What follows belongs to an exercise in optimizing a design on an open flow for small area, a short achievable clock period and few clock cycles; a production flow would make more cautious choices. Where RTL was checked, it was by simulation tests only, not by an equivalence proof against the original. The series may have gaps, and a smaller design here may also do less where the tests do not look. The RTL of runs 5 to 10 was laid out without a check of its function. No activity file was given, so power comes from the tool's default toggle rates.

### PDN straps and rails, run 1

Scale bar: 100 microns. Pins as bars on the die edge. Tap cells in grey.
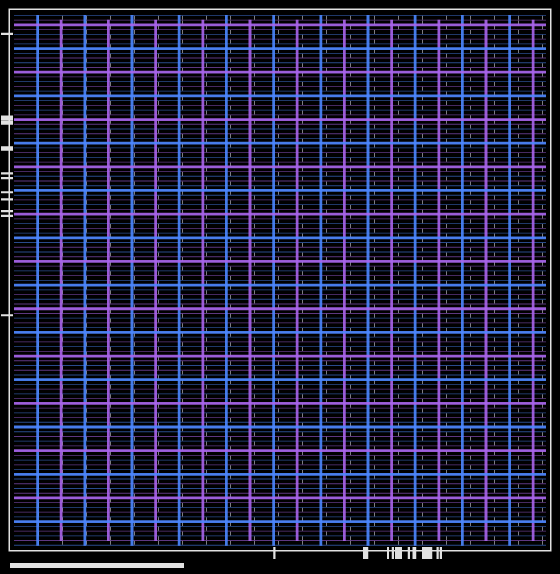
### Placed cells, one colour a class, run 1

Fill, decap, tap and diode cells in grey.
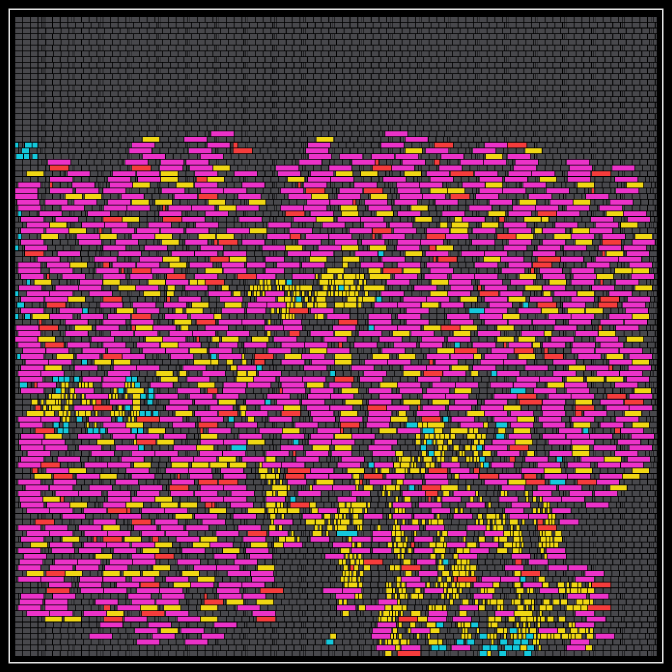
### Clock distribution, run 1

Scale bar: 100 microns.
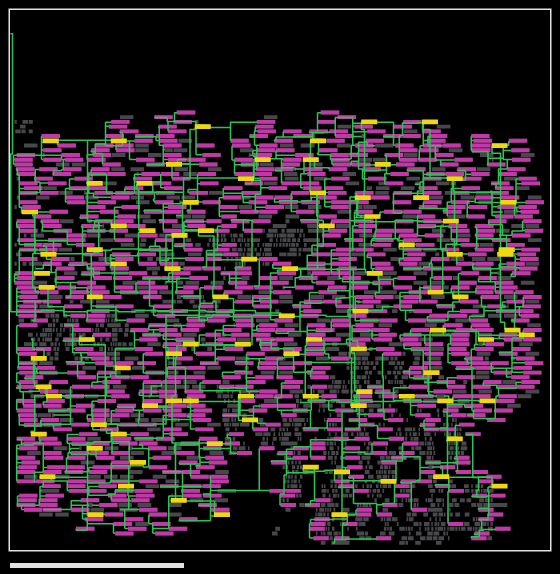
--- flow/config.mk ---
export PLATFORM = sky130hd
export DESIGN_NAME = cb_seg
export DESIGN_NICKNAME = cb_seg
export VERILOG_FILES = /design/flow/design.v
export SDC_FILE = /design/flow/constraint.sdc
export NUM_CORES = 4
export LEC_CHECK = 0
export CAP_MARGIN = 20
export CORE_MARGIN = 2
export CORE_UTILIZATION = 40
export SLEW_MARGIN = 20
--- flow/constraint.sdc ---
create_clock -name core_clock -period 5.0 [get_ports {clk}]
set_input_delay 1.0000 -clock core_clock [delete_from_list [all_inputs] [get_ports {clk}]]
set_output_delay 1.0000 -clock core_clock [all_outputs]
set_load 0.01 [all_outputs]
--- flow/design.v ---
module counter_10bits (
	input  wire       aclr,
	input  wire       clock,
	input  wire       cnt_en,
	input  wire [9:0] data,
	input  wire       sload,
	output reg  [9:0] q
);
always @(posedge clock or posedge aclr) begin
	if (aclr) q <= 10'd0;
	else if (sload) q <= data;
	else if (cnt_en) q <= q - 10'd1;
end
endmodule
module register_1bit (
	input  wire aclr,
	input  wire clock,
	input  wire data,
	input  wire enable,
	input  wire load,
	output reg  q
);
always @(posedge clock or posedge aclr) begin
	if (aclr) q <= 1'b0;
	else if (enable) q <= load ? data : 1'b0;
end
endmodule
module register_2bits (
	input  wire       aclr,
	input  wire       clock,
	input  wire [1:0] data,
	input  wire       enable,
	input  wire       load,
	output reg  [1:0] q
);
always @(posedge clock or posedge aclr) begin
	if (aclr) q <= 2'b00;
	else if (enable) q <= load ? data : {q[0], 1'b0};
end
endmodule
module register_8bits (
	input  wire       aclr,
	input  wire       clock,
	input  wire [7:0] data,
	input  wire       enable,
	input  wire       load,
	output reg  [7:0] q
);
always @(posedge clock or posedge aclr) begin
	if (aclr) q <= 8'd0;
	else if (enable) q <= load ? data : {1'b0, q[7:1]};
end
endmodule
module shiftreg (
	input  wire        aclr,
	input  wire        clock,
	input  wire [23:0] data,
	input  wire        enable,
	input  wire        load,
	input  wire        sset,
	output reg  [23:0] q
);
always @(posedge clock or posedge aclr) begin
	if (aclr) q <= 24'd0;
	else if (enable) begin
		if (sset) q <= 24'hffffff;
		else if (load) q <= data;
		else q <= {1'b0, q[23:1]};
	end
end
endmodule
module mux_ip (
	input  wire [7:0] data0x,
	input  wire [7:0] data1x,
	input  wire       sel,
	output wire [7:0] result
);
assign result = sel ? data1x : data0x;
endmodule
module crc_shift_mux (
	input  wire [7:0] data0x,
	input  wire [7:0] data1x,
	input  wire [7:0] data2x,
	input  wire [1:0] sel,
	output reg  [7:0] result
);
always @(*) begin
	case (sel)
		2'd0: result = data0x;
		2'd1: result = data1x;
		2'd2: result = data2x;
		default: result = 8'd0;
	endcase
end
endmodule
module fifo12 (
	input  wire        aclr,
	input  wire        clock,
	input  wire [11:0] data,
	input  wire        rdreq,
	input  wire        wrreq,
	output wire        empty,
	output wire        full,
	output reg  [11:0] q
);
reg [11:0] mem [0:31];
reg [4:0] rp, wp;
reg [5:0] cnt;
assign empty = (cnt == 6'd0);
assign full  = (cnt == 6'd32);
always @(posedge clock) begin
	if (wrreq) mem[wp] <= data;
end
always @(posedge clock or posedge aclr) begin
	if (aclr) begin
		rp <= 5'd0; wp <= 5'd0; cnt <= 6'd0; q <= 12'd0;
	end else begin
		if (wrreq) wp <= wp + 5'd1;
		if (rdreq) begin
			rp <= rp + 5'd1;
			q <= mem[rp];
		end
		cnt <= cnt + {5'd0, wrreq} - {5'd0, rdreq};
	end
end
endmodule
module fifo14 (
	input  wire        aclr,
	input  wire        clock,
	input  wire [13:0] data,
	input  wire        rdreq,
	input  wire        wrreq,
	output wire        empty,
	output wire        full,
	output reg  [13:0] q
);
reg [13:0] mem [0:31];
reg [4:0] rp, wp;
reg [5:0] cnt;
assign empty = (cnt == 6'd0);
assign full  = (cnt == 6'd32);
always @(posedge clock) begin
	if (wrreq) mem[wp] <= data;
end
always @(posedge clock or posedge aclr) begin
	if (aclr) begin
		rp <= 5'd0; wp <= 5'd0; cnt <= 6'd0; q <= 14'd0;
	end else begin
		if (wrreq) wp <= wp + 5'd1;
		if (rdreq) begin
			rp <= rp + 5'd1;
			q <= mem[rp];
		end
		cnt <= cnt + {5'd0, wrreq} - {5'd0, rdreq};
	end
end
endmodule
module crc24(
    input wire clk,
    input wire reset,
    input wire init,
    input wire en_com,
    input wire[7:0] d_in,
    output wire[23:0] crc_out
);
reg[23:0] state_next;
wire[23:0] state_reg;
shiftreg	shiftreg_inst (
	.aclr ( reset ),
	.clock ( clk ),
	.data ( state_next ),
	.enable (en_com ),
	.load (en_com),
	.sset (init),
	.q (state_reg)
	);
always@(state_reg, d_in)
begin
		state_next[  0] = state_reg[ 16] ^ state_reg[ 17] ^ state_reg[ 18] ^ state_reg[ 19] ^ state_reg[ 20] ^ state_reg[ 21] ^ state_reg[ 22] ^ state_reg[ 23] ^ d_in[  0] ^ d_in[  1] ^ d_in[  2] ^ d_in[  3] ^ d_in[  4] ^ d_in[  5] ^ d_in[  6] ^ d_in[  7];
		state_next[  1] = state_reg[ 16] ^ d_in[  7];
		state_next[  2] = state_reg[ 17] ^ d_in[  6];
		state_next[  3] = state_reg[ 18] ^ d_in[  5];
		state_next[  4] = state_reg[ 19] ^ d_in[  4];
		state_next[  5] = state_reg[ 16] ^ state_reg[ 17] ^ state_reg[ 18] ^ state_reg[ 19] ^ state_reg[ 21] ^ state_reg[ 22] ^ state_reg[ 23] ^ d_in[  0] ^ d_in[  1] ^ d_in[  2] ^ d_in[  4] ^ d_in[  5] ^ d_in[  6] ^ d_in[  7];
		state_next[  6] = state_reg[ 16] ^ state_reg[ 21] ^ d_in[  2] ^ d_in[  7];
		state_next[  7] = state_reg[ 17] ^ state_reg[ 22] ^ d_in[  1] ^ d_in[  6];
		state_next[  8] = state_reg[  0] ^ state_reg[ 18] ^ state_reg[ 23] ^ d_in[  0] ^ d_in[  5];
		state_next[  9] = state_reg[  1] ^ state_reg[ 19] ^ d_in[  4];
		state_next[ 10] = state_reg[  2] ^ state_reg[ 20] ^ d_in[  3];
		state_next[ 11] = state_reg[  3] ^ state_reg[ 21] ^ d_in[  2];
		state_next[ 12] = state_reg[  4] ^ state_reg[ 22] ^ d_in[  1];
		state_next[ 13] = state_reg[  5] ^ state_reg[ 23] ^ d_in[  0];
		state_next[ 14] = state_reg[  6];
		state_next[ 15] = state_reg[  7];
		state_next[ 16] = state_reg[  8];
		state_next[ 17] = state_reg[  9];
		state_next[ 18] = state_reg[ 10];
		state_next[ 19] = state_reg[ 11];
		state_next[ 20] = state_reg[ 12];
		state_next[ 21] = state_reg[ 13];
		state_next[ 22] = state_reg[ 14];
		state_next[ 23] = state_reg[ 15] ^ state_reg[ 16] ^ state_reg[ 17] ^ state_reg[ 18] ^ state_reg[ 19] ^ state_reg[ 20] ^ state_reg[ 21] ^ state_reg[ 22] ^ state_reg[ 23]
					^ d_in[  0] ^ d_in[  1] ^ d_in[  2] ^ d_in[  3] ^ d_in[  4] ^ d_in[  5] ^ d_in[  6] ^ d_in[  7];
end
assign crc_out = state_reg;
endmodule
module cal_size ( input logic [11:0] B,
						output logic [1:0] C_plus,
						output logic [1:0] C_minus,
						output logic [9:0] filler,
						output logic max_exceed_error);
	logic [2:0] branch;
	localparam max  = 12'h5FA;
	localparam high = 12'h37E;
	localparam mid  = 12'h300;
	localparam low  = 12'h084;
	assign max_exceed_error = (B > max) ? 1'b1: 1'b0;
	assign branch[2] = (B > high) ? 1'b1: 1'b0;   
	assign branch[1] = (B > mid) ? 1'b1: 1'b0;    
	assign branch[0] = (B > low) ? 1'b1: 1'b0;    
	always_comb
		case(branch)
			3'b111: begin
				C_plus = 2'b10;
				C_minus = 2'b00;
				filler = max - B;
				end
			3'b011: begin
				C_plus = 2'b01;
				C_minus = 2'b01;
				filler = high - B;
				end
			3'b001: begin
				C_plus = 2'b01;
				C_minus = 2'b00;
				filler = mid - B;
				end
			3'b000: begin
				C_plus = 2'b00;
				C_minus = 2'b01;
				filler = low - B;
				end
			default: begin
				C_plus = 2'b00;
				C_minus = 2'b00;
				filler = 10'h000;
				end
		endcase
endmodule
module CRC_size  (input logic aclr,
						input logic clk,
						input logic w,
						input logic [11:0] inputSize,
						input logic r_out,
						output logic empty_out,
						output logic [13:0] data_out);
	logic empty, full, r;
	logic [11:0] B;
	fifo12 fifo12_inst (.aclr(aclr), .clock(clk), .data(inputSize), .rdreq(r), 
							  .wrreq(w), .empty(empty), .full(full), .q(B));
	logic w_in, full_in;
	logic [13:0] data_in;	
	fifo14 fifo14_inst (.aclr(aclr), .clock(clk), .data(data_in), .rdreq(r_out), 
							  .wrreq(w_in), .empty(empty_out), .full(full_in), .q(data_out));
	logic max_exceed_error;
	logic [1:0] C_minus, C_plus;
	logic [9:0] filler;
	cal_size cal_size_inst (B, C_plus, C_minus, filler, max_exceed_error);
	logic stop, prev_stop;
	assign stop = (empty | full_in);
	always_ff @(posedge clk, posedge aclr)
		if (aclr) prev_stop <= 1;
		else 		 prev_stop <= stop;
	assign r = (~stop);
	assign w_in = (~prev_stop);
	assign data_in = {C_plus, C_minus, filler};
endmodule
module data_fsm(
    input wire clk,
    input wire reset,
	input wire empty_data_fifo,
	input wire empty_size_fifo,
	input wire[13:0] size,
	output wire[1:0] crc_shift_sel,
	output reg mux_fill,
	output reg mux_crc,
	output reg init_crc,
	output reg ena_crc,
	output reg read_data_fifo,
	output reg read_size_fifo,
	output reg wreq_itl_fifo,
	output reg wreq_enc_fifo,
	output wire block_size,
	output wire start,
	output reg filling,
	output reg crc
);
parameter IDLE			=	10'b0000000000,
			 READ_REQ	=	10'b0000000011,
			 READ_SIZE	=	10'b0000000101,
			 LOAD_SIZE	=	10'b0000001001,
			 SEND_SIZE	=  10'b0000010001,
			 FILLING		=	10'b0000100001,
			 READ_DATA	=	10'b0001000001,
			 OUT_CRC		=	10'b0010000001,
			 NEXT_BLOCK	=	10'b0100000001,
			 WAIT_NEXT = 	10'b1000000001;
reg[9:0] state_reg, next_state;
reg[9:0] cnt_fl_in, cnt_cb_in;
wire[9:0] cnt_fl_q, cnt_cb_q;
reg cnt_fl_en, cnt_fl_load, cnt_cb_en, cnt_cb_load;
reg req_crc_in, req_crc_load, req_crc_en;
wire req_crc_q;
reg[7:0] wc_in;
reg	 wc_load;
wire[7:0] wc_q;
reg cm_load, cm_en, cp_load, cp_en;
reg[1:0] cm_in, cp_in;
wire[1:0] cm_q, cp_q;
reg[7:0] wait_cyc;
reg blk_large, start_pend, start_req, send_size_large;
assign block_size = blk_large;
assign start = start_pend & wreq_itl_fifo;
always@(posedge clk or posedge reset) begin
	if (reset==1) begin
		blk_large <= 1'b0;
		start_pend <= 1'b0;
	end
	else begin
		if (state_reg == SEND_SIZE) blk_large <= send_size_large;
		if (start_req) start_pend <= 1'b1;
		else if (wreq_itl_fifo) start_pend <= 1'b0;
	end
end
assign crc_shift_sel = cnt_cb_q[1:0];
counter_10bits	cnt_fill (
	.aclr ( reset),
	.clock ( clk ),
	.cnt_en ( cnt_fl_en ),
	.data ( cnt_fl_in ),
	.sload ( cnt_fl_load ),
	.q ( cnt_fl_q )
	);
counter_10bits	cnt_cb (
	.aclr ( reset),
	.clock ( clk ),
	.cnt_en ( cnt_cb_en ),
	.data ( cnt_cb_in ),
	.sload ( cnt_cb_load ),
	.q ( cnt_cb_q )
	);
register_1bit	req_crc (
	.aclr (reset),
	.clock (clk),
	.data (req_crc_in),
	.enable (req_crc_en),
	.load ( req_crc_load),
	.q (req_crc_q)
	);
register_8bits	wait_cycles (
	.aclr (reset),
	.clock (clk),
	.data (wc_in),
	.enable (wc_load),
	.load (wc_load),
	.q (wc_q)
	);
register_2bits	cm (
	.aclr (reset),
	.clock (clk),
	.data (cm_in),
	.enable (cm_en),
	.load ( cm_load),
	.q (cm_q)
	);
register_2bits	cp (
	.aclr (reset),
	.clock (clk),
	.data (cp_in),
	.enable (cp_en),
	.load (cp_load),
	.q (cp_q)
	);
always@(posedge clk or posedge reset) begin
	if (reset==1) state_reg <= IDLE; 
	else state_reg <= next_state;
end
always@(*) begin
	case(state_reg)
		IDLE:			if(empty_size_fifo==0) next_state <= READ_REQ;
						else next_state <= IDLE;
		READ_REQ:	next_state <= READ_SIZE;
		READ_SIZE:	next_state <= LOAD_SIZE;
		LOAD_SIZE:	next_state <= SEND_SIZE;
		SEND_SIZE:	if(cnt_fl_q == 10'h0000) next_state <= READ_DATA;
						else next_state <= FILLING;
		FILLING:		if(cnt_fl_q == 10'h0000 && req_crc_q==0 && cnt_cb_q==10'h0001) next_state <= NEXT_BLOCK;	 
						else if(cnt_fl_q == 10'h0000) next_state <= READ_DATA;
						else next_state <= FILLING;
		READ_DATA:	if(req_crc_q==0 && cnt_cb_q==10'h0001) next_state <= NEXT_BLOCK;
						else if(req_crc_q==1 && cnt_cb_q == 10'h003)	next_state <= OUT_CRC;
						else next_state <= READ_DATA;
		OUT_CRC:		if(cnt_cb_q == 10'h0001) next_state <= NEXT_BLOCK;
						else next_state <= OUT_CRC;
		NEXT_BLOCK:	next_state <= WAIT_NEXT;
		WAIT_NEXT: begin
						if(wc_q == 8'd5) begin
							if(cm_q == 2'b00 && cp_q == 2'b00) next_state <= IDLE;
							else next_state <= LOAD_SIZE;
						end
						else next_state <= WAIT_NEXT;
				end
		default:		next_state <= IDLE;
	endcase
end
always@(*) begin
	mux_fill 	= 	1'b1;			 
	mux_crc 		=		1'b0;			 
	init_crc		=		1'b0;
	ena_crc		=		1'b0;
	read_data_fifo =	1'b0;
	read_size_fifo = 1'b0;
	send_size_large	=	1'b0;
	start_req		= 	1'b0;
	filling		= 	1'b0;
	crc			=		1'b0;
	cnt_fl_in	= 	10'h0000;
	cnt_cb_in	=		10'h0000;
	cnt_fl_en	=		1'b0;
	cnt_fl_load	=		1'b0;
	cnt_cb_en	=		1'b0;
	cnt_cb_load =		1'b0;
	req_crc_in	=		1'b0;
	req_crc_load=		1'b0;
	req_crc_en	=		1'b0;
	wreq_itl_fifo = 	1'b0;
	wreq_enc_fifo = 	1'b0;
	cm_in			=		2'b00;
	cm_load		=		1'b0;
	cm_en			=		1'b0;
	cp_in			=		2'b00;
	cp_load		=		1'b0;
	cp_en			=		1'b0;
	wc_in 		= 	8'b0;
	wc_load		= 	1'b0;
	case(state_reg)
		IDLE:	begin
						init_crc = 1'b1;
						ena_crc	= 1'b1;
						req_crc_in	=	1'b1;
						req_crc_load=	1'b1;
						req_crc_en	=	1'b1;
						wreq_itl_fifo = 	1'b0;
						wreq_enc_fifo = 	1'b0;
				end
		READ_REQ:	begin
						read_size_fifo = 1'b1;
						wreq_itl_fifo = 	1'b0;
						wreq_enc_fifo = 	1'b0;
				end
		READ_SIZE:begin
						cm_in		= size[11:10];
						cm_load 	=	1'b1;
						cm_en		=	1'b1;
						cp_in 	= size[13:12];
						cp_load 	=	1'b1;
						cp_en		=	1'b1;
						cnt_fl_in= size[9:0];
						cnt_fl_load=		1'b1;
						if ((size[13:12]==2'b00 && size[11:10]== 2'b01) ||
							(size[13:12]==2'b01 && size[11:10]== 2'b00)) begin
							req_crc_in = 1'b0;
							req_crc_en = 1'b1;
							req_crc_load = 1'b1;
						end
						wreq_itl_fifo = 	1'b0;
						wreq_enc_fifo = 	1'b0;
					end
		LOAD_SIZE:begin						
						if (cp_q == 2'b10 && cm_q == 2'b00) begin
							cp_in 	= 2'b01;
							cp_load 	=	1'b1;
							cp_en		=	1'b1;
							cnt_cb_in 	= 10'h300;	 
							cnt_cb_load	=	1'b1;
						end
						else if(cp_q == 2'b01 && cm_q == 2'b00) begin
							cp_in 	= 2'b00;
							cp_load 	=	1'b1;
							cp_en		=	1'b1;
							cnt_cb_in = 10'h300;	 
							cnt_cb_load	=	1'b1;
						end
						else if(cm_q == 2'b01) begin
							cm_in 	= 2'b00;
							cm_load 	=	1'b1;
							cm_en		=	1'b1;
							cnt_cb_in = 10'h084;	 
							cnt_cb_load	=	1'b1;
						end
						start_req 	= 1'b1;
					end
		SEND_SIZE: begin
						if(cnt_fl_q == 10'h000) begin 
							read_data_fifo =	1'b1;		 
						end
						else	begin 
							cnt_fl_en		= 1'b1;
						end
						if(cnt_cb_q == 10'h300)
							send_size_large = 1'b1;
						else
							send_size_large = 1'b0;
						cnt_cb_en= 1'b1;
					end
		FILLING:	begin
						mux_fill	=	1'b0;		 
						mux_crc	=	1'b0;
						filling 	=	1'b1;
						wreq_itl_fifo = 	1'b1;
						wreq_enc_fifo = 	1'b1;
						ena_crc 	= 1'b1;
						cnt_cb_en		= 1'b1;
						if(cnt_fl_q == 10'h000) 
						begin
							cnt_fl_en= 1'b0;		 
							read_data_fifo =	1'b1;		 
						end
						else cnt_fl_en= 1'b1;
					end
		READ_DATA:begin
						mux_fill = 1'b1;
						mux_crc	=	1'b0;
						init_crc = 1'b0;
						wreq_itl_fifo = 	1'b1;
						wreq_enc_fifo = 	1'b1;
						ena_crc 	= 1'b1;
						cnt_cb_en	=	1'b1;
						if((req_crc_q==0 && cnt_cb_q==10'h000) 
							|| (req_crc_q==1 && cnt_cb_q == 10'h003))
							read_data_fifo =	1'b0;	
						else
							read_data_fifo =	1'b1;
					end
		OUT_CRC:	begin
						mux_fill = 1'b1;
						mux_crc	=	1'b1;
						init_crc = 1'b0;
						wreq_itl_fifo = 	1'b1;
						wreq_enc_fifo = 	1'b1;
						ena_crc 	= 1'b0;
						cnt_cb_en	=	1'b1;
						crc		= 1'b1;
					end
		NEXT_BLOCK:	begin
				if(req_crc_q==1) begin 
					mux_crc = 1'b1;
					crc = 1'b1;  
				end
				init_crc = 1'b1;
				ena_crc 	= 1'b1;
				wreq_itl_fifo = 	1'b1;
				wreq_enc_fifo = 	1'b1;
				wc_in 	= 8'b0;
				wc_load 	=	1'b1;
				end
		WAIT_NEXT: begin
			wc_in 	= wc_q + 1'd1;
			wc_load 	=	1'b1;
			ena_crc 	= 1'b0;
		end
	endcase
end
endmodule
module cb_seg(
    input wire clk,
    input wire reset,
    input wire[11:0] tb_size_in,
    input wire wreq_size,
    output wire rreq_data,        
    input wire[7:0] tb_in,
    output wire cb_valid,
    output wire[7:0] cb_data,
    output wire cb_size,
    output wire cb_start
);
wire[7:0] data_fifo_out;
wire data_fifo_rd, size_fifo_rd, size_fifo_empty;
assign data_fifo_out = tb_in;
assign rreq_data = data_fifo_rd;
wire start;
wire wreq_itl_fifo, wreq_enc_fifo;
assign cb_valid = wreq_itl_fifo;
assign cb_start = start;
wire[1:0] crc_shift_mux_sel;
wire[13:0] size_fifo_data;
wire[7:0] padding_mux_out;
wire[23:0] crc_out;
wire[7:0] crc_shift_mux_out;
wire padding_mux_sel, crc_mux_sel, crc_init, crc_ena_com;
mux_ip	padding_mux (
	.data0x ( 8'h00 ),
	.data1x ( data_fifo_out ),
	.sel ( padding_mux_sel ),
	.result ( padding_mux_out )
	);
mux_ip	crc_mux (
	.data0x ( padding_mux_out ),
	.data1x ( crc_shift_mux_out ),
	.sel ( crc_mux_sel ),
	.result ( cb_data )
	);
crc_shift_mux	crc_shift_mux_inst (
	.data0x (crc_out[23:16]),
	.data1x (crc_out[15:8]),
	.data2x (crc_out[7:0]),
	.sel (crc_shift_mux_sel),
	.result (crc_shift_mux_out)
	);
crc24 crc_mod(
    .clk(clk),
    .reset(reset),
    .init(crc_init),
    .en_com(crc_ena_com),
    .d_in(padding_mux_out),
    .crc_out(crc_out)
);
data_fsm datapath_control_unit(
    .clk(clk),
    .reset(reset),
	.empty_data_fifo(1'b0),
	.empty_size_fifo(size_fifo_empty),
	.size(size_fifo_data),
	.crc_shift_sel(crc_shift_mux_sel),
	.mux_fill(padding_mux_sel),
	.mux_crc(crc_mux_sel),
    .init_crc(crc_init),
	.ena_crc(crc_ena_com),
	.read_data_fifo(data_fifo_rd),
	.read_size_fifo(size_fifo_rd),
	.block_size(cb_size),
	.wreq_itl_fifo(wreq_itl_fifo),
	.wreq_enc_fifo(wreq_enc_fifo),
	.start(start),
	.filling(),
	.crc()
);
CRC_size  cb_size_computation(
	.aclr(reset),
	.clk(clk),
	.w(wreq_size),
	.inputSize(tb_size_in),
	.r_out(size_fifo_rd),
	.empty_out(size_fifo_empty),
	.data_out(size_fifo_data)
);
endmodule
--- flow/run.sh ---
#!/bin/bash
# synth_recipe.tcl (not shown) runs the flow's synth.tcl, then flattens the netlist and writes it again
# the make line also repeats each setting of config.mk as NAME=value (left out here)
make -C /OpenROAD-flow-scripts/flow DESIGN_CONFIG=/design/flow/config.mk WORK_HOME=/design/flow/orfs CLKGATE_MAP_FILE= SYNTH_SCRIPT=/design/flow/synth_recipe.tcl finish
==> results.yml, run 1 <==
global_route:
  antenna_found_initial: 1
  grt_first_pass_wirelength_microns: 122000
  grt.overflow.total: 0
  grt_start_max_net_pins: 104
  track_usage_pct: 17.1
  grt_pass1_vias: 19200
route:
  drc_errors: 0
  wl_per_cell_microns: 23.4
  dr.pass1.iters: 7
  drt-total-wl_microns: 79600
  ant_nets: 0
  vias: 18500
  drt_iter0_drc: 1775
  via_per_inst: 5.42
final_layout:
  diodes: 0
  final_common_cell: "edfxtp_1"
  layout_common_cells: "edfxtp_1 (800), mux4_2 (250), dfrtp_1 (119)"
  fill_cells: 7860
  drive_gt1_share_pct: 25.5
  nNetsFinal: 2142
  largestRegisters: "cb_size_computation.fifo14_inst.mem x416, cb_size_computation.fifo12_inst.mem x384, crc_mod.shiftreg_inst.q x24"
  largest_register_ffs: 416
  max_flop_register: "cb_size_computation.fifo14_inst.mem"
  area_delta_synth_final_pct: 14.3
hold_path:
  hold_path.class: "reg2reg"
logic_synthesis:
  syn_inst: 1972
  synth_area_sq_mm: 0.0376
  ys_warn_count: 12
  synthesis.nets: 2041
  synth_edf_count: 800
  synth_cell_types: 72
  synth_area_per_cell_sq_um: 19.1
  async_reset_ff_share_pct: 13.6
  ys_ff_latch: 926
  synthFlopType: "edfxtp_1"
  synth_seq_area_share_pct: 72.3
clocking:
  clock_sinks: 926
  clk_latency_ps: 660
  post-cts-setup-buffers: 0
  tritoncts: "done"
  cts-resized-gates: 0
  cts_buffers: 92
  cts-hold-fix-buffers: 0
  path_clk_slew_ps: 60
  h-tree-depth: 3
  cts_buffer_depth: 3
  cts_root_buf: "clkbuf_16"
place:
  hpwl_microns: 47900
  io_buffers: 34
  gp_congestion: 0.823
sta:
  min_period_ps: 4510
  final_max_slew_viol_count: 0
  worst_slew_pin_slew_ps: 1140
  fin_setup_tns_ps: 0
  timing.slew.headroom_pct: 23.6
  finalHoldViolations: 0
  setup_viol: 0
  max_freq_mhz: 222
  rsz0062_at_grt: "no"
  post-route-period-util_pct: 90.2
pwr:
  power_leakage_nw: 14.2
  p_per_area_mw_per_mm2: 602
job:
  cap_violations: 0
floorplan:
  dieArea_sq_mm: 0.0964
  pin_count: 35
  start_util_pct: 40.3
critical_path:
  cp-start-kind: "register"
  path_max_fanout: 32
  worstPathArrival_ps: 4840
  worstSetupEndpointType: "register"
  cp.required_ps: 5330
  crit_type: "reg2reg"
outcome:
  outcome: "no timing/DRC/antenna violations"
Testbench counts for the RTL of run 1, summed over its fixed seeds: cycles 1,075,504.
Notes on 'PDN straps and rails' above:
legend:
  VDD:
    colour: purple
  VSS:
    colour: blue
met5 straps: 22
met1 rails: 113
signal pins: 35
Horiz. Die Dim: 310 microns
Die Y: 310 microns
maximum VDD drop: 0.572 mV
Core Area: 0.0932 sq mm

Notes on 'Placed cells, one colour a class' above:
legend:
  sequential cells:
    colour: magenta
    cells: 926
    share_of_their_area: 66%
  remaining buffers and delay cells:
    colour: cyan
    cells: 107
    share_of_their_area: 2.3%
  combinational and other logic:
    colour: yellow
    cells: 946
    share_of_their_area: 25%
  clock drivers and dummy loads:
    colour: red
    cells: 171
    share_of_their_area: 7.4%
site row count: 112
Seq/total area: 63.3%
post-layout util: 46.1%
final instance area: 0.0429 sq mm

Notes on 'Clock distribution' above:
legend:
  clock drivers:
    colour: yellow
    count: 92
  flip-flops:
    colour: magenta
    count: 926
  clock wires:
    colour: green
    length: 11,000 microns
routed clock nets: 93
share of power burned in the clock network: 27.2%
Layout Skew: 23.7 ps

-- run 1: area by class of cell --
type	instances	area, sq um	share of cell area, %
Inverter	56	218	0.507
Multi-Input combinational cell	890	9940	23.1
Sequential cell	926	27200	63.3
Clock buffer	113	2450	5.71
Timing Repair Buffer	107	945	2.20
Clock inverter	58	624	1.45
Tap cell	1254	1570	3.65
-- run 1: metrics by stage --
stage / hold slack, ps / total power, mW / setup WS, ps / std cells / area (sq um)
3_5_place_dp: 475 / 19.0 / 276 / 3230 / 39800
3_3_place_gp: 476 / 18.7 / 556 / 3228 / 39800
6_report: 490 / 25.9 / 489 / 3404 / 42900
5_1_grt: 523 / 27.1 / 65.8 / 3404 / 42900
2_1_floorplan: 450 / 16.4 / 186 / 1972 / 37600
4_1_cts: 491 / 26.1 / 216 / 3401 / 42900
-- run 1: power by group --
| group | switching, mW | internal (mW) | leakage (nW) |
|---|---|---|---|
| clock | 2.95 | 4.08 | 1.49 |
| combinational | 4.24 | 2.61 | 3.99 |
| sequential | 0.625 | 11.4 | 8.73 |
| total | 7.81 | 18.1 | 14.2 |
-- run 1: cell usage after synthesis (all sizes together), types with 7 or more instances --
master  count  area, sq um
buf        42          241
clkbuf     58          219
nor2      133          507
ha         43          538
inv        56          213
xnor2      48          420
o21ai      58          290
nor4        7         56.3
o22a       13          114
a222oi      8         80.1
mux4      250         5630
nand2      89          334
dfrtp     125         3130
nand3      24          120
a21oi      47          243
xor2       27          236
nand4      10         62.6
edfxtp    800        24000
mux2i      25          250
nor3       22          110
-- run 1: path summary, 6_finish.rpt --
path,from,endpoint,slack (ps),cells after the start
worst max-delay path,cb_size_computation.fifo12_inst.q[6]$_DFFE_PP0P_,cb_size_computation.fifo14_inst.mem[1][9]$_DFFE_PP_,490,12
worst min-delay path,datapath_control_unit.blk_large$_DFFE_PP0P_,datapath_control_unit.blk_large$_DFFE_PP0P_,490,2
worst max register to register,cb_size_computation.fifo12_inst.q[6]$_DFFE_PP0P_,cb_size_computation.fifo14_inst.mem[1][9]$_DFFE_PP_,490,12
worst min register to register,datapath_control_unit.blk_large$_DFFE_PP0P_,datapath_control_unit.blk_large$_DFFE_PP0P_,490,2
max in group asynchronous,reset,crc_mod.shiftreg_inst.q[1]$_DFFE_PP0P_,3180,4
min in group asynchronous,reset,datapath_control_unit.wait_cycles.q[3]$_DFFE_PP0P_,760,2
-- run 1: metal layers --
layer / routed length (microns) / track usage (%) / vias to the layer above
met5: 11 / 0 / -
met4: 2180 / 5.56 / 2
met3: 3690 / 2.70 / 126
met2: 38600 / 27.5 / 445
met1: 35100 / 23.9 / 9807
li1: - / - / 8077
-- run 1: cell families (layout without fill, tap and decap cells) --
family,after synthesis,in the layout,synth area share [%]
simple gates,333,333,4.17
xor+xnor,76,76,1.81
mux,277,277,15.7
buf+inv,156,334,1.79
flops,926,926,72.3
fa+ha+maj,46,46,1.59
compound gates,158,158,2.60
-- run 1: worst max-delay path, stage by stage, from the launching register on --
cell	delay [ps]
dfrtp_1	430
nor4_1	430
a21oi_1	110
nor3_1	600
inv_1	320
ha_1	350
nor2b_1	120
o21ai_0	130
a21boi_0	330
o21ai_0	170
a21oi_1	290
a31oi_1	240
xnor2_4	680
### Full-chip view from the flow's report step, run 1

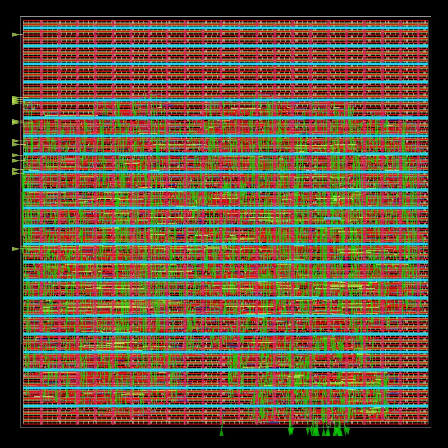

==> run 2: a larger rewrite; changed files in full <==
==> flow/design.v <==
module cb_seg(
    input wire clk,
    input wire reset,
    input wire[11:0] tb_size_in,
    input wire wreq_size,
    output wire rreq_data,
    input wire[7:0] tb_in,
    output wire cb_valid,
    output wire[7:0] cb_data,
    output wire cb_size,
    output wire cb_start
);
reg [10:0] din_r;
reg        push_r;
always @(posedge clk) din_r <= tb_size_in[10:0];
always @(posedge clk or posedge reset)
    if (reset) push_r <= 1'b0;
    else       push_r <= wreq_size;
reg [10:0] wq [0:31];
integer i;
always @(posedge clk)
    if (push_r) begin
        wq[0] <= din_r;
        for (i = 1; i < 32; i = i + 1) wq[i] <= wq[i-1];
    end
reg [4:0] hidx;      
reg       qne;       
wire      pop;
wire [10:0] head = wq[hidx];
always @(posedge clk or posedge reset)
    if (reset) begin
        hidx <= 5'd0;
        qne  <= 1'b0;
    end else if (push_r & ~pop) begin
        if (qne) hidx <= hidx + 5'd1;
        qne <= 1'b1;
    end else if (pop & ~push_r) begin
        if (hidx == 5'd0) qne <= 1'b0;
        else hidx <= hidx - 5'd1;
    end
localparam IDLE = 2'd0, CLS = 2'd1, BODY = 2'd2, CRC = 2'd3;
reg [1:0]  ph;
reg [10:0] cur;      
reg [10:0] p;        
reg        fill;     
reg        twob;     
reg        big;      
reg        sob;      
reg        blk2;     
reg [1:0]  cc;       
assign pop = (ph == IDLE) & qne;
wire c_gt132 = cur > 11'd132;
wire c_gt768 = cur > 11'd768;
wire c_gt894 = cur > 11'd894;
wire [10:0] ktot_m1 = c_gt894 ? 11'd1529 : c_gt768 ? 11'd893 : c_gt132 ? 11'd767 : 11'd131;
wire body_last_nc = (p == 11'd0) | (twob & ~blk2 & (p == 11'd765));
always @(posedge clk or posedge reset)
    if (reset) ph <= IDLE;
    else case (ph)
        IDLE: if (qne) ph <= CLS;
        CLS:  ph <= BODY;
        BODY: if (body_last_nc) ph <= twob ? CRC : IDLE;
        CRC:  if (cc == 2'd2) ph <= blk2 ? IDLE : BODY;
    endcase
always @(posedge clk) begin
    case (ph)
        IDLE: cur <= head;
        CLS: begin
            p    <= ktot_m1;
            fill <= (cur != ktot_m1 + 11'd1);
            twob <= c_gt768;
            big  <= c_gt132 & ~(c_gt768 & ~c_gt894);
            sob  <= 1'b1;
            blk2 <= 1'b0;
        end
        BODY: begin
            p   <= p - 11'd1;
            sob <= 1'b0;
            if (p == cur) fill <= 1'b0;
            cc  <= 2'd0;
        end
        CRC: begin
            cc <= cc + 2'd1;
            if (cc == 2'd2) begin
                blk2 <= 1'b1;
                big  <= 1'b1;
                sob  <= 1'b1;
            end
        end
    endcase
end
wire is_v    = ph[1];                       
wire is_data = (ph == BODY) & ~fill;
wire is_crc  = (ph == CRC);
reg s1_v, s2_v, s1_d, s2_d, s1_c, s2_c;
reg [1:0] s1_cc, s2_cc;
reg s1_st, s2_st, s1_sz, s2_sz;
reg rreq_q;
assign rreq_data = rreq_q;
always @(posedge clk or posedge reset)
    if (reset) begin
        s1_v <= 1'b0; s2_v <= 1'b0; rreq_q <= 1'b0;
    end else begin
        s1_v <= is_v; s2_v <= s1_v; rreq_q <= is_data;
    end
always @(posedge clk) begin
    s1_d <= is_data; s1_c <= is_crc; s1_cc <= cc; s1_st <= sob; s1_sz <= big;
    s2_d <= s1_d;    s2_c <= s1_c;   s2_cc <= s1_cc; s2_st <= s1_st; s2_sz <= s1_sz;
end
reg [7:0]  ob;       
reg        ov, ost, osz, onc;
reg [23:0] crc;
assign cb_valid = ov;
assign cb_data  = ob;
assign cb_start = ost;
assign cb_size  = osz;
function [23:0] crc_next(input [23:0] s, input [7:0] d);
    reg [23:0] r;
    integer k;
    begin
        r = s;
        for (k = 0; k < 8; k = k + 1)
            r = {r[22:0], 1'b0} ^ ((r[23] ^ d[k]) ? 24'h800063 : 24'h0);
        crc_next = r;
    end
endfunction
wire [23:0] crc_n = crc_next(crc, ob);
always @(posedge clk or posedge reset)
    if (reset) ov <= 1'b0;
    else       ov <= s2_v;
always @(posedge clk) begin
    ost <= s2_st;
    osz <= s2_sz;
    onc <= ~s2_c;
    if (s2_c)
        ob <= (s2_cc == 2'd0) ? crc_n[7:0] : (s2_cc == 2'd1) ? crc[15:8] : crc[23:16];
    else
        ob <= s2_d ? tb_in : 8'h00;
    if (s2_v & s2_st) crc <= 24'hffffff;
    else if (ov & onc) crc <= crc_n;
end
endmodule
==> flow/config.mk <==
export PLATFORM = sky130hd
export DESIGN_NAME = cb_seg
export DESIGN_NICKNAME = cb_seg
export VERILOG_FILES = /design/flow/design.v
export SDC_FILE = /design/flow/constraint.sdc
export NUM_CORES = 4
export LEC_CHECK = 0
export CAP_MARGIN = 20
export CORE_MARGIN = 2
export CORE_UTILIZATION = 40
export SETUP_SLACK_MARGIN = 2.8
export SLEW_MARGIN = 20
### Full-chip view from the flow's report step, run 2

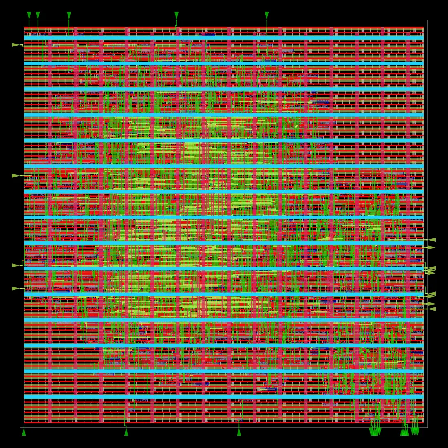
Routed Wire Length: 50,300 microns
# IOs: 35
DIE AREA: 0.0467 sq mm
site row count: 77

### PDN straps and rails, run 2

Scale bar: 50 microns. Pins as bars on the die edge. Tap cells in grey.
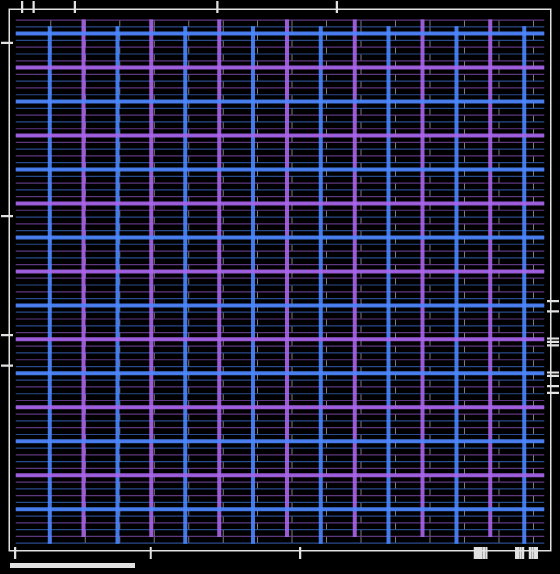
legend:
  VDD:
    colour: purple
  VSS:
    colour: blue
tap cells: 592
rows: 77
met5 straps: 15
met4 straps: 15
signal pins: 35
Die Y: 216 microns
Core Area: 0.0443 sq mm

==> run 2 against run 1 <==
Critical path type unchanged. Design area down 48%. Flip-flop and latch count is 474 lower. Final cell count down 42%. Combinational power fell by 11%. Power fell by 42%. Register-to-register slack better by 1900 ps. Maximum frequency increased by 73%. Clock skew is 13 ps higher. Sequential share of layout area fell by 5.0 points.
==> results.yml, run 2 <==
final_layout:
  layoutNonFillerInstCount: 1975
  nNetsFinal: 1386
  area_delta_synth_final_pct: 23.3
  final_common_cell: "edfxtp_1"
  largestRegisters: "wq x352, crc x24"
  drive_gt1_share_pct: 25.0
  layout_common_cells: "edfxtp_1 (381), nand2_1 (90), buf_4 (90)"
  final_area_sq_mm: 0.0222
global_route:
  track_usage_pct: 21.1
  antenna_found_initial: 1
  grt_start_max_net_pins: 132
  grt_first_pass_wirelength_microns: 73600
critical_path:
  worstSetupEndpointType: "register"
  worstSetupStartpoint: "cur[6]$_DFFE_PN_"
  regToRegEndpoint: "fill$_SDFFCE_PP0P_"
  cp-start-kind: "register"
  cp.required_ps: 5330
  worstPathArrival_ps: 2930
logic_synthesis:
  synthFlopType: "edfxtp_1"
  synth_area_per_cell_sq_um: 15.0
  ys_warn_count: 2
  yosys-top-cells-count: "edfxtp_1 (381), nand2_1 (95), dfxtp_1 (58), nor2_1 (47), nand3_1 (45)"
  synth_area_leaders: "edfxtp_1 (64%), dfxtp_1 (6.4%), nand2_1 (2.0%), mux2i_1 (1.9%), dfrtp_1 (1.8%)"
  syn_inst: 1203
  synth_edf_count: 381
  synth_seq_area_share_pct: 71.8
  synth_cell_types: 81
  yosysMostFrequentCell: "edfxtp_1"
  synth_area_sq_mm: 0.0180
sta:
  fin_setup_tns_ps: 0
  rsz0062_at_grt: "yes"
  post-route-period-util_pct: 52.1
  finClkSkew_ps: 36.2
  max_freq_mhz: 384
  setup_viol: 0
route:
  dr.pass1.iters: 6
  wl_per_cell_microns: 25.5
  drc_errors: 0
  via_per_inst: 5.96
  drt_iter0_drc: 1561
clocking:
  cts-hold-fix-buffers: 0
  cts_buffer_depth: 3
  path_clk_slew_ps: 60
  cts_buffers: 48
  clock_sinks: 452
  h-tree-depth: 2
  clk_latency_ps: 600
  cts_root_buf: "clkbuf_16"
place:
  io_buffers: 33
  placedCellCount: 1784
  placed_area_sq_mm: 0.0190
  gp_congestion: 0.862
floorplan:
  start_util_pct: 40.6
pwr:
  power.total_mw: 14.9
  p_per_area_mw_per_mm2: 672
  max-vdd-ir-drop_mv: 0.469
  power_frac_comb_pct: 40.7
  p_sw_mw: 5.43
  power.share.clock_pct: 23.7
hold_path:
  hold_path_depth: 0
  min_to: "s2_cc[1]$_DFF_P_"
outcome:
  outcome: "no timing/DRC/antenna violations"
Testbench counts for the RTL of run 2, summed over its fixed seeds: cycles 1,062,360.
run 2: metrics by stage:
step	hold WS, ps	setup WS, ps	utilization, %
after detailed placement	313	1580	42.9
after global routing	333	2250	50.1
after floorplan	310	1070	-
after global placement	313	1590	42.9
final	324	2390	50.1
after CTS	327	2380	49.2
run 2: worst max-delay path, stage by stage, from the launching register on:
cell and delay [ps]:
edfxtp_1 500, nor4_4 380, nand2_2 120, a2111oi_4 440, nor2_4 80, ha_4 220
xnor2_1 120, nor2_1 90, o21a_1 160, o211a_1 150, a31oi_1 70
run 2: routing by layer:
layer	GRT usage [%]	wire length, microns	vias up
met3	4.51	5480	160
met4	9.61	2010	0
met5	0	0	-
met1	29.5	20300	5893
li1	-	-	5017
met2	31.6	22500	705
run 2: how the worst max path moves through the flow:
stage / endpoint / slack [ps] / cells past startpoint
2_1_floorplan: hidx[4]$_DFFE_PP0P_ / 1070 / 6
3_3_place_gp: cur[3]$_DFFE_PN_ / 1590 / 10
3_5_place_dp: cur[3]$_DFFE_PN_ / 1580 / 10
4_1_cts: fill$_SDFFCE_PP0P_ / 2380 / 10
5_1_grt: fill$_SDFFCE_PP0P_ / 2250 / 10
6_report: fill$_SDFFCE_PP0P_ / 2390 / 10
run 2: cell type report:
class | instances | area (sq um) | area share, %
flip-flops and latches | 452 | 13000 | 58.3
multi-input cells | 659 | 5220 | 23.5
repair buffers | 158 | 1610 | 7.25
clock buffers | 70 | 1390 | 6.26
well taps | 592 | 741 | 3.34
clock inverters | 18 | 176 | 0.795
inverters | 25 | 111 | 0.502
diodes | 1 | 2.50 | 0.0113
run 2: kinds of logic after synthesis:
logic type	share of synthesized area [%]
flops	71.8
simple gates	7.54
compound gates	10.9
buf+inv	2.49
mux	3.39
xor+xnor	2.53
fa+ha+maj	1.38
run 2: power groups by stage:
stage	clock network (mW)	logic [mW]	registers [mW]
2_1_floorplan	0	3.12	5.16
3_5_place_dp	0	4.19	5.49
6_report	3.54	6.07	5.31
3_3_place_gp	0	4.17	5.47
5_1_grt	3.74	6.38	5.38
4_1_cts	3.59	5.54	5.30
run 2: what timing repair did:
| item | in CTS | in global routing |
|---|---|---|
| setup endpoints to repair | 285 | 103 |
| resized for setup | 154 | 41 |
| gates cloned | 3 | 2 |
| setup buffers | 80 | 17 |
| endpoints found under the hold margin | 0 | 0 |
| pin swaps | 39 | 20 |
==> run 3: changes to the inputs <==
--- a/flow/config.mk
+++ b/flow/config.mk
@@ -7,2 +7,3 @@
 export LEC_CHECK = 0
+export ABC_CLOCK_PERIOD_IN_PS = 2200
 export CAP_MARGIN = 20
### Placed cells, one colour a class, run 3

Fill, decap, tap and diode cells in grey.
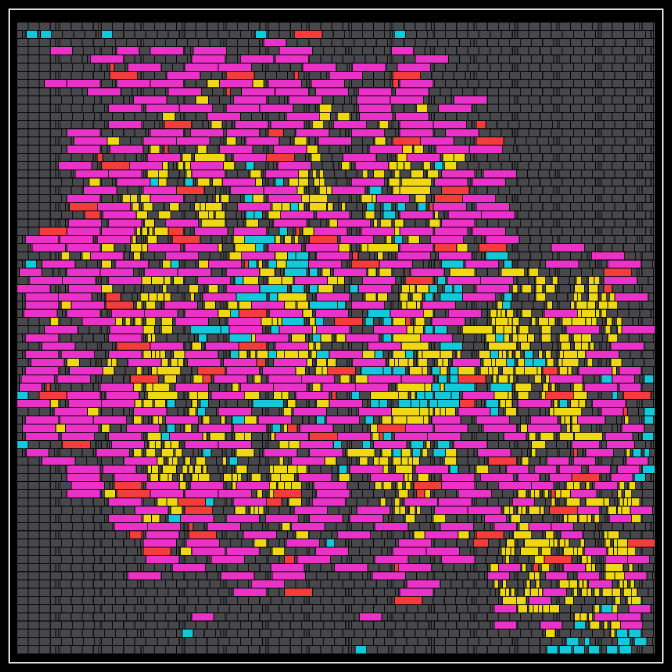
legend:
  sequential cells:
    colour: magenta
    cells: 452
    share_of_their_area: 60%
  combinational and other logic:
    colour: yellow
    cells: 684
    share_of_their_area: 25%
  remaining buffers and delay cells:
    colour: cyan
    cells: 158
    share_of_their_area: 7.5%
  clock drivers and dummy loads:
    colour: red
    cells: 88
    share_of_their_area: 7.3%
final instance area: 0.0222 sq mm
post-layout util: 50.1%
Seq/total area: 58.3%

### Clock distribution, run 3

Scale bar: 50 microns.
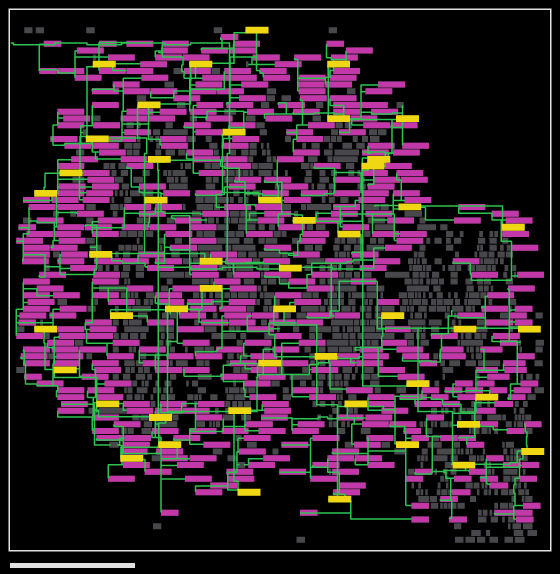
legend:
  clock drivers:
    colour: yellow
    count: 48
  flip-flops:
    colour: magenta
    count: 452
  clock wires:
    colour: green
    length: 5,700 microns
routed clock nets: 49
flops lie: widely spread
clock latency at the later pin of the worst-skew pair: 600 ps
Layout Skew: 36.2 ps
share of power burned in the clock network: 23.7%

==> run 3 against run 2 <==
Design area is the same. Clock skew unchanged. Flip-flop and latch count unchanged. Clock power hardly changed. Synthesized cell count unchanged. Register-to-register slack barely moved. Final cell count unchanged. Routed wire length is the same. Largest cell class unchanged.
==> results.yml, run 3 <==
pwr:
  p_per_area_mw_per_mm2: 672
  power.total_mw: 14.9
  power_leakage_nw: 7.80
  max-vdd-ir-drop_mv: 0.469
sta:
  rsz0062_at_grt: "yes"
  setup_viol: 0
  timing.slew.headroom_pct: 41.7
  final_max_slew_viol_count: 0
  fin_hold_ws_ps: 324
  fin_setup_tns_ps: 0
  worst_slew_pin_slew_ps: 872
  max_freq_mhz: 384
  finalHoldViolations: 0
  post-route-period-util_pct: 52.1
  min_period_ps: 2610
logic_synthesis:
  synth_area_per_cell_sq_um: 15.0
  async_reset_ff_share_pct: 2.88
  synthFlopType: "edfxtp_1"
  synth_top_area_share_pct: 63.5
  yosys-top-cells-count: "edfxtp_1 (381), nand2_1 (95), dfxtp_1 (58), nor2_1 (47), nand3_1 (45)"
  synth_seq_area_share_pct: 71.8
  ys_warn_count: 2
  synth_area_leaders: "edfxtp_1 (64%), dfxtp_1 (6.4%), nand2_1 (2.0%), mux2i_1 (1.9%), dfrtp_1 (1.8%)"
  synthesis.nets: 1245
  synth_area_sq_mm: 0.0180
  yosysTopAreaCell: "edfxtp_1"
  ys_ff_latch: 452
  synth_cell_types: 81
  yosysMostFrequentCell: "edfxtp_1"
  synth_edf_count: 381
  syn_inst: 1203
global_route:
  antenna_found_initial: 1
  track_usage_pct: 21.1
  grt_start_max_net_pins: 132
  grt_first_pass_wirelength_microns: 73600
  grt_pass1_vias: 11500
  grt.overflow.total: 0
floorplan:
  start_util_pct: 40.6
  row_count: 77
  core_area_sq_mm: 0.0443
  die_h_microns: 216
  die_w_microns: 216
  pin_count: 35
  dieArea_sq_mm: 0.0467
outcome:
  outcome: "no timing/DRC/antenna violations"
job:
  cap_violations: 0
critical_path:
  worstSetupEndpointType: "register"
  critPathTopFamily: "compound AO/OA/AOI/OAI gates"
  r2r_slack_ps: 2390
  regToRegEndpoint: "fill$_SDFFCE_PP0P_"
  cp-start-kind: "register"
  cpPeakStageDelay_ps: 500
  cp_num_buf_inv: 0
  worstPathArrival_ps: 2930
  path_cells: "nor4_4, nand2_2, a2111oi_4, nor2_4, ha_4, xnor2_1, nor2_1, o21a_1, o211a_1, a31oi_1"
  path_max_fanout: 3
  cp.required_ps: 5330
  crit_type: "reg2reg"
  cpMaxStageDelayCell: "edfxtp_1"
  r2r_start: "cur[6]$_DFFE_PN_"
  reg2reg_depth: 10
route:
  wl_per_cell_microns: 25.5
  dr.pass1.iters: 6
  ant_nets: 0
  via_per_inst: 5.96
  drc_errors: 0
  drt-total-wl_microns: 50300
  vias: 11800
  drt_iter0_drc: 1561
final_layout:
  final_common_cell: "edfxtp_1"
  layout_common_cells: "edfxtp_1 (381), nand2_1 (90), buf_4 (90)"
  max_flop_register: "wq"
  largestRegisters: "wq x352, crc x24"
  largest_register_ffs: 352
  area_delta_synth_final_pct: 23.3
  drive_gt1_share_pct: 25.0
  nNetsFinal: 1386
place:
  io_buffers: 33
  hpwl_microns: 29000
  gp_congestion: 0.862
clocking:
  h-tree-depth: 2
  clock_sinks: 452
  cts_buffers: 48
  path_clk_slew_ps: 60
  cts_root_buf: "clkbuf_16"
  tritoncts: "done"
  cts_buffer_depth: 3
hold_path:
  min-delay-start: "s1_cc[1]$_DFF_P_"
  hold_path.class: "reg2reg"
  min_to: "s2_cc[1]$_DFF_P_"
  hold_path_depth: 0
run 3: cells by family (layout without fill, tap and decap cells):
logic type / count (synthesis) / after routing / synth area share, %
xor+xnor: 47 / 47 / 2.53
simple gates: 276 / 276 / 7.54
flops: 452 / 452 / 71.8
compound gates: 259 / 259 / 10.9
mux: 57 / 57 / 3.39
fa+ha+maj: 20 / 20 / 1.38
buf+inv: 92 / 271 / 2.49
other cells: 0 / 1 / 0
run 3: what timing repair did:
item / in CTS / in global routing
cloned: 3 / 2
endpoints found under the setup margin: 285 / 103
hold buffers: 0 / 0
pin swaps: 39 / 20
gates resized for setup: 154 / 41
buffers inserted: 80 / 17
run 3: how the worst max path moves through the flow:
stage                              from             endpoint  slack (ps)  cells after the start
floorplan              push_r$_DFF_PP0_  hidx[4]$_DFFE_PP0P_        1070                      6
global placement    hidx[1]$_DFFE_PP0P_     cur[3]$_DFFE_PN_        1590                     10
detailed placement  hidx[0]$_DFFE_PP0P_     cur[3]$_DFFE_PN_        1580                     10
CTS                    cur[5]$_DFFE_PN_   fill$_SDFFCE_PP0P_        2380                     10
global route           cur[6]$_DFFE_PN_   fill$_SDFFCE_PP0P_        2250                     10
finish                 cur[6]$_DFFE_PN_   fill$_SDFFCE_PP0P_        2390                     10
run 3: area by class of cell:
| type | count | area [sq um] |
|---|---|---|
| Inverter | 25 | 111 |
| Fill cell | 3737 | 22100 |
| Clock buffer | 70 | 1390 |
| Timing Repair Buffer | 158 | 1610 |
| Tap cell | 592 | 741 |
| Multi-Input combinational cell | 659 | 5220 |
| Sequential cell | 452 | 13000 |
| Clock inverter | 18 | 176 |
| Antenna cell | 1 | 2.50 |
run 3: layer usage:
| layer | vias up | track usage (%) | share of wire (%) |
|---|---|---|---|
| met4 | 0 | 9.61 | 4.0 |
| met2 | 705 | 31.6 | 45 |
| met1 | 5893 | 29.5 | 40 |
| met3 | 160 | 4.51 | 11 |
| li1 | 5017 | - | - |
| met5 | - | 0 | 0 |
run 3: worst register-to-register path, delay by kind of cell (launching register included):
family | cells | cell delay, ps
AOI/OAI and AO/OA | 4 | 820
xor gates and xnor gates | 1 | 120
adders and majority gates | 1 | 220
DFF | 1 | 500
and+or+nand+nor | 4 | 680
run 3: through the flow:
step | setup WS (ps) | utilization (%) | std cells | area [sq um]
after floorplan | 1070 | - | 1203 | 18100
after global placement | 1590 | 42.9 | 1784 | 19000
after detailed placement | 1580 | 42.9 | 1784 | 19000
after CTS | 2380 | 49.2 | 1955 | 21800
after global routing | 2250 | 50.1 | 1974 | 22200
final | 2390 | 50.1 | 1975 | 22200
run 3: power by group:
group	internal, mW	switching (mW)
Clock	2.04	1.50
Sequential	4.78	0.530
Combinational	2.67	3.40
### Congestion heat map, run 3

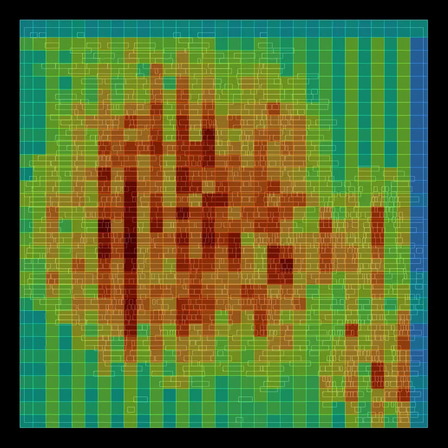

==> run 4: changes to the inputs <==
--- a/flow/config.mk
+++ b/flow/config.mk
@@ -7,3 +7,2 @@
 export LEC_CHECK = 0
-export ABC_CLOCK_PERIOD_IN_PS = 2200
 export CAP_MARGIN = 20
@@ -11,3 +10,2 @@
 export CORE_UTILIZATION = 40
-export SETUP_SLACK_MARGIN = 2.8
 export SLEW_MARGIN = 20
### Congestion heat map, run 4

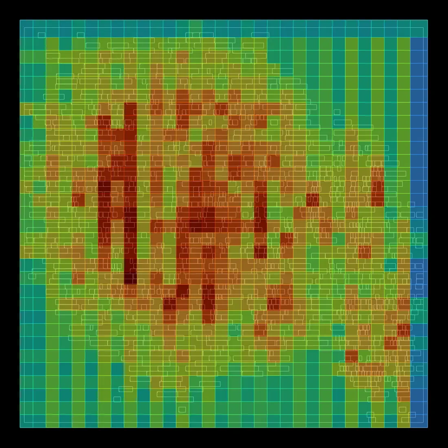
met1 Usage GRT: 27.7%
post-layout util: 46.3%
GR met3 Demand/Resource: 3.59%
Avg WL per Cell: 24.7 microns

### PDN straps and rails, run 4

Scale bar: 50 microns. Pins as bars on the die edge. Tap cells in grey.
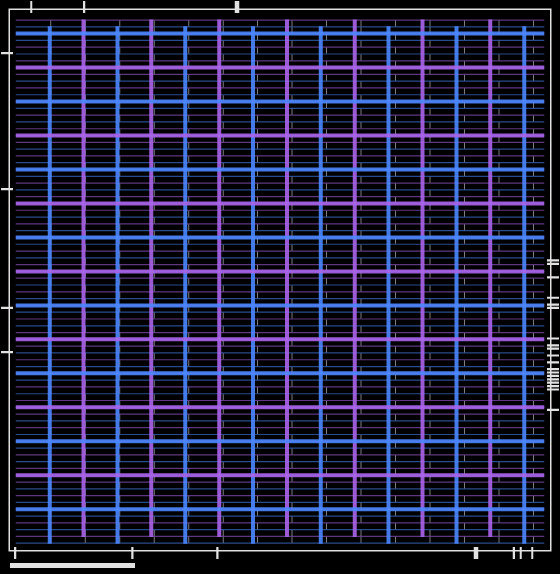
legend:
  VSS:
    colour: blue
  VDD:
    colour: purple
rows: 77
met5 straps: 15
Horiz. Die Dim: 216 microns
maximum VDD drop: 0.349 mV

==> run 4 against run 3 <==
Flip-flop and latch count is the same. Global-route usage shrank 1.6 points. Highest routed layer unchanged. Largest power group is now registers. Setup slack lost 920 ps. Die area is the same. Power shrank 12%. First-iteration DRC count grew 13%. Clock skew shrank 12 ps. Register-to-register slack lost 920 ps. Synthesized cell count is the same. Utilization shrank 3.8 points. Worst hold slack gained 1.9 ps. Design area shrank 7.6%.
==> results.yml, run 4 <==
final_layout:
  layout_common_cells: "edfxtp_1 (381), nand2_1 (94), dfxtp_1 (58)"
  nNetsFinal: 1283
  diodes: 0
  largest_register_ffs: 352
  largestRegisters: "wq x352, crc x24"
  layoutNonFillerInstCount: 1871
critical_path:
  worstSetupStartpoint: "hidx[0]$_DFFE_PP0P_"
  crit_type: "reg2reg"
  path_cells: "inv_1, ha_1, buf_4, nor2b_1, o32a_1, nor3_1, o2111ai_2, buf_4, nor2_1, a41oi_1"
  cp-start-kind: "register"
  r2r_slack_ps: 1480
  cp.required_ps: 5280
  path_max_fanout: 12
  endpoint: "cur[3]$_DFFE_PN_"
  worstPathArrival_ps: 3800
  r2r_start: "hidx[0]$_DFFE_PP0P_"
clocking:
  h-tree-depth: 2
  cts_buffers: 46
  post-cts-setup-buffers: 0
  cts_buffer_depth: 3
  path_clk_slew_ps: 60
  clock_sinks: 452
  tritoncts: "done"
global_route:
  antenna_found_initial: 0
  grt_first_pass_wirelength_microns: 68300
  grt_start_max_net_pins: 151
  track_usage_pct: 19.5
floorplan:
  pin_count: 35
  row_count: 77
  start_util_pct: 40.6
  dieArea_sq_mm: 0.0467
  core_area_sq_mm: 0.0443
sta:
  rsz0062_at_grt: "no"
  fin_setup_tns_ps: 0
  finClkSkew_ps: 24.5
  timing.slew.headroom_pct: 21.0
  worst_slew_pin_slew_ps: 1180
  max_freq_mhz: 284
route:
  drt_iter0_drc: 1771
  dr.pass1.iters: 6
  drc_errors: 0
  via_per_inst: 5.95
  vias: 11100
  drt-total-wl_microns: 46100
outcome:
  outcome: "no timing/DRC/antenna violations"
logic_synthesis:
  synth_seq_area_share_pct: 71.8
  syn_inst: 1203
  async_reset_ff_share_pct: 2.88
  synth_area_sq_mm: 0.0180
  synth_edf_count: 381
  yosysMostFrequentCell: "edfxtp_1"
  synth_cell_types: 81
  yosysTopAreaCell: "edfxtp_1"
  ys_ff_latch: 452
  yosys-top-cells-count: "edfxtp_1 (381), nand2_1 (95), dfxtp_1 (58), nor2_1 (47), nand3_1 (45)"
  ys_warn_count: 2
place:
  placedCellCount: 1785
pwr:
  power_leakage_nw: 7.09
  power.total_mw: 13.1
job:
  cap_violations: 0
## run 4: cell count changes in the layout (fill, tap and decap cells not counted), moves of 6 or more
cell / previous run / this run
dfxtp_1: 52 / 58
nor2_4: 12 / 0
clkdlybuf4s50_1: 21 / 33
nor2_1: 30 / 46
buf_6: 15 / 0
and2_1: 3 / 10
a31oi_1: 9 / 15
ha_4: 8 / 0
buf_12: 12 / 2
ha_1: 8 / 19
clkdlybuf4s15_2: 7 / 0
and2_4: 9 / 2
buf_4: 90 / 22
## run 4: worst min path at each step
stage,startpoint,to,slack [ps],depth (start not counted)
floorplan,s2_sz$_DFF_P_,osz$_DFF_P_,310,0
global placement,s1_c$_DFF_P_,s2_c$_DFF_P_,310,0
detailed placement,s1_c$_DFF_P_,s2_c$_DFF_P_,310,0
CTS,s1_c$_DFF_P_,s2_c$_DFF_P_,330,0
global route,s1_cc[1]$_DFF_P_,s2_cc[1]$_DFF_P_,330,0
finish,s1_d$_DFF_P_,s2_d$_DFF_P_,330,0
## run 4: metal layers
| metal | GRT usage, % | wire length (microns) |
|---|---|---|
| met5 | 0 | 0 |
| met4 | 7.42 | 1530 |
| met3 | 3.59 | 4510 |
| met2 | 30.0 | 21000 |
| met1 | 27.7 | 19100 |
## run 4: cell type report
| cell class | count | area (sq um) |
|---|---|---|
| clock buffers | 59 | 1270 |
| clock inverters | 27 | 283 |
| well taps | 592 | 741 |
| repair buffers | 57 | 536 |
| multi-input cells | 659 | 4650 |
| inverters | 25 | 93.8 |
| flip-flops and latches | 452 | 12900 |
| fillers | 3879 | 23800 |
## run 4: logic make-up after synthesis
family                     after synthesis  synth area share, %
and+or+nand+nor                        276                 7.54
DFF                                    452                 71.8
buffers and inverters                   92                 2.49
AOI/OAI and AO/OA                      259                 10.9
xor gates and xnor gates                47                 2.53
muxes                                   57                 3.39
adders and majority gates               20                 1.38
## run 4: critical path, delay by kind of cell, from the launching register on
kind / cells / cell delay (ps)
compound gates: 3 / 950
fa+ha+maj: 1 / 460
buf+inv: 3 / 820
flops: 1 / 410
simple gates: 3 / 590
## run 4: where the power goes
group          internal [mW]  switching (mW)
clock                   2.07            1.46
combinational           1.61            2.64
sequential              4.77           0.585
## run 4: through the flow
step	instance area (sq um)	worst slack [ps]	hold slack, ps	util (%)
final	20500	1480	326	46.3
after global placement	19000	1670	312	42.8
after detailed placement	19000	1600	314	42.8
after global routing	20500	1350	333	46.3
after floorplan	18000	793	310	-
after CTS	20500	1570	329	46.3
### Full-chip view from the flow's report step, run 4

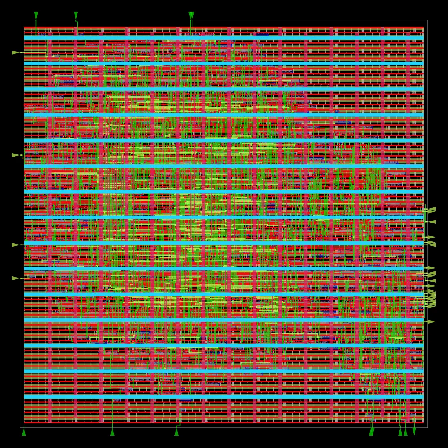

==> run 5: changes to the inputs <==
--- a/flow/design.v
+++ b/flow/design.v
@@ -12,33 +12,27 @@
 );
-reg [10:0] din_r;
-reg        push_r;
-always @(posedge clk) din_r <= tb_size_in[10:0];
+reg [10:0] wq [0:32];
+reg [32:0] v;
+wire       release_cur;
+wire [32:0] fa;      
+wire [31:0] mv;      
+assign fa[32] = 1'b1;
+genvar g;
+generate for (g = 0; g < 32; g = g + 1) begin : q
+    assign fa[g] = fa[g+1] & v[g+1];
+    assign mv[g] = v[g] & ~fa[g];
+    always @(posedge clk)
+        if (mv[g]) wq[g+1] <= wq[g];
+end endgenerate
+always @(posedge clk)
+    if (wreq_size) wq[0] <= tb_size_in[10:0];
 always @(posedge clk or posedge reset)
-    if (reset) push_r <= 1'b0;
-    else       push_r <= wreq_size;
-reg [10:0] wq [0:31];
-integer i;
-always @(posedge clk)
-    if (push_r) begin
-        wq[0] <= din_r;
-        for (i = 1; i < 32; i = i + 1) wq[i] <= wq[i-1];
+    if (reset) v <= 33'd0;
+    else begin
+        v[0] <= wreq_size | (v[0] & ~mv[0]);
+        v[32] <= mv[31] | (v[32] & ~release_cur);
+        v[31:1] <= mv[30:0] | (v[31:1] & ~mv[31:1]);
     end
-reg [4:0] hidx;      
-reg       qne;       
-wire      pop;
-wire [10:0] head = wq[hidx];
-always @(posedge clk or posedge reset)
-    if (reset) begin
-        hidx <= 5'd0;
-        qne  <= 1'b0;
-    end else if (push_r & ~pop) begin
-        if (qne) hidx <= hidx + 5'd1;
-        qne <= 1'b1;
-    end else if (pop & ~push_r) begin
-        if (hidx == 5'd0) qne <= 1'b0;
-        else hidx <= hidx - 5'd1;
-    end
+wire [10:0] cur = wq[32];
 localparam IDLE = 2'd0, CLS = 2'd1, BODY = 2'd2, CRC = 2'd3;
 reg [1:0]  ph;
-reg [10:0] cur;      
 reg [10:0] p;        
@@ -50,3 +44,3 @@
 reg [1:0]  cc;       
-assign pop = (ph == IDLE) & qne;
+assign release_cur = (ph == BODY & body_last_nc & ~twob) | (ph == CRC & cc == 2'd2 & blk2);
 wire c_gt132 = cur > 11'd132;
@@ -59,3 +53,3 @@
     else case (ph)
-        IDLE: if (qne) ph <= CLS;
+        IDLE: if (v[32]) ph <= CLS;
         CLS:  ph <= BODY;
@@ -66,6 +60,5 @@
     case (ph)
-        IDLE: cur <= head;
         CLS: begin
             p    <= ktot_m1;
-            fill <= (cur != ktot_m1 + 11'd1);
+            fill <= ~(cur == 11'd132 | cur == 11'd768 | cur == 11'd894 | cur == 11'd1530);
             twob <= c_gt768;
--- a/flow/config.mk
+++ b/flow/config.mk
@@ -10,2 +10,3 @@
 export CORE_UTILIZATION = 40
+export SETUP_SLACK_MARGIN = 3.0
 export SLEW_MARGIN = 20
### Full-chip view from the flow's report step, run 5

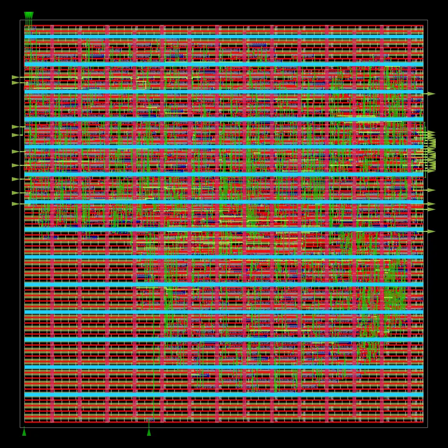
site row count: 72
final instance area: 0.0191 sq mm
Routed Wire Length: 23,200 microns
DIE AREA: 0.0405 sq mm
post-layout util: 49.5%

### Clock distribution, run 5

Scale bar: 50 microns.
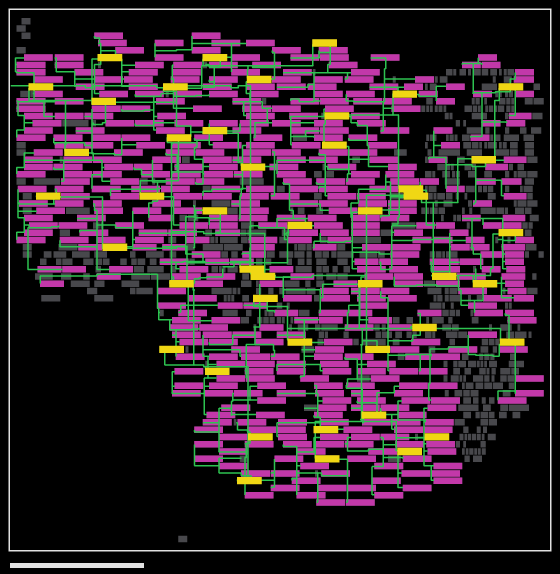
legend:
  clock wires:
    colour: green
    length: 4,960 microns
  clock drivers:
    colour: yellow
    count: 45
  flip-flops:
    colour: magenta
    count: 467
flops lie: widely spread
routed clock nets: 46
Clk power: 3.17 mW
Layout Skew: 7.94 ps

==> run 5 against run 4 <==
Still clean. Synthesized area fell by 13%. Worst hold slack got worse by 0.86 ps. Via count down 37%. Synthesized cell count fell by 31%. Clock skew fell by 17 ps. Combinational power is 45% lower. Clock power decreased by about 10%. Critical path depth down 5. Power fell by 13%. Utilization rose by 3.3 points. First-iteration DRC count is 77% lower. Largest cell class unchanged.
==> results.yml, run 5 <==
logic_synthesis:
  synth_area_sq_mm: 0.0156
  yosysMostFrequentCell: "edfxtp_1"
  synthFlopType: "edfxtp_1"
  synth_top_area_share_pct: 73.4
  yosysTopAreaCell: "edfxtp_1"
  synthAdderAreaFrac_pct: 0.562
  yosys.area_share.simple_pct: 6.39
  synth_edf_count: 381
  synthesis.nets: 863
  async_reset_ff_share_pct: 8.35
  ys_ff_latch: 467
  synthMuxAreaShare_pct: 0.265
  syn_inst: 833
  yosys-top-cells-count: "edfxtp_1 (381), nand2_1 (65), dfxtp_1 (47), dfrtp_1 (39), xnor2_1 (29)"
  ys_warn_count: 2
  synth_area_leaders: "edfxtp_1 (73%), dfrtp_1 (6.3%), dfxtp_1 (6.0%), xnor2_1 (1.6%), nand2_1 (1.6%)"
critical_path:
  crit_type: "reg2reg"
  r2r_start: "p[4]$_DFFE_PP_"
  r2r_slack_ps: 2730
  worstSetupEndpointType: "register"
  reg2reg_depth: 5
  cp.required_ps: 5420
  regToRegEndpoint: "ph[0]$_DFFE_PP0P_"
  cp-start-kind: "register"
  path_max_fanout: 3
sta:
  post-route-period-util_pct: 45.4
  worst_slew_pin_slew_ps: 909
  final_max_slew_viol_count: 0
  rsz0062_at_grt: "yes"
  min_period_ps: 2270
  timing.slew.headroom_pct: 39.3
  timing.final.ws_setup_ps: 2730
  finalHoldViolations: 0
  setup_viol: 0
  max_freq_mhz: 441
  fin_setup_tns_ps: 0
pwr:
  max-vdd-ir-drop_mv: 0.288
  p_per_area_mw_per_mm2: 597
  power.total_mw: 11.4
route:
  wl_per_cell_microns: 15.2
  drt_iter0_drc: 407
  ant_nets: 0
  dr.pass1.iters: 4
  vias: 7064
  drc_errors: 0
hold_path:
  min-delay-start: "s1_cc[1]$_DFF_P_"
  hold_path_depth: 0
  min_to: "s2_cc[1]$_DFF_P_"
  hold_path.class: "reg2reg"
place:
  placedCellCount: 1369
  dp_slack_ps: 2390
  hpwl_microns: 13300
clocking:
  h-tree-depth: 2
  clk_latency_ps: 540
  cts_root_buf: "clkbuf_16"
  clock_sinks: 467
  path_clk_slew_ps: 60
  tritoncts: "done"
  cts_buffer_depth: 3
  cts-hold-fix-buffers: 0
  cts_buffers: 45
final_layout:
  largestRegisters: "wq x363, v x33, crc x24"
  layout_common_cells: "edfxtp_1 (381), nand2_1 (62), clkbuf_16 (49)"
  largest_register_ffs: 363
  layoutNonFillerInstCount: 1520
  area_delta_synth_final_pct: 22.6
  drive_gt1_share_pct: 22.9
  max_flop_register: "wq"
  final_common_cell: "edfxtp_1"
  diodes: 0
outcome:
  outcome: "no timing/DRC/antenna violations"
global_route:
  grt_pass1_vias: 7061
  antenna_found_initial: 1
  grt.overflow.total: 0
  track_usage_pct: 10.8
floorplan:
  die_h_microns: 201
  core_area_sq_mm: 0.0386
  pin_count: 35
job:
  cap_violations: 0
run 5: how the worst max path moves through the flow:
| stage | cells past startpoint | slack, ps | endpoint | startpoint |
|---|---|---|---|---|
| final | 5 | 2730 | ph[0]$_DFFE_PP0P_ | p[4]$_DFFE_PP_ |
| after global routing | 5 | 2670 | ph[0]$_DFFE_PP0P_ | p[4]$_DFFE_PP_ |
| after CTS | 5 | 2740 | ph[0]$_DFFE_PP0P_ | p[4]$_DFFE_PP_ |
| after detailed placement | 6 | 2390 | wq[5][5]$_DFFE_PP_ | v[32]$_DFF_PP0_ |
| after global placement | 6 | 2490 | wq[5][4]$_DFFE_PP_ | v[32]$_DFF_PP0_ |
| after floorplan | 6 | 2630 | ph[0]$_DFFE_PP0P_ | p[3]$_DFFE_PP_ |
run 5: critical path, stage by stage (launching register included):
cell	delay (ps)
edfxtp_1	400
or3_4	400
or4_4	420
or4_4	460
o21a_1	180
o32a_1	280
run 5: cell type report:
type | instances | area [sq um]
Clock inverter | 15 | 101
Multi-Input combinational cell | 342 | 2580
Clock buffer | 68 | 1310
Timing Repair Buffer | 94 | 1020
Inverter | 16 | 60.1
Fill cell | 3179 | 19500
Sequential cell | 467 | 13400
Tap cell | 518 | 648
run 5: timing repair:
item,in CTS,in global routing
buffers inserted,31,24
pin swaps,13,25
gates cloned,2,11
endpoints found under the setup margin,305,242
resized for setup,112,62
run 5: cells by family (layout without fill, tap and decap cells):
kind of cell / Yosys count / after routing
XOR/XNOR: 42 / 42
multiplexers: 4 / 4
buffers and inverters: 33 / 193
flip-flops: 467 / 467
AND/OR/NAND/NOR: 195 / 203
adder cells (fa/ha/maj): 7 / 7
AO/OA/AOI/OAI: 85 / 86
run 5: power by group:
part           switching [mW]  internal [mW]  leakage, nW
sequential              0.469           5.40         4.45
combinational            1.34           1.02         1.68
clock                    1.32           1.85        0.692
total                    3.12           8.27         6.83
run 5: per-layer routing:
layer  track usage, %  wire [microns]
met1             12.7            9050
met4             4.46             539
met5                0               0
met3             2.77            1280
met2             19.0           12300
run 5: per-stage QoR:
step	cell area, sq um	utilization [%]	hold slack [ps]
finish	19100	49.5	325
global route	19100	49.5	335
CTS	18500	48.0	328
detailed placement	16600	43.0	314
global placement	16600	43.0	312
floorplan	15700	-	310
### PDN straps and rails, run 5

Scale bar: 50 microns. Pins as bars on the die edge. Tap cells in grey.
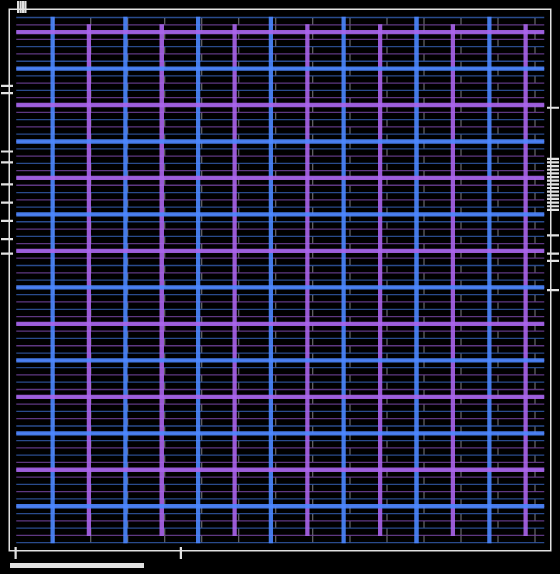

==> run 6: changes to the inputs <==
--- a/flow/design.v
+++ b/flow/design.v
@@ -35,3 +35,3 @@
 wire [10:0] cur = wq[32];
-localparam IDLE = 2'd0, CLS = 2'd1, BODY = 2'd2, CRC = 2'd3;
+localparam IDLE = 2'd0, BODY = 2'd2, CRC = 2'd3;
 reg [1:0]  ph;
@@ -44,3 +44,2 @@
 reg [1:0]  cc;       
-assign release_cur = (ph == BODY & body_last_nc & ~twob) | (ph == CRC & cc == 2'd2 & blk2);
 wire c_gt132 = cur > 11'd132;
@@ -49,21 +48,25 @@
 wire [10:0] ktot_m1 = c_gt894 ? 11'd1529 : c_gt768 ? 11'd893 : c_gt132 ? 11'd767 : 11'd131;
+wire c_nofill = (cur == 11'd132) | (cur == 11'd768) | (cur == 11'd894) | (cur == 11'd1530);
 wire body_last_nc = (p == 11'd0) | (twob & ~blk2 & (p == 11'd765));
+wire tb_last = (ph == BODY & body_last_nc & ~twob) | (ph == CRC & cc == 2'd2 & blk2);
+wire start = v[32] & ((ph == IDLE) | tb_last);
+wire fill_end = (ph == BODY) & fill & (p == cur);
+assign release_cur = (start & c_nofill) | fill_end;
 always @(posedge clk or posedge reset)
     if (reset) ph <= IDLE;
+    else if (start) ph <= BODY;
     else case (ph)
-        IDLE: if (v[32]) ph <= CLS;
-        CLS:  ph <= BODY;
         BODY: if (body_last_nc) ph <= twob ? CRC : IDLE;
         CRC:  if (cc == 2'd2) ph <= blk2 ? IDLE : BODY;
+        default: ;
     endcase
 always @(posedge clk) begin
-    case (ph)
-        CLS: begin
-            p    <= ktot_m1;
-            fill <= ~(cur == 11'd132 | cur == 11'd768 | cur == 11'd894 | cur == 11'd1530);
-            twob <= c_gt768;
-            big  <= c_gt132 & ~(c_gt768 & ~c_gt894);
-            sob  <= 1'b1;
-            blk2 <= 1'b0;
-        end
+    if (start) begin
+        p    <= ktot_m1;
+        fill <= ~c_nofill;
+        twob <= c_gt768;
+        big  <= c_gt132 & ~(c_gt768 & ~c_gt894);
+        sob  <= 1'b1;
+        blk2 <= 1'b0;
+    end else case (ph)
         BODY: begin
@@ -71,3 +74,3 @@
             sob <= 1'b0;
-            if (p == cur) fill <= 1'b0;
+            if (fill_end) fill <= 1'b0;
             cc  <= 2'd0;
@@ -82,2 +85,3 @@
         end
+        default: ;
     endcase
--- a/flow/config.mk
+++ b/flow/config.mk
@@ -10,2 +10,4 @@
 export CORE_UTILIZATION = 40
+export CTS_CLUSTER_DIAMETER = 60
+export CTS_CLUSTER_SIZE = 30
 export SETUP_SLACK_MARGIN = 3.0
### PDN straps and rails, run 6

Scale bar: 50 microns. Pins as bars on the die edge. Tap cells in grey.
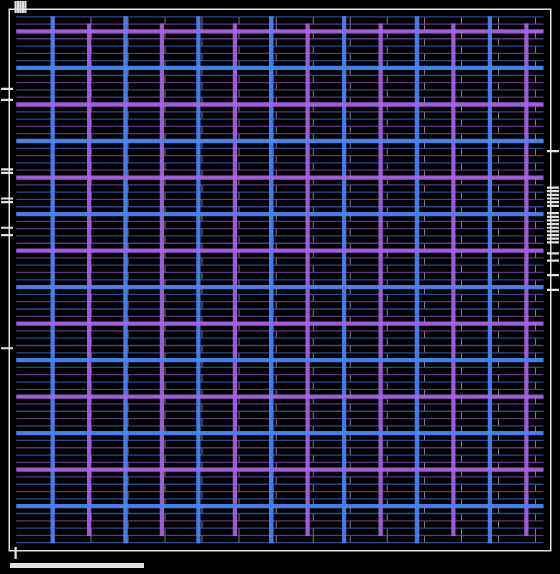
legend:
  VDD:
    colour: purple
  VSS:
    colour: blue
met5 straps: 14
rows: 72
met1 rails: 73
tap cells: 518
signal pins: 35
maximum VDD drop: 0.273 mV
Die Y: 201 microns
Horiz. Die Dim: 201 microns
Core Area: 0.0385 sq mm

### Routed metal, one colour a layer, run 6

Scale bar: 50 microns.
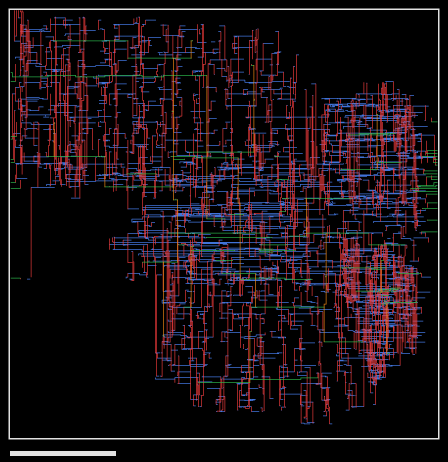
legend:
  metal 4:
    colour: orange
    wire_length: 536 microns
  metal 1:
    colour: blue
    wire_length: 8,970 microns
  metal 2:
    colour: red
    wire_length: 11,300 microns
  metal 3:
    colour: green
    wire_length: 1,040 microns
DR vias: 6,855
Avg WL per Cell: 14.9 microns
Routed Wire Length: 21,900 microns
GRT Resource Usage Total: 10.7%

==> run 6 against run 5 <==
Largest power group unchanged. Routed wire length shrank 5.5%. Sequential share of layout area grew 2.3 points. Synthesized area shrank 0.24%. Final cell count shrank 3.5%. Global-route usage shrank 0.15 points. Die area shrank 0.24%. Via count shrank 3.0%. Power shrank 16%. Critical path type unchanged.
==> results.yml, run 6 <==
sta:
  min_period_ps: 2110
  post-route-period-util_pct: 42.3
  final_max_slew_viol_count: 0
  max_freq_mhz: 473
  rsz0062_at_grt: "yes"
  fin_hold_ws_ps: 332
  setup_viol: 0
  finClkSkew_ps: 17.5
  worst_slew_pin_slew_ps: 944
  fin_setup_tns_ps: 0
  timing.slew.headroom_pct: 36.9
  finalHoldViolations: 0
global_route:
  grt_start_max_net_pins: 40
  antenna_found_initial: 0
  grt_first_pass_wirelength_microns: 34600
  grt_pass1_vias: 6719
  grt.overflow.total: 0
critical_path:
  r2r_start: "p[8]$_DFFE_PP_"
  worstSetupEndpointType: "register"
  cp_num_buf_inv: 0
  path_cells: "nand4b_1, or3_4, nand3b_1, nand3_4, nor2_4, a21oi_2"
  worstSetupStartpoint: "p[8]$_DFFE_PP_"
  cp-start-kind: "register"
  path_max_fanout: 7
  r2r_slack_ps: 2890
  cpMaxStageDelayCell: "edfxtp_1"
  cp.required_ps: 5320
  cpPeakStageDelay_ps: 510
  worstPathArrival_ps: 2440
  critPathTopFamily: "simple AND/OR/NAND/NOR gates"
  crit_type: "reg2reg"
route:
  drt_iter0_drc: 274
  drc_errors: 0
  via_per_inst: 4.67
  ant_nets: 0
  dr.pass1.iters: 6
clocking:
  clock_sinks: 467
  cts_buffer_depth: 3
  tritoncts: "done"
  h-tree-depth: 1
  cts_root_buf: "clkbuf_16"
  clk_latency_ps: 580
  path_clk_slew_ps: 90
  cts-hold-fix-buffers: 0
  cts_buffers: 29
final_layout:
  final_common_cell: "edfxtp_1"
  largest_register_ffs: 363
  multi_input_area_sq_mm: 0.00263
  max_flop_register: "wq"
  drive_gt1_share_pct: 21.5
  nNetsFinal: 953
  layout_common_cells: "edfxtp_1 (379), nand2_1 (68), dfxtp_1 (41)"
  largestRegisters: "wq x363, v x33, crc x24"
  diodes: 0
  fill_cells: 3188
  regArea_sq_mm: 0.0134
  area_delta_synth_final_pct: 18.7
logic_synthesis:
  async_reset_ff_share_pct: 8.35
  synth_top_area_share_pct: 73.2
  synth_area_per_cell_sq_um: 18.7
  synth_area_sq_mm: 0.0155
  synth_seq_area_share_pct: 85.8
  ys_warn_count: 2
  synthFlopType: "edfxtp_1"
  yosysMostFrequentCell: "edfxtp_1"
  ys_ff_latch: 467
  synth_area_leaders: "edfxtp_1 (73%), dfxtp_1 (6.3%), dfrtp_1 (6.3%), nand2_1 (1.8%), xor2_1 (1.4%)"
  synth_edf_count: 379
  syn_inst: 829
  yosysTopAreaCell: "edfxtp_1"
  synth_cell_types: 48
  yosys-top-cells-count: "edfxtp_1 (379), nand2_1 (73), dfxtp_1 (49), dfrtp_1 (39), xor2_1 (25)"
  synthesis.nets: 855
floorplan:
  pin_count: 35
  row_count: 72
  dieArea_sq_mm: 0.0404
  start_util_pct: 40.4
outcome:
  outcome: "no timing/DRC/antenna violations"
place:
  hpwl_microns: 13100
  gp_congestion: 0.781
  io_buffers: 33
hold_path:
  min-delay-start: "s1_sz$_DFF_P_"
  hold_path.class: "reg2reg"
pwr:
  power_leakage_nw: 6.44
  p_per_area_mw_per_mm2: 519
job:
  cap_violations: 0
-- run 6: cell types whose count changed after synthesis, moves of 5 or more --
cell     previous run  this run
xnor2_1            29        17
xor2_1             12        25
nand2_1            65        73
nor3_1             10         5
and3_1             10         5
nor2b_1            12         7
-- run 6: final timing paths --
path	cells after the start	end
setup reg to reg	6	p[5]$_DFFE_PP_
setup / recovery	6	p[5]$_DFFE_PP_
hold reg to reg	0	s2_sz$_DFF_P_
min in group asynchronous	2	v[0]$_DFF_PP0_
hold / removal	0	s2_sz$_DFF_P_
max in group asynchronous	2	v[32]$_DFF_PP0_
-- run 6: kinds of logic after synthesis --
family	count (synthesis)	synth area share, %
AO/OA/AOI/OAI	79	3.39
XOR/XNOR	43	2.51
adder cells (fa/ha/maj)	3	0.242
buffers and inverters	32	0.773
flip-flops	467	85.8
multiplexers	5	0.322
AND/OR/NAND/NOR	200	6.94
-- run 6: timing repair --
| action | in CTS | in global routing |
|---|---|---|
| resized for setup | 120 | 44 |
| gates cloned | 5 | 2 |
| buffers inserted | 29 | 11 |
| setup endpoints to repair | 282 | 219 |
| pin swaps | 14 | 14 |
-- run 6: area by class of cell --
cell class | count | share of cell area (%)
sequential | 467 | 72.4
tap | 518 | 3.51
clock inverter | 23 | 1.87
inverter | 17 | 0.346
clock buffer | 30 | 3.95
timing repair buffer | 75 | 3.68
multi-input combinational | 337 | 14.3
-- run 6: metrics by stage --
step                      worst slack [ps]  util [%]  power (mW)  std cells  instance area, sq um
after floorplan                       3000         -        6.30        829                 15600
after global placement                2070      42.9        6.70       1367                 16500
after detailed placement              2040      42.9        6.72       1367                 16500
after CTS                             2810      47.0        9.55       1454                 18100
after global routing                  2780      48.0        10.0       1467                 18500
final                                 2890      48.0        9.58       1467                 18500
-- run 6: worst register-to-register path, stage by stage (launching register included) --
cell and delay [ps]:
edfxtp_1 510, nand4b_1 230, or3_4 410, nand3b_1 210
nand3_4 240, nor2_4 250, a21oi_2 40
-- run 6: report_power, final --
group	total, mW	switching, mW	internal, mW
registers	5.37	0.380	4.99
logic	1.59	0.853	0.732
clock network	2.63	1.43	1.20
-- run 6: layer usage --
| layer | share of wire [%] | routed length, microns | vias up | global-route usage (%) |
|---|---|---|---|---|
| met4 | 2.4 | 536 | 0 | 3.57 |
| met5 | 0 | 0 | - | 0 |
| li1 | - | - | 3305 | - |
| met3 | 4.7 | 1040 | 44 | 2.19 |
| met1 | 41 | 8970 | 3380 | 13.3 |
| met2 | 52 | 11300 | 126 | 18.6 |
### Placed cells, one colour a class, run 6

Fill, decap, tap and diode cells in grey.
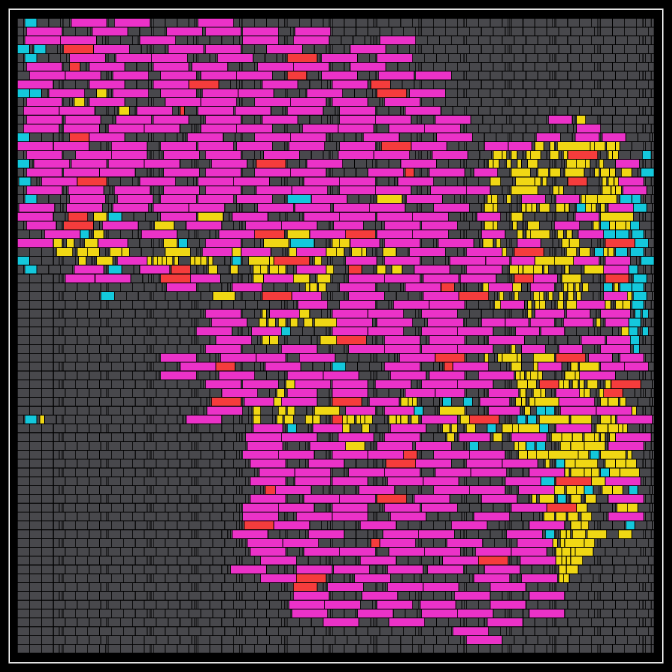

==> run 7: changes to the inputs <==
--- a/flow/config.mk
+++ b/flow/config.mk
@@ -11,3 +11,3 @@
 export CTS_CLUSTER_DIAMETER = 60
-export CTS_CLUSTER_SIZE = 30
+export CTS_CLUSTER_SIZE = 45
 export SETUP_SLACK_MARGIN = 3.0
### Placed cells, one colour a class, run 7

Fill, decap, tap and diode cells in grey.
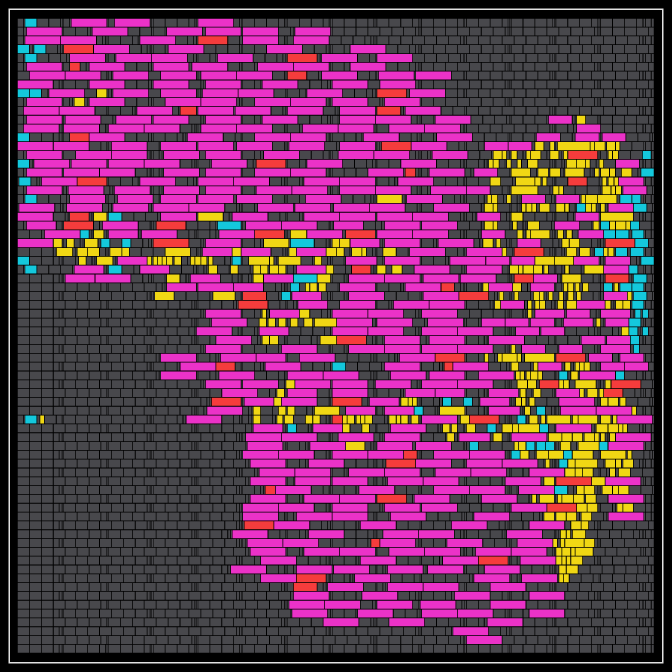
legend:
  combinational and other logic:
    colour: yellow
    cells: 352
    share_of_their_area: 15%
  remaining buffers and delay cells:
    colour: cyan
    cells: 74
    share_of_their_area: 3.8%
  sequential cells:
    colour: magenta
    cells: 467
    share_of_their_area: 75%
  clock drivers and dummy loads:
    colour: red
    cells: 53
    share_of_their_area: 6.2%
final instance area: 0.0184 sq mm
Seq/total area: 72.5%
post-layout util: 47.9%

==> run 7 against run 6 <==
Critical path type unchanged. Flip-flop and latch count stayed put. Die area did not move. Clock skew decreased by 1.2 ps. Synthesized cell count stayed put. Maximum frequency fell by 4.5%. Sequential share of layout area increased by 0.16 points. Synthesized area unchanged. Routed wire length about the same. Non-clock buffer count decreased by 1. Critical endpoint is now p[2]$_DFFE_PP_. Largest power group unchanged. Utilization decreased by 0.11 points. Still clean.
==> results.yml, run 7 <==
clocking:
  clock_sinks: 467
  cts_buffers: 29
  cts_buffer_depth: 3
  path_clk_slew_ps: 90
  h-tree-depth: 1
  cts_root_buf: "clkbuf_16"
  tritoncts: "done"
  cts-hold-fix-buffers: 0
pwr:
  power_leakage_nw: 6.43
  power_frac_comb_pct: 16.0
  p_per_area_mw_per_mm2: 521
  power.total_mw: 9.59
  p_sw_mw: 2.67
  p_int_mw: 6.92
  power_frac_seq_pct: 56.1
  max-vdd-ir-drop_mv: 0.296
  switching_share_pct: 27.8
critical_path:
  r2r_start: "p[1]$_DFFE_PP_"
  path_cells: "inv_1, ha_1, nand4b_1, or3_4, nand3b_1, nand3_4, a21oi_4, a21oi_1"
  r2r_slack_ps: 2790
  path_max_fanout: 6
  cpMaxStageDelayCell: "edfxtp_1"
  cp-start-kind: "register"
  worstPathArrival_ps: 2530
  reg2reg_depth: 8
  critPathTopFamily: "simple AND/OR/NAND/NOR gates"
  cp.required_ps: 5320
  cp_num_buf_inv: 1
  cp_num_cells: 8
  cpPeakStageDelay_ps: 400
  worstSetupEndpointType: "register"
  crit_type: "reg2reg"
  regToRegEndpoint: "p[2]$_DFFE_PP_"
place:
  dp_slack_ps: 2040
  placedCellCount: 1367
  placed_area_sq_mm: 0.0165
  hpwl_microns: 13100
  io_buffers: 33
  gp_congestion: 0.781
hold_path:
  min-delay-start: "s1_cc[1]$_DFF_P_"
  hold_path.class: "reg2reg"
  hold_path_depth: 0
  min_to: "s2_cc[1]$_DFF_P_"
logic_synthesis:
  synth_area_leaders: "edfxtp_1 (73%), dfxtp_1 (6.3%), dfrtp_1 (6.3%), nand2_1 (1.8%), xor2_1 (1.4%)"
  synth_top_area_share_pct: 73.2
  synth_cell_types: 48
  yosysTopAreaCell: "edfxtp_1"
  yosys-top-cells-count: "edfxtp_1 (379), nand2_1 (73), dfxtp_1 (49), dfrtp_1 (39), xor2_1 (25)"
  synth_edf_count: 379
  synth_seq_area_share_pct: 85.8
  yosysMostFrequentCell: "edfxtp_1"
  ys_warn_count: 2
  synthesis.nets: 855
  async_reset_ff_share_pct: 8.35
  ys_ff_latch: 467
  syn_inst: 829
  synthFlopType: "edfxtp_1"
  synth_area_per_cell_sq_um: 18.7
  synth_area_sq_mm: 0.0155
route:
  drc_errors: 0
  wl_per_cell_microns: 14.9
  ant_nets: 0
  drt_iter0_drc: 282
  drt-total-wl_microns: 21900
  vias: 6792
  dr.pass1.iters: 6
  via_per_inst: 4.64
sta:
  setup_viol: 0
  timing.final.ws_setup_ps: 2790
  rsz0062_at_grt: "yes"
  min_period_ps: 2210
  finalHoldViolations: 0
  post-route-period-util_pct: 44.3
  worst_slew_pin_slew_ps: 944
  final_max_slew_viol_count: 0
  max_freq_mhz: 452
  fin_hold_ws_ps: 334
  fin_setup_tns_ps: 0
  timing.slew.headroom_pct: 36.9
final_layout:
  layout_common_cells: "edfxtp_1 (379), nand2_1 (68), dfxtp_1 (41)"
  diodes: 0
  layoutNonFillerInstCount: 1464
  largest_register_ffs: 363
  max_flop_register: "wq"
  nNetsFinal: 950
  final_common_cell: "edfxtp_1"
  area_delta_synth_final_pct: 18.5
  drive_gt1_share_pct: 20.6
  fill_cells: 3202
  largestRegisters: "wq x363, v x33, crc x24"
floorplan:
  dieArea_sq_mm: 0.0404
  die_h_microns: 201
  row_count: 72
  pin_count: 35
  start_util_pct: 40.4
  die_w_microns: 201
  core_area_sq_mm: 0.0385
job:
  cap_violations: 0
global_route:
  grt_pass1_vias: 6622
  grt.overflow.total: 0
  antenna_found_initial: 0
  grt_first_pass_wirelength_microns: 34000
  grt_start_max_net_pins: 40
  track_usage_pct: 10.5
outcome:
  outcome: "no timing/DRC/antenna violations"
### Clock distribution, run 7

Scale bar: 50 microns.
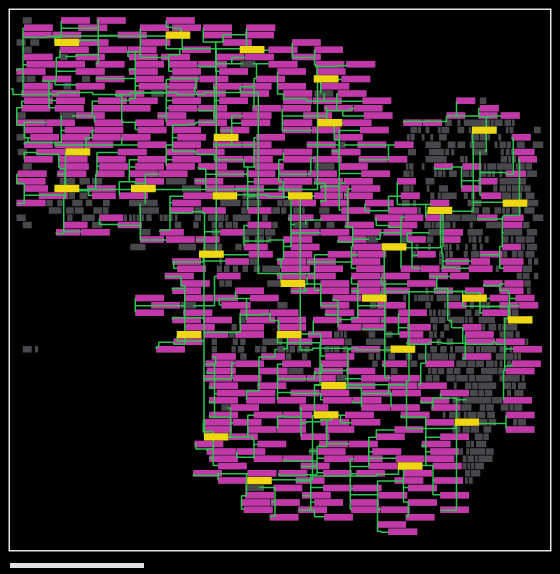
legend:
  clock wires:
    colour: green
    length: 4,570 microns
  flip-flops:
    colour: magenta
    count: 467
  clock drivers:
    colour: yellow
    count: 29
routed clock nets: 30
flops lie: widely spread
share of power burned in the clock network: 27.9%
Layout Skew: 16.3 ps
clock latency at the later pin of the worst-skew pair: 580 ps
Clk power: 2.67 mW

## run 7: how the worst max path moves through the flow
stage | from | endpoint | slack, ps
floorplan | v[24]$_DFF_PP0_ | wq[14][0]$_DFFE_PP_ | 3000
global placement | p[0]$_SDFFCE_PP1P_ | p[3]$_DFFE_PP_ | 2070
detailed placement | p[0]$_SDFFCE_PP1P_ | p[6]$_DFFE_PP_ | 2040
CTS | p[1]$_DFFE_PP_ | p[2]$_DFFE_PP_ | 2750
global route | p[0]$_SDFFCE_PP1P_ | p[2]$_DFFE_PP_ | 2690
finish | p[1]$_DFFE_PP_ | p[2]$_DFFE_PP_ | 2790
## run 7: per-layer routing
| layer | vias up | routed length, microns | global-route usage, % | part of all wire [%] |
|---|---|---|---|---|
| li1 | 3295 | - | - | - |
| met1 | 3344 | 9120 | 13.1 | 42 |
| met2 | 112 | 11200 | 18.4 | 51 |
| met3 | 41 | 1040 | 2.19 | 4.8 |
| met4 | 0 | 558 | 3.57 | 2.5 |
| met5 | - | 0 | 0 | 0 |
## run 7: kinds of logic (layout without fill, tap and decap cells)
logic type,after synthesis,after routing,synth area share [%]
compound gates,79,79,3.39
fa+ha+maj,3,3,0.242
mux,5,5,0.322
buf+inv,32,144,0.773
simple gates,200,205,6.94
xor+xnor,43,43,2.51
flops,467,467,85.8
## run 7: area by class of cell
cell class	count	area, sq um	area share, %
flip-flops and latches	467	13400	72.5
multi-input cells	335	2570	13.9
clock buffers	30	739	4.02
repair buffers	74	681	3.70
well taps	518	648	3.52
clock inverters	23	359	1.95
inverters	17	63.8	0.347
## run 7: worst reg2reg max path: stages (launching register included)
cell	delay, ps
edfxtp_1	400
inv_1	170
ha_1	190
nand4b_1	150
or3_4	370
nand3b_1	210
nand3_4	220
a21oi_4	190
a21oi_1	70
## run 7: power by group through the flow
stage	logic (mW)	clock network, mW	registers, mW
after CTS	1.41	2.77	5.36
after floorplan	1.03	0	5.27
after global routing	1.70	2.91	5.44
final	1.54	2.67	5.38
after detailed placement	1.29	0	5.42
after global placement	1.28	0	5.42
## run 7: timing repair
action,4_1_cts,5_1_grt
pin swaps,9,15
setup buffers,22,17
resized for setup,109,41
endpoints found under the setup margin,286,213
gates cloned,3,2
### Congestion heat map, run 7

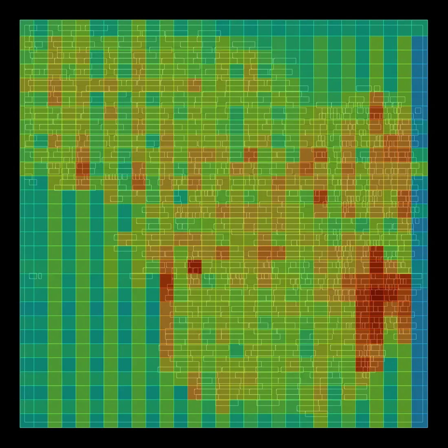

==> run 8: changes to the inputs <==
--- a/flow/config.mk
+++ b/flow/config.mk
@@ -10,4 +10,3 @@
 export CORE_UTILIZATION = 40
-export CTS_CLUSTER_DIAMETER = 60
-export CTS_CLUSTER_SIZE = 45
+export CTS_BUF_LIST = sky130_fd_sc_hd__clkbuf_4 sky130_fd_sc_hd__clkbuf_8
 export SETUP_SLACK_MARGIN = 3.0
### Congestion heat map, run 8

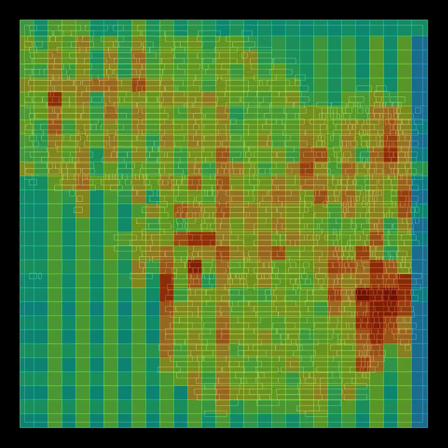
GR peak layer: met2
met1 Usage GRT: 13.3%
M2 GR Usage: 18.9%

### Full-chip view from the flow's report step, run 8

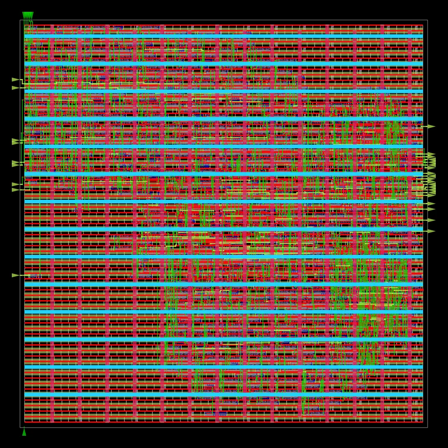
final instance area: 0.0191 sq mm
Routed Wire Length: 23,300 microns
Finished Layout Cells: 1,573
DIE AREA: 0.0404 sq mm
post-layout util: 49.8%

==> run 8 against run 7 <==
Via count increased by 6.4%. Sequential share of layout area decreased by 2.7 points. Combinational power increased by 9%. Setup slack improved by 31 ps. Sequential power about the same. Clock power increased by 25%. Synthesized cell count unchanged. Utilization increased by 1.9 points. Final cell count increased by 7.4%. Global-route usage increased by 0.72 points. Critical path depth increased by 1. Critical endpoint is now p[7]$_DFFE_PP_.
==> results.yml, run 8 <==
sta:
  post-route-period-util_pct: 43.7
  rsz0062_at_grt: "yes"
  timing.final.ws_setup_ps: 2820
  fin_setup_tns_ps: 0
  finClkSkew_ps: 29.0
  finalHoldViolations: 0
  max_freq_mhz: 458
  final_max_slew_viol_count: 0
  timing.slew.headroom_pct: 40.3
  worst_slew_pin_slew_ps: 896
  setup_viol: 0
  min_period_ps: 2180
global_route:
  grt_start_max_net_pins: 40
  grt_first_pass_wirelength_microns: 35800
  grt.overflow.total: 0
  antenna_found_initial: 0
  track_usage_pct: 11.2
  grt_pass1_vias: 7117
logic_synthesis:
  syn_inst: 829
  yosysTopAreaCell: "edfxtp_1"
  yosysMostFrequentCell: "edfxtp_1"
  synth_top_area_share_pct: 73.2
  yosys-top-cells-count: "edfxtp_1 (379), nand2_1 (73), dfxtp_1 (49), dfrtp_1 (39), xor2_1 (25)"
  synth_edf_count: 379
  synth_area_leaders: "edfxtp_1 (73%), dfxtp_1 (6.3%), dfrtp_1 (6.3%), nand2_1 (1.8%), xor2_1 (1.4%)"
  synthesis.nets: 855
  synth_area_sq_mm: 0.0155
  ys_warn_count: 2
  async_reset_ff_share_pct: 8.35
  synth_area_per_cell_sq_um: 18.7
  synth_cell_types: 48
  ys_ff_latch: 467
  synthFlopType: "edfxtp_1"
  synth_seq_area_share_pct: 85.8
floorplan:
  row_count: 72
  die_w_microns: 201
  die_h_microns: 201
  start_util_pct: 40.4
  pin_count: 35
  core_area_sq_mm: 0.0385
pwr:
  max-vdd-ir-drop_mv: 0.302
  power_leakage_nw: 6.87
  p_per_area_mw_per_mm2: 543
  power.total_mw: 10.4
critical_path:
  cp.required_ps: 5340
  worstPathArrival_ps: 2520
  cp-start-kind: "register"
  worstSetupEndpointType: "register"
  path_max_fanout: 7
  crit_type: "reg2reg"
route:
  ant_nets: 0
  drt_iter0_drc: 320
  vias: 7230
  drc_errors: 0
  via_per_inst: 4.60
  dr.pass1.iters: 4
  wl_per_cell_microns: 14.8
final_layout:
  max_flop_register: "wq"
  area_delta_synth_final_pct: 23.2
  nNetsFinal: 1019
  largest_register_ffs: 363
  layout_common_cells: "edfxtp_1 (379), clkbuf_8 (79), nand2_1 (69)"
  final_common_cell: "edfxtp_1"
  drive_gt1_share_pct: 29.0
  largestRegisters: "wq x363, v x33, crc x24"
  diodes: 0
clocking:
  clock_sinks: 467
  cts_root_buf: "clkbuf_8"
  cts_buffers: 75
  clk_latency_ps: 610
  cts-hold-fix-buffers: 0
  h-tree-depth: 3
  tritoncts: "done"
  path_clk_slew_ps: 60
  cts_buffer_depth: 3
place:
  io_buffers: 33
  hpwl_microns: 13100
  placedCellCount: 1367
  dp_slack_ps: 2040
  gp_congestion: 0.781
job:
  cap_violations: 0
outcome:
  outcome: "no timing/DRC/antenna violations"
hold_path:
  hold_path.class: "reg2reg"
[run 8: final cells by class]
cell class | count | area (sq um)
fill | 3157 | 19300
multi-input combinational | 338 | 2630
inverter | 17 | 63.8
clock buffer | 115 | 1360
clock inverter | 24 | 224
tap | 518 | 648
timing repair buffer | 94 | 860
sequential | 467 | 13400
[run 8: worst max-delay path: stages, from the launching register on]
cell,delay (ps)
edfxtp_1,410
inv_2,130
ha_4,140
nand4b_1,160
or3_4,390
nand3b_1,210
buf_6,140
nand3_4,160
nand2_1,120
o21ai_1,70
[run 8: path summary, 6_finish.rpt]
kind	end	from	slack [ps]	depth (start not counted)
hold / removal	s2_cc[1]$_DFF_P_	s1_cc[1]$_DFF_P_	320	0
min in group asynchronous	v[0]$_DFF_PP0_	reset	900	2
hold reg to reg	s2_cc[1]$_DFF_P_	s1_cc[1]$_DFF_P_	320	0
setup / recovery	p[7]$_DFFE_PP_	p[1]$_DFFE_PP_	2820	9
setup reg to reg	p[7]$_DFFE_PP_	p[1]$_DFFE_PP_	2820	9
max in group asynchronous	v[15]$_DFF_PP0_	reset	3460	2
[run 8: cell families (layout without fill, tap and decap cells)]
group | count (synthesis) | count (layout) | synth area share (%)
adders and majority gates | 3 | 3 | 0.242
DFF | 467 | 467 | 85.8
muxes | 5 | 5 | 0.322
buffers and inverters | 32 | 250 | 0.773
AOI/OAI and AO/OA | 79 | 79 | 3.39
xor gates and xnor gates | 43 | 43 | 2.51
and+or+nand+nor | 200 | 208 | 6.94
[run 8: timing repair]
item / 4_1_cts / 5_1_grt
pin swaps: 9 / 19
setup endpoints to repair: 291 / 229
buffers inserted: 18 / 41
cloned: 4 / 4
gates resized for setup: 110 / 57
[run 8: metal layers]
layer | track usage (%) | routed length, microns
met4 | 5.40 | 708
met3 | 3.42 | 1300
met5 | 0 | 0
met2 | 18.9 | 11900
met1 | 13.3 | 9390
[run 8: per-stage QoR]
step	cell area, sq um	hold WS, ps	utilization (%)
2_1_floorplan	15600	310	-
3_3_place_gp	16500	313	42.9
3_5_place_dp	16500	312	42.9
4_1_cts	18500	323	48.0
5_1_grt	19100	333	49.8
6_report	19100	323	49.8
[run 8: report_power, final]
part	switching, mW	internal (mW)	leakage, nW
registers	0.378	5.00	4.42
logic	0.880	0.800	1.62
clock network	1.43	1.91	0.837
total	2.68	7.71	6.87
### Routed metal, one colour a layer, run 8

Scale bar: 50 microns.
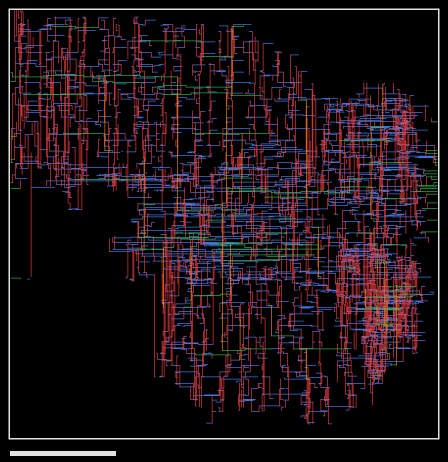

==> run 9: changes to the inputs <==
--- a/flow/design.v
+++ b/flow/design.v
@@ -37,4 +37,6 @@
 reg [1:0]  ph;
-reg [10:0] p;        
+reg [10:0] p;
 reg        fill;     
+reg        fe;       
+reg        lastnc;   
 reg        twob;     
@@ -47,8 +49,9 @@
 wire c_gt894 = cur > 11'd894;
-wire [10:0] ktot_m1 = c_gt894 ? 11'd1529 : c_gt768 ? 11'd893 : c_gt132 ? 11'd767 : 11'd131;
 wire c_nofill = (cur == 11'd132) | (cur == 11'd768) | (cur == 11'd894) | (cur == 11'd1530);
-wire body_last_nc = (p == 11'd0) | (twob & ~blk2 & (p == 11'd765));
-wire tb_last = (ph == BODY & body_last_nc & ~twob) | (ph == CRC & cc == 2'd2 & blk2);
+wire c_fill1  = (cur == 11'd131) | (cur == 11'd767) | (cur == 11'd893) | (cur == 11'd1529);
+wire p_fe = twob ? (big ? (p == 11'd519) : (p == 11'd1155))
+                 : (big ? (p == 11'd1281) : (p == 11'd1917));
+wire tb_last = (ph == BODY & lastnc & ~twob) | (ph == CRC & cc == 2'd2 & blk2);
 wire start = v[32] & ((ph == IDLE) | tb_last);
-wire fill_end = (ph == BODY) & fill & (p == cur);
+wire fill_end = (ph == BODY) & fill & fe;
 assign release_cur = (start & c_nofill) | fill_end;
@@ -58,3 +61,3 @@
     else case (ph)
-        BODY: if (body_last_nc) ph <= twob ? CRC : IDLE;
+        BODY: if (lastnc) ph <= twob ? CRC : IDLE;
         CRC:  if (cc == 2'd2) ph <= blk2 ? IDLE : BODY;
@@ -64,14 +67,27 @@
     if (start) begin
-        p    <= ktot_m1;
-        fill <= ~c_nofill;
-        twob <= c_gt768;
-        big  <= c_gt132 & ~(c_gt768 & ~c_gt894);
-        sob  <= 1'b1;
-        blk2 <= 1'b0;
+        p      <= c_nofill ? cur : ~cur;
+        fill   <= ~c_nofill;
+        fe     <= c_fill1;
+        lastnc <= 1'b0;
+        twob   <= c_gt768;
+        big    <= c_gt132 & ~(c_gt768 & ~c_gt894);
+        sob    <= 1'b1;
+        blk2   <= 1'b0;
     end else case (ph)
         BODY: begin
-            p   <= p - 11'd1;
             sob <= 1'b0;
-            if (fill_end) fill <= 1'b0;
             cc  <= 2'd0;
+            if (fill) begin
+                if (fe) begin
+                    p      <= cur;
+                    fill   <= 1'b0;
+                    lastnc <= (cur == 11'd1);
+                end else begin
+                    p      <= p - 11'd1;
+                    fe     <= p_fe;
+                end
+            end else begin
+                p      <= p - 11'd1;
+                lastnc <= (p == 11'd2) | (twob & ~blk2 & (p == 11'd767));
+            end
         end
--- a/flow/config.mk
+++ b/flow/config.mk
@@ -10,4 +10,5 @@
 export CORE_UTILIZATION = 40
-export CTS_BUF_LIST = sky130_fd_sc_hd__clkbuf_4 sky130_fd_sc_hd__clkbuf_8
-export SETUP_SLACK_MARGIN = 3.0
+export CTS_CLUSTER_DIAMETER = 80
+export CTS_CLUSTER_SIZE = 35
+export SETUP_SLACK_MARGIN = 3.3
 export SLEW_MARGIN = 20
### Routed metal, one colour a layer, run 9

Scale bar: 50 microns.
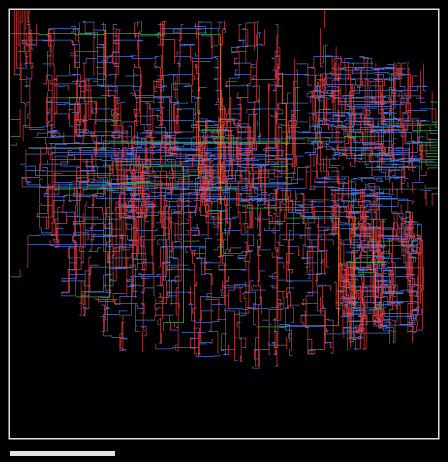
legend:
  metal 3:
    colour: green
    wire_length: 1,100 microns
  metal 2:
    colour: red
    wire_length: 13,600 microns
  metal 4:
    colour: orange
    wire_length: 559 microns
  metal 1:
    colour: blue
    wire_length: 10,800 microns
Avg WL per Cell: 16.4 microns
DR vias: 7,691
Routed Wire Length: 26,000 microns

==> run 9 against run 8 <==
Power up 17%. Die area rose by 2.1%. Global-route usage grew 0.47 points. Synthesized cell count is 6.3% higher. Routed wire length is 11% higher. Final cell count grew 0.89%. Synthesized area grew 2.1%. Worst hold slack gained 13 ps. Critical path type unchanged. Largest cell class unchanged. Highest routed layer unchanged.
==> results.yml, run 9 <==
final_layout:
  largestRegisters: "wq x363, v x33, crc x24"
  drive_gt1_share_pct: 29.5
  max_flop_register: "wq"
  nNetsFinal: 1087
  layoutNonFillerInstCount: 1587
  diodes: 0
  final_common_cell: "edfxtp_1"
  area_delta_synth_final_pct: 24.2
  layout_common_cells: "edfxtp_1 (380), nand2_1 (69), buf_4 (65)"
sta:
  finalHoldViolations: 0
  timing.slew.headroom_pct: 31.9
  timing.final.ws_setup_ps: 2670
  post-route-period-util_pct: 46.6
  setup_viol: 0
  worst_slew_pin_slew_ps: 1020
  min_period_ps: 2330
  final_max_slew_viol_count: 0
  max_freq_mhz: 429
  finClkSkew_ps: 40.6
pwr:
  p_int_mw: 8.51
  power_leakage_nw: 7.11
  power_frac_seq_pct: 50.2
  power.share.clock_pct: 15.2
  p_per_area_mw_per_mm2: 615
  max-vdd-ir-drop_mv: 0.425
  p_sw_mw: 3.60
  power_frac_comb_pct: 34.6
  switching_share_pct: 29.7
critical_path:
  worstSetupStartpoint: "wq[32][5]$_DFFE_PP_"
  crit_type: "reg2reg"
  cp-start-kind: "register"
  cp_num_cells: 5
  path_cells: "or4_4, or4_4, a21oi_4, nor2b_2, a221oi_2"
  crit_top_cell: "or4_4"
  r2r_slack_ps: 2670
  cpMaxStageDelayCell: "or4_4"
  reg2reg_depth: 5
  cpPeakStageDelay_ps: 530
  worstSetupEndpointType: "register"
  r2r_start: "wq[32][5]$_DFFE_PP_"
  critPathTopFamily: "simple AND/OR/NAND/NOR gates"
  worstPathArrival_ps: 2680
  regToRegEndpoint: "p[8]$_DFFE_PP_"
  cp_num_buf_inv: 0
  endpoint: "p[8]$_DFFE_PP_"
  path_max_fanout: 6
  cp.required_ps: 5350
route:
  dr.pass1.iters: 5
  via_per_inst: 4.85
  drt-met1-wl_microns: 10800
  ant_nets: 0
  drt_iter0_drc: 488
  wl_met2_microns: 13600
  top_layer: "met4"
  wl_met3_microns: 1100
floorplan:
  row_count: 72
  core_area_sq_mm: 0.0389
  pin_count: 35
  die_w_microns: 203
  dieArea_sq_mm: 0.0413
  die_h_microns: 203
clocking:
  cts_root_buf: "clkbuf_16"
  tritoncts: "done"
  h-tree-depth: 1
  clock_sinks: 469
  cts-hold-fix-buffers: 0
  cts_buffer_depth: 3
  path_clk_slew_ps: 110
  cts_buffers: 18
hold_path:
  hold_path.class: "reg2reg"
logic_synthesis:
  async_reset_ff_share_pct: 8.32
  yosysMostFrequentCell: "edfxtp_1"
  syn_inst: 881
  synth_cell_types: 56
  synthesis.nets: 911
  ys_ff_latch: 469
  yosysTopAreaCell: "edfxtp_1"
  synth_area_leaders: "edfxtp_1 (72%), dfxtp_1 (6.3%), dfrtp_1 (6.2%), nand2_1 (1.8%), xnor2_1 (1.2%)"
  synthFlopType: "edfxtp_1"
  synth_edf_count: 380
  synth_seq_area_share_pct: 84.4
  synth_area_per_cell_sq_um: 18.0
  ys_warn_count: 2
job:
  cap_violations: 0
global_route:
  grt.overflow.total: 0
  grt_first_pass_wirelength_microns: 38400
  antenna_found_initial: 3
  grt_pass1_vias: 7430
outcome:
  outcome: "no timing/DRC/antenna violations"
place:
  dp_slack_ps: 2260
  hpwl_microns: 14400
  io_buffers: 33
  placedCellCount: 1411
  gp_congestion: 0.797
### Congestion heat map, run 9

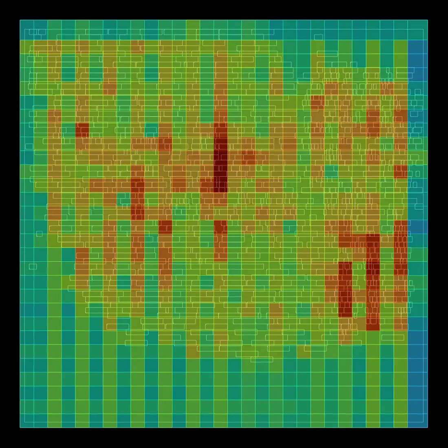
met1 Usage GRT: 14.7%
GR met3 Demand/Resource: 2.17%
post-layout util: 50.6%
M2 GR Usage: 21.0%

==> run 9: cell types whose count changed in the layout (fill, tap and decap cells not counted), moves of 11 or more <==
cell / before / now
clkbuf_4: 36 / 0
nor2_1: 17 / 29
buf_6: 13 / 55
clkbuf_16: 0 / 22
buf_4: 51 / 65
clkbuf_8: 79 / 0
nor2b_4: 4 / 15
xor2_1: 23 / 9
==> run 9: worst min path at each step <==
stage	from	cells after the start	slack, ps	endpoint
after global routing	s2_sz$_DFF_P_	0	350	osz$_DFF_P_
after global placement	s1_sz$_DFF_P_	0	310	s2_sz$_DFF_P_
final	s2_sz$_DFF_P_	0	340	osz$_DFF_P_
after CTS	s1_cc[1]$_DFF_P_	0	340	s2_cc[1]$_DFF_P_
after detailed placement	s1_cc[1]$_DFF_P_	0	310	s2_cc[1]$_DFF_P_
after floorplan	s2_sz$_DFF_P_	0	310	osz$_DFF_P_
==> run 9: worst reg2reg max path: stages, from the launching register on <==
cell and delay (ps):
edfxtp_1 420, or4_4 530, or4_4 510, a21oi_4 270
nor2b_2 130, a221oi_2 290
==> run 9: metrics by stage <==
step	hold WS, ps	instance area, sq um	power [mW]
after global placement	312	17000	8.36
final	336	19700	12.1
after floorplan	310	16200	7.81
after CTS	342	18800	11.3
after global routing	346	19700	12.8
after detailed placement	313	17000	8.46
==> run 9: cells by family after synthesis <==
| logic type | synth area share [%] |
|---|---|
| XOR/XNOR | 1.91 |
| buffers and inverters | 0.844 |
| AND/OR/NAND/NOR | 7.65 |
| AO/OA/AOI/OAI | 4.48 |
| flip-flops | 84.4 |
| multiplexers | 0.189 |
| adder cells (fa/ha/maj) | 0.552 |
==> run 9: metal layers <==
| layer | vias up | GRT usage [%] |
|---|---|---|
| li1 | 3652 | - |
| met1 | 3893 | 14.7 |
| met2 | 116 | 21.0 |
| met3 | 30 | 2.17 |
| met4 | 0 | 2.84 |
| met5 | - | 0 |
==> run 9: final cells by class <==
class,count,area [sq um]
Sequential cell,469,13400
Fill cell,3139,19200
Clock buffer,26,480
Inverter,14,56.3
Clock inverter,6,78.8
Multi-Input combinational cell,392,3300
Tap cell,518,648
Timing Repair Buffer,161,1730
Timing Repair inverter,1,5.00
==> run 9: power by group through the flow <==
stage          Combinational (mW)  Clock [mW]  Sequential, mW
3_5_place_dp                 2.31           0            6.14
5_1_grt                      4.53        2.04            6.18
2_1_floorplan                1.87           0            5.94
3_3_place_gp                 2.27           0            6.09
6_report                     4.19        1.84            6.08
4_1_cts                      3.28        1.92            6.07
==> run 9: what timing repair did <==
| item | in CTS | in global routing |
|---|---|---|
| gates cloned | 17 | 6 |
| endpoints found under the setup margin | 359 | 379 |
| pin swaps | 35 | 39 |
| resized for setup | 149 | 85 |
| setup buffers | 73 | 48 |
| endpoints found under the hold margin | 0 | 0 |
### Full-chip view from the flow's report step, run 9

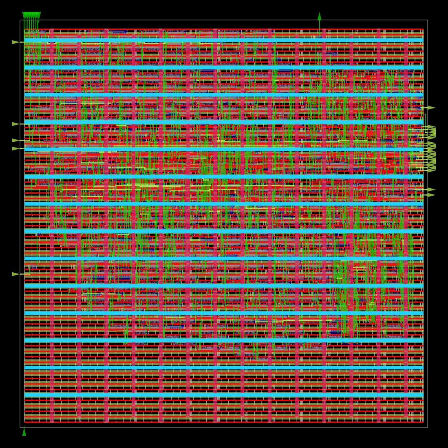

==> run 10: changes to the inputs <==
--- a/flow/config.mk
+++ b/flow/config.mk
@@ -10,5 +10,5 @@
 export CORE_UTILIZATION = 40
-export CTS_CLUSTER_DIAMETER = 80
-export CTS_CLUSTER_SIZE = 35
-export SETUP_SLACK_MARGIN = 3.3
+export CTS_CLUSTER_DIAMETER = 60
+export CTS_CLUSTER_SIZE = 30
+export SETUP_SLACK_MARGIN = 3.0
 export SLEW_MARGIN = 20
### Full-chip view from the flow's report step, run 10

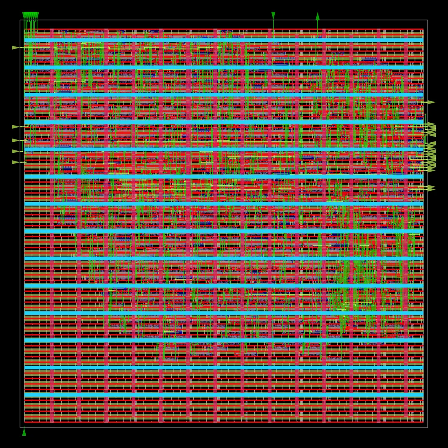
final instance area: 0.0190 sq mm
DIE AREA: 0.0413 sq mm
Horiz. Die Dim: 203 microns
Die Y: 203 microns
Finished Layout Cells: 1,530

==> run 10 against run 9 <==
Critical path depth is 1 higher. First-iteration DRC count is 4.9% lower. Setup slack hardly changed. Worst hold slack worse by 10 ps. Sequential share of layout area is 2.5 points higher. Count of clock-buffer cells in the layout is 4 higher. Combinational power is 32% lower. Critical endpoint is now p[10]$_DFFE_PP_. Highest routed layer unchanged.
==> results.yml, run 10 <==
sta:
  min_period_ps: 2330
  worst_slew_pin_slew_ps: 961
  rsz0062_at_grt: "yes"
  final_max_slew_viol_count: 0
  timing.slew.headroom_pct: 35.8
  finalHoldViolations: 0
  post-route-period-util_pct: 46.6
  max_freq_mhz: 429
  fin_setup_tns_ps: 0
  setup_viol: 0
logic_synthesis:
  synth_area_per_cell_sq_um: 18.0
  synth_area_sq_mm: 0.0159
  ys_ff_latch: 469
  yosysTopAreaCell: "edfxtp_1"
  syn_inst: 881
  yosysMostFrequentCell: "edfxtp_1"
  synth_area_leaders: "edfxtp_1 (72%), dfxtp_1 (6.3%), dfrtp_1 (6.2%), nand2_1 (1.8%), xnor2_1 (1.2%)"
  async_reset_ff_share_pct: 8.32
  synth_edf_count: 380
  yosys-top-cells-count: "edfxtp_1 (380), nand2_1 (74), dfxtp_1 (50), dfrtp_1 (39), nor2_1 (33)"
  synth_top_area_share_pct: 71.9
  ys_warn_count: 2
  synthesis.nets: 911
  synth_cell_types: 56
  synthFlopType: "edfxtp_1"
  synth_seq_area_share_pct: 84.4
pwr:
  p_per_area_mw_per_mm2: 611
  power_leakage_nw: 6.73
  max-vdd-ir-drop_mv: 0.293
critical_path:
  path_max_fanout: 6
  crit_type: "reg2reg"
  worstSetupEndpointType: "register"
  cpPeakStageDelay_ps: 560
  crit_top_cell: "or4_4"
  cp.required_ps: 5290
  cp_num_buf_inv: 1
  worstPathArrival_ps: 2630
  path_cells: "or4_4, or4_4, a21oi_4, buf_12, or2_2, o221ai_1"
  cpMaxStageDelayCell: "or4_4"
  critPathTopFamily: "simple AND/OR/NAND/NOR gates"
  cp-start-kind: "register"
floorplan:
  row_count: 72
  start_util_pct: 40.8
  pin_count: 35
  core_area_sq_mm: 0.0389
final_layout:
  fin_util_pct: 48.8
  final_common_cell: "edfxtp_1"
  multi_input_area_sq_mm: 0.00293
  drive_gt1_share_pct: 23.3
  regArea_sq_mm: 0.0134
  max_flop_register: "wq"
  largest_register_ffs: 363
  nNetsFinal: 1019
  largestRegisters: "wq x363, v x33, crc x24"
  fill_cells: 3228
  layout_common_cells: "edfxtp_1 (380), nand2_1 (71), dfxtp_1 (42), buf_4 (42), dfrtp_1 (38)"
  diodes: 0
  area_delta_synth_final_pct: 19.7
global_route:
  grt_pass1_vias: 7106
  antenna_found_initial: 0
  grt_first_pass_wirelength_microns: 36000
  grt_start_max_net_pins: 40
  grt.overflow.total: 0
  track_usage_pct: 10.8
clocking:
  cts-hold-fix-buffers: 0
  cts_buffer_depth: 3
  cts_buffers: 29
  path_clk_slew_ps: 90
  cts_root_buf: "clkbuf_16"
  tritoncts: "done"
  h-tree-depth: 1
  clock_sinks: 469
route:
  vias: 7323
  wl_per_cell_microns: 15.2
  drt-total-wl_microns: 23300
  via_per_inst: 4.79
  drt_iter0_drc: 464
  ant_nets: 0
  drc_errors: 0
  dr.pass1.iters: 4
hold_path:
  hold_path.class: "reg2reg"
place:
  hpwl_microns: 14000
  io_buffers: 33
  gp_congestion: 0.793
outcome:
  outcome: "no timing/DRC/antenna violations"
job:
  cap_violations: 0
### Clock distribution, run 10

Scale bar: 50 microns.
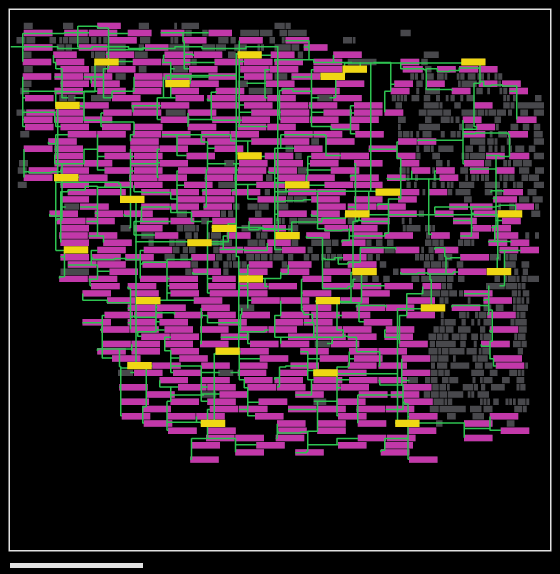
legend:
  clock wires:
    colour: green
    length: 4,470 microns
  clock drivers:
    colour: yellow
    count: 29
  flip-flops:
    colour: magenta
    count: 469
routed clock nets: 30
clock latency at the later pin of the worst-skew pair: 590 ps
Layout Skew: 31.6 ps
Clk power: 2.68 mW
share of power burned in the clock network: 23.1%

## run 10: final cells by class
| cell class | count | area share (%) |
|---|---|---|
| Sequential cell | 469 | 70.5 |
| Multi-Input combinational cell | 385 | 15.4 |
| Timing Repair Buffer | 90 | 4.50 |
| Clock buffer | 30 | 3.89 |
| Tap cell | 518 | 3.41 |
| Clock inverter | 24 | 1.95 |
| Inverter | 14 | 0.277 |
## run 10: per-layer routing
| layer | share of wire, % | routed length [microns] | global-route usage, % |
|---|---|---|---|
| met1 | 43 | 9910 | 14.2 |
| met2 | 51 | 12000 | 18.7 |
| met3 | 4.0 | 931 | 1.82 |
| met4 | 2.1 | 480 | 2.76 |
| met5 | 0 | 0 | 0 |
## run 10: worst paths after layout
path	endpoint	slack (ps)	depth (start not counted)	startpoint
hold reg to reg	s2_sz$_DFF_P_	330	0	s1_sz$_DFF_P_
min in group asynchronous	v[1]$_DFF_PP0_	920	2	reset
setup reg to reg	p[10]$_DFFE_PP_	2670	6	wq[32][3]$_DFFE_PP_
hold / removal	s2_sz$_DFF_P_	330	0	s1_sz$_DFF_P_
max in group asynchronous	v[32]$_DFF_PP0_	3440	2	reset
setup / recovery	p[10]$_DFFE_PP_	2670	6	wq[32][3]$_DFFE_PP_
## run 10: worst register-to-register path, stage by stage (launching register included)
cell and delay, ps:
edfxtp_1 400, or4_4 560, or4_4 520, a21oi_4 170
buf_12 140, or2_2 150, o221ai_1 120
## run 10: cell families (layout without fill, tap and decap cells)
group / Yosys count / count (layout) / synth area share [%]
AND/OR/NAND/NOR: 232 / 238 / 7.65
multiplexers: 3 / 3 / 0.189
AO/OA/AOI/OAI: 102 / 104 / 4.48
flip-flops: 469 / 469 / 84.4
XOR/XNOR: 33 / 33 / 1.91
adder cells (fa/ha/maj): 7 / 7 / 0.552
buffers and inverters: 35 / 158 / 0.844
## run 10: stage by stage
step	setup slack [ps]	power (mW)	area (sq um)	hold slack, ps	instances
3_3_place_gp	2440	8.32	16900	312	1413
5_1_grt	2570	12.3	19000	326	1530
6_report	2670	11.6	19000	326	1530
3_5_place_dp	2410	8.41	16900	313	1413
4_1_cts	2680	11.5	18500	327	1500
2_1_floorplan	2730	7.74	16000	310	881
## run 10: timing repair
| item | 4_1_cts | 5_1_grt |
|---|---|---|
| endpoints found under the setup margin | 313 | 262 |
| gates resized for setup | 122 | 50 |
| pin swaps | 21 | 21 |
| setup buffers | 30 | 23 |
| gates cloned | 3 | 7 |
## run 10: power breakdown
part	total [mW]	leakage, nW	internal, mW	switching [mW]
Sequential	6.06	4.49	5.57	0.490
Clock	2.68	0.532	1.22	1.45
Combinational	2.87	1.72	1.31	1.57
Total	11.6	6.73	8.10	3.51

==> notes/layouts.md <==
Pictures saved along the way, in no particular order.

Congestion heat map.
Plate I
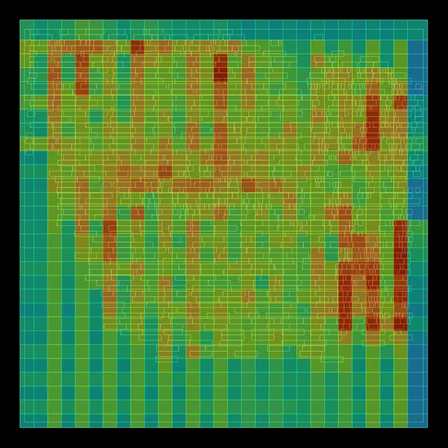
Plate II
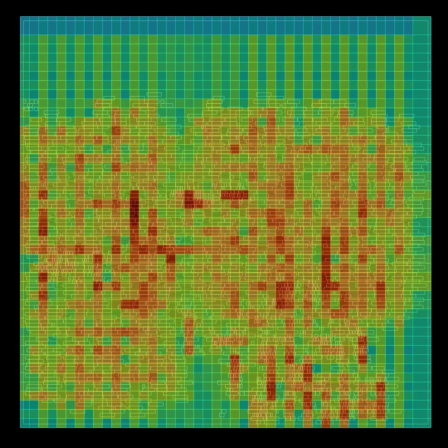
Plate III
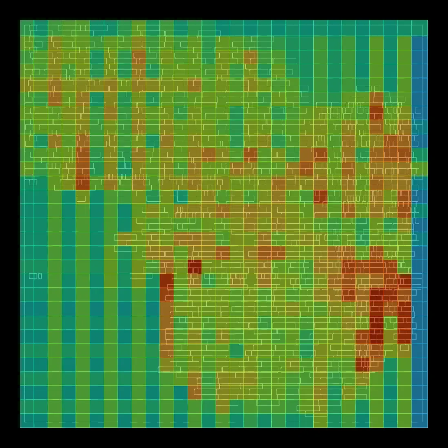
- highest track usage: Plate II
- most wire per cell: Plate II
- Plate I = run 10
- Plate III = run 6
- Plate II = run 1

[separate check: timing with driven ports]
The results above use ideal ports. As a check the final layouts listed here were re-extracted and re-timed, cells and wires unchanged. Step 1 sets driving cells, clkbuf_16 on the clock port and buf_2 on the other inputs (assumed; they add their load-dependent delay and slew). Step 2, shift: input delay + t, output delay - t, t = (earliest + latest rising clock arrival at the registers) / 2. This alone moves slack from input paths to output paths. a / b / c = no drivers / after step 1 / after step 2; a / b = the first two.
run	shift t [ns]	slack for setup (ns)	worst register clock-pin slew, ns	worst data-port slew with drivers (ns)	pins driven straight from the clock port
run 1	0.715	0.489 / 0.480 / 0.489	0.07 / 0.07	0.06	1
run 2	0.637	2.393 / 2.393 / 2.393	0.07 / 0.07	0.04	1
run 3	0.637	2.393 / 2.393 / 2.393	0.07 / 0.07	0.04	1
run 4	0.629	1.475 / 1.475 / 1.475	0.07 / 0.07	0.04	1
run 5	0.587	2.730 / 2.730 / 2.730	0.06 / 0.06	0.04	1
run 6	0.617	2.887 / 2.868 / 2.848	0.10 / 0.10	0.04	1
run 7	0.619	2.787 / 2.787 / 2.787	0.10 / 0.10	0.04	1
run 8	0.637	2.817 / 2.817 / 2.817	0.07 / 0.07	0.04	1
run 9	0.593	2.668 / 2.668 / 2.668	0.12 / 0.12	0.04	1
run 10	0.623	2.668 / 2.668 / 2.668	0.10 / 0.10	0.04	1
After both steps setup and hold are still met in every run listed. The setup slack of run 6, which loses most, moves by -0.019 ns with the drivers and by -0.039 ns with both steps.
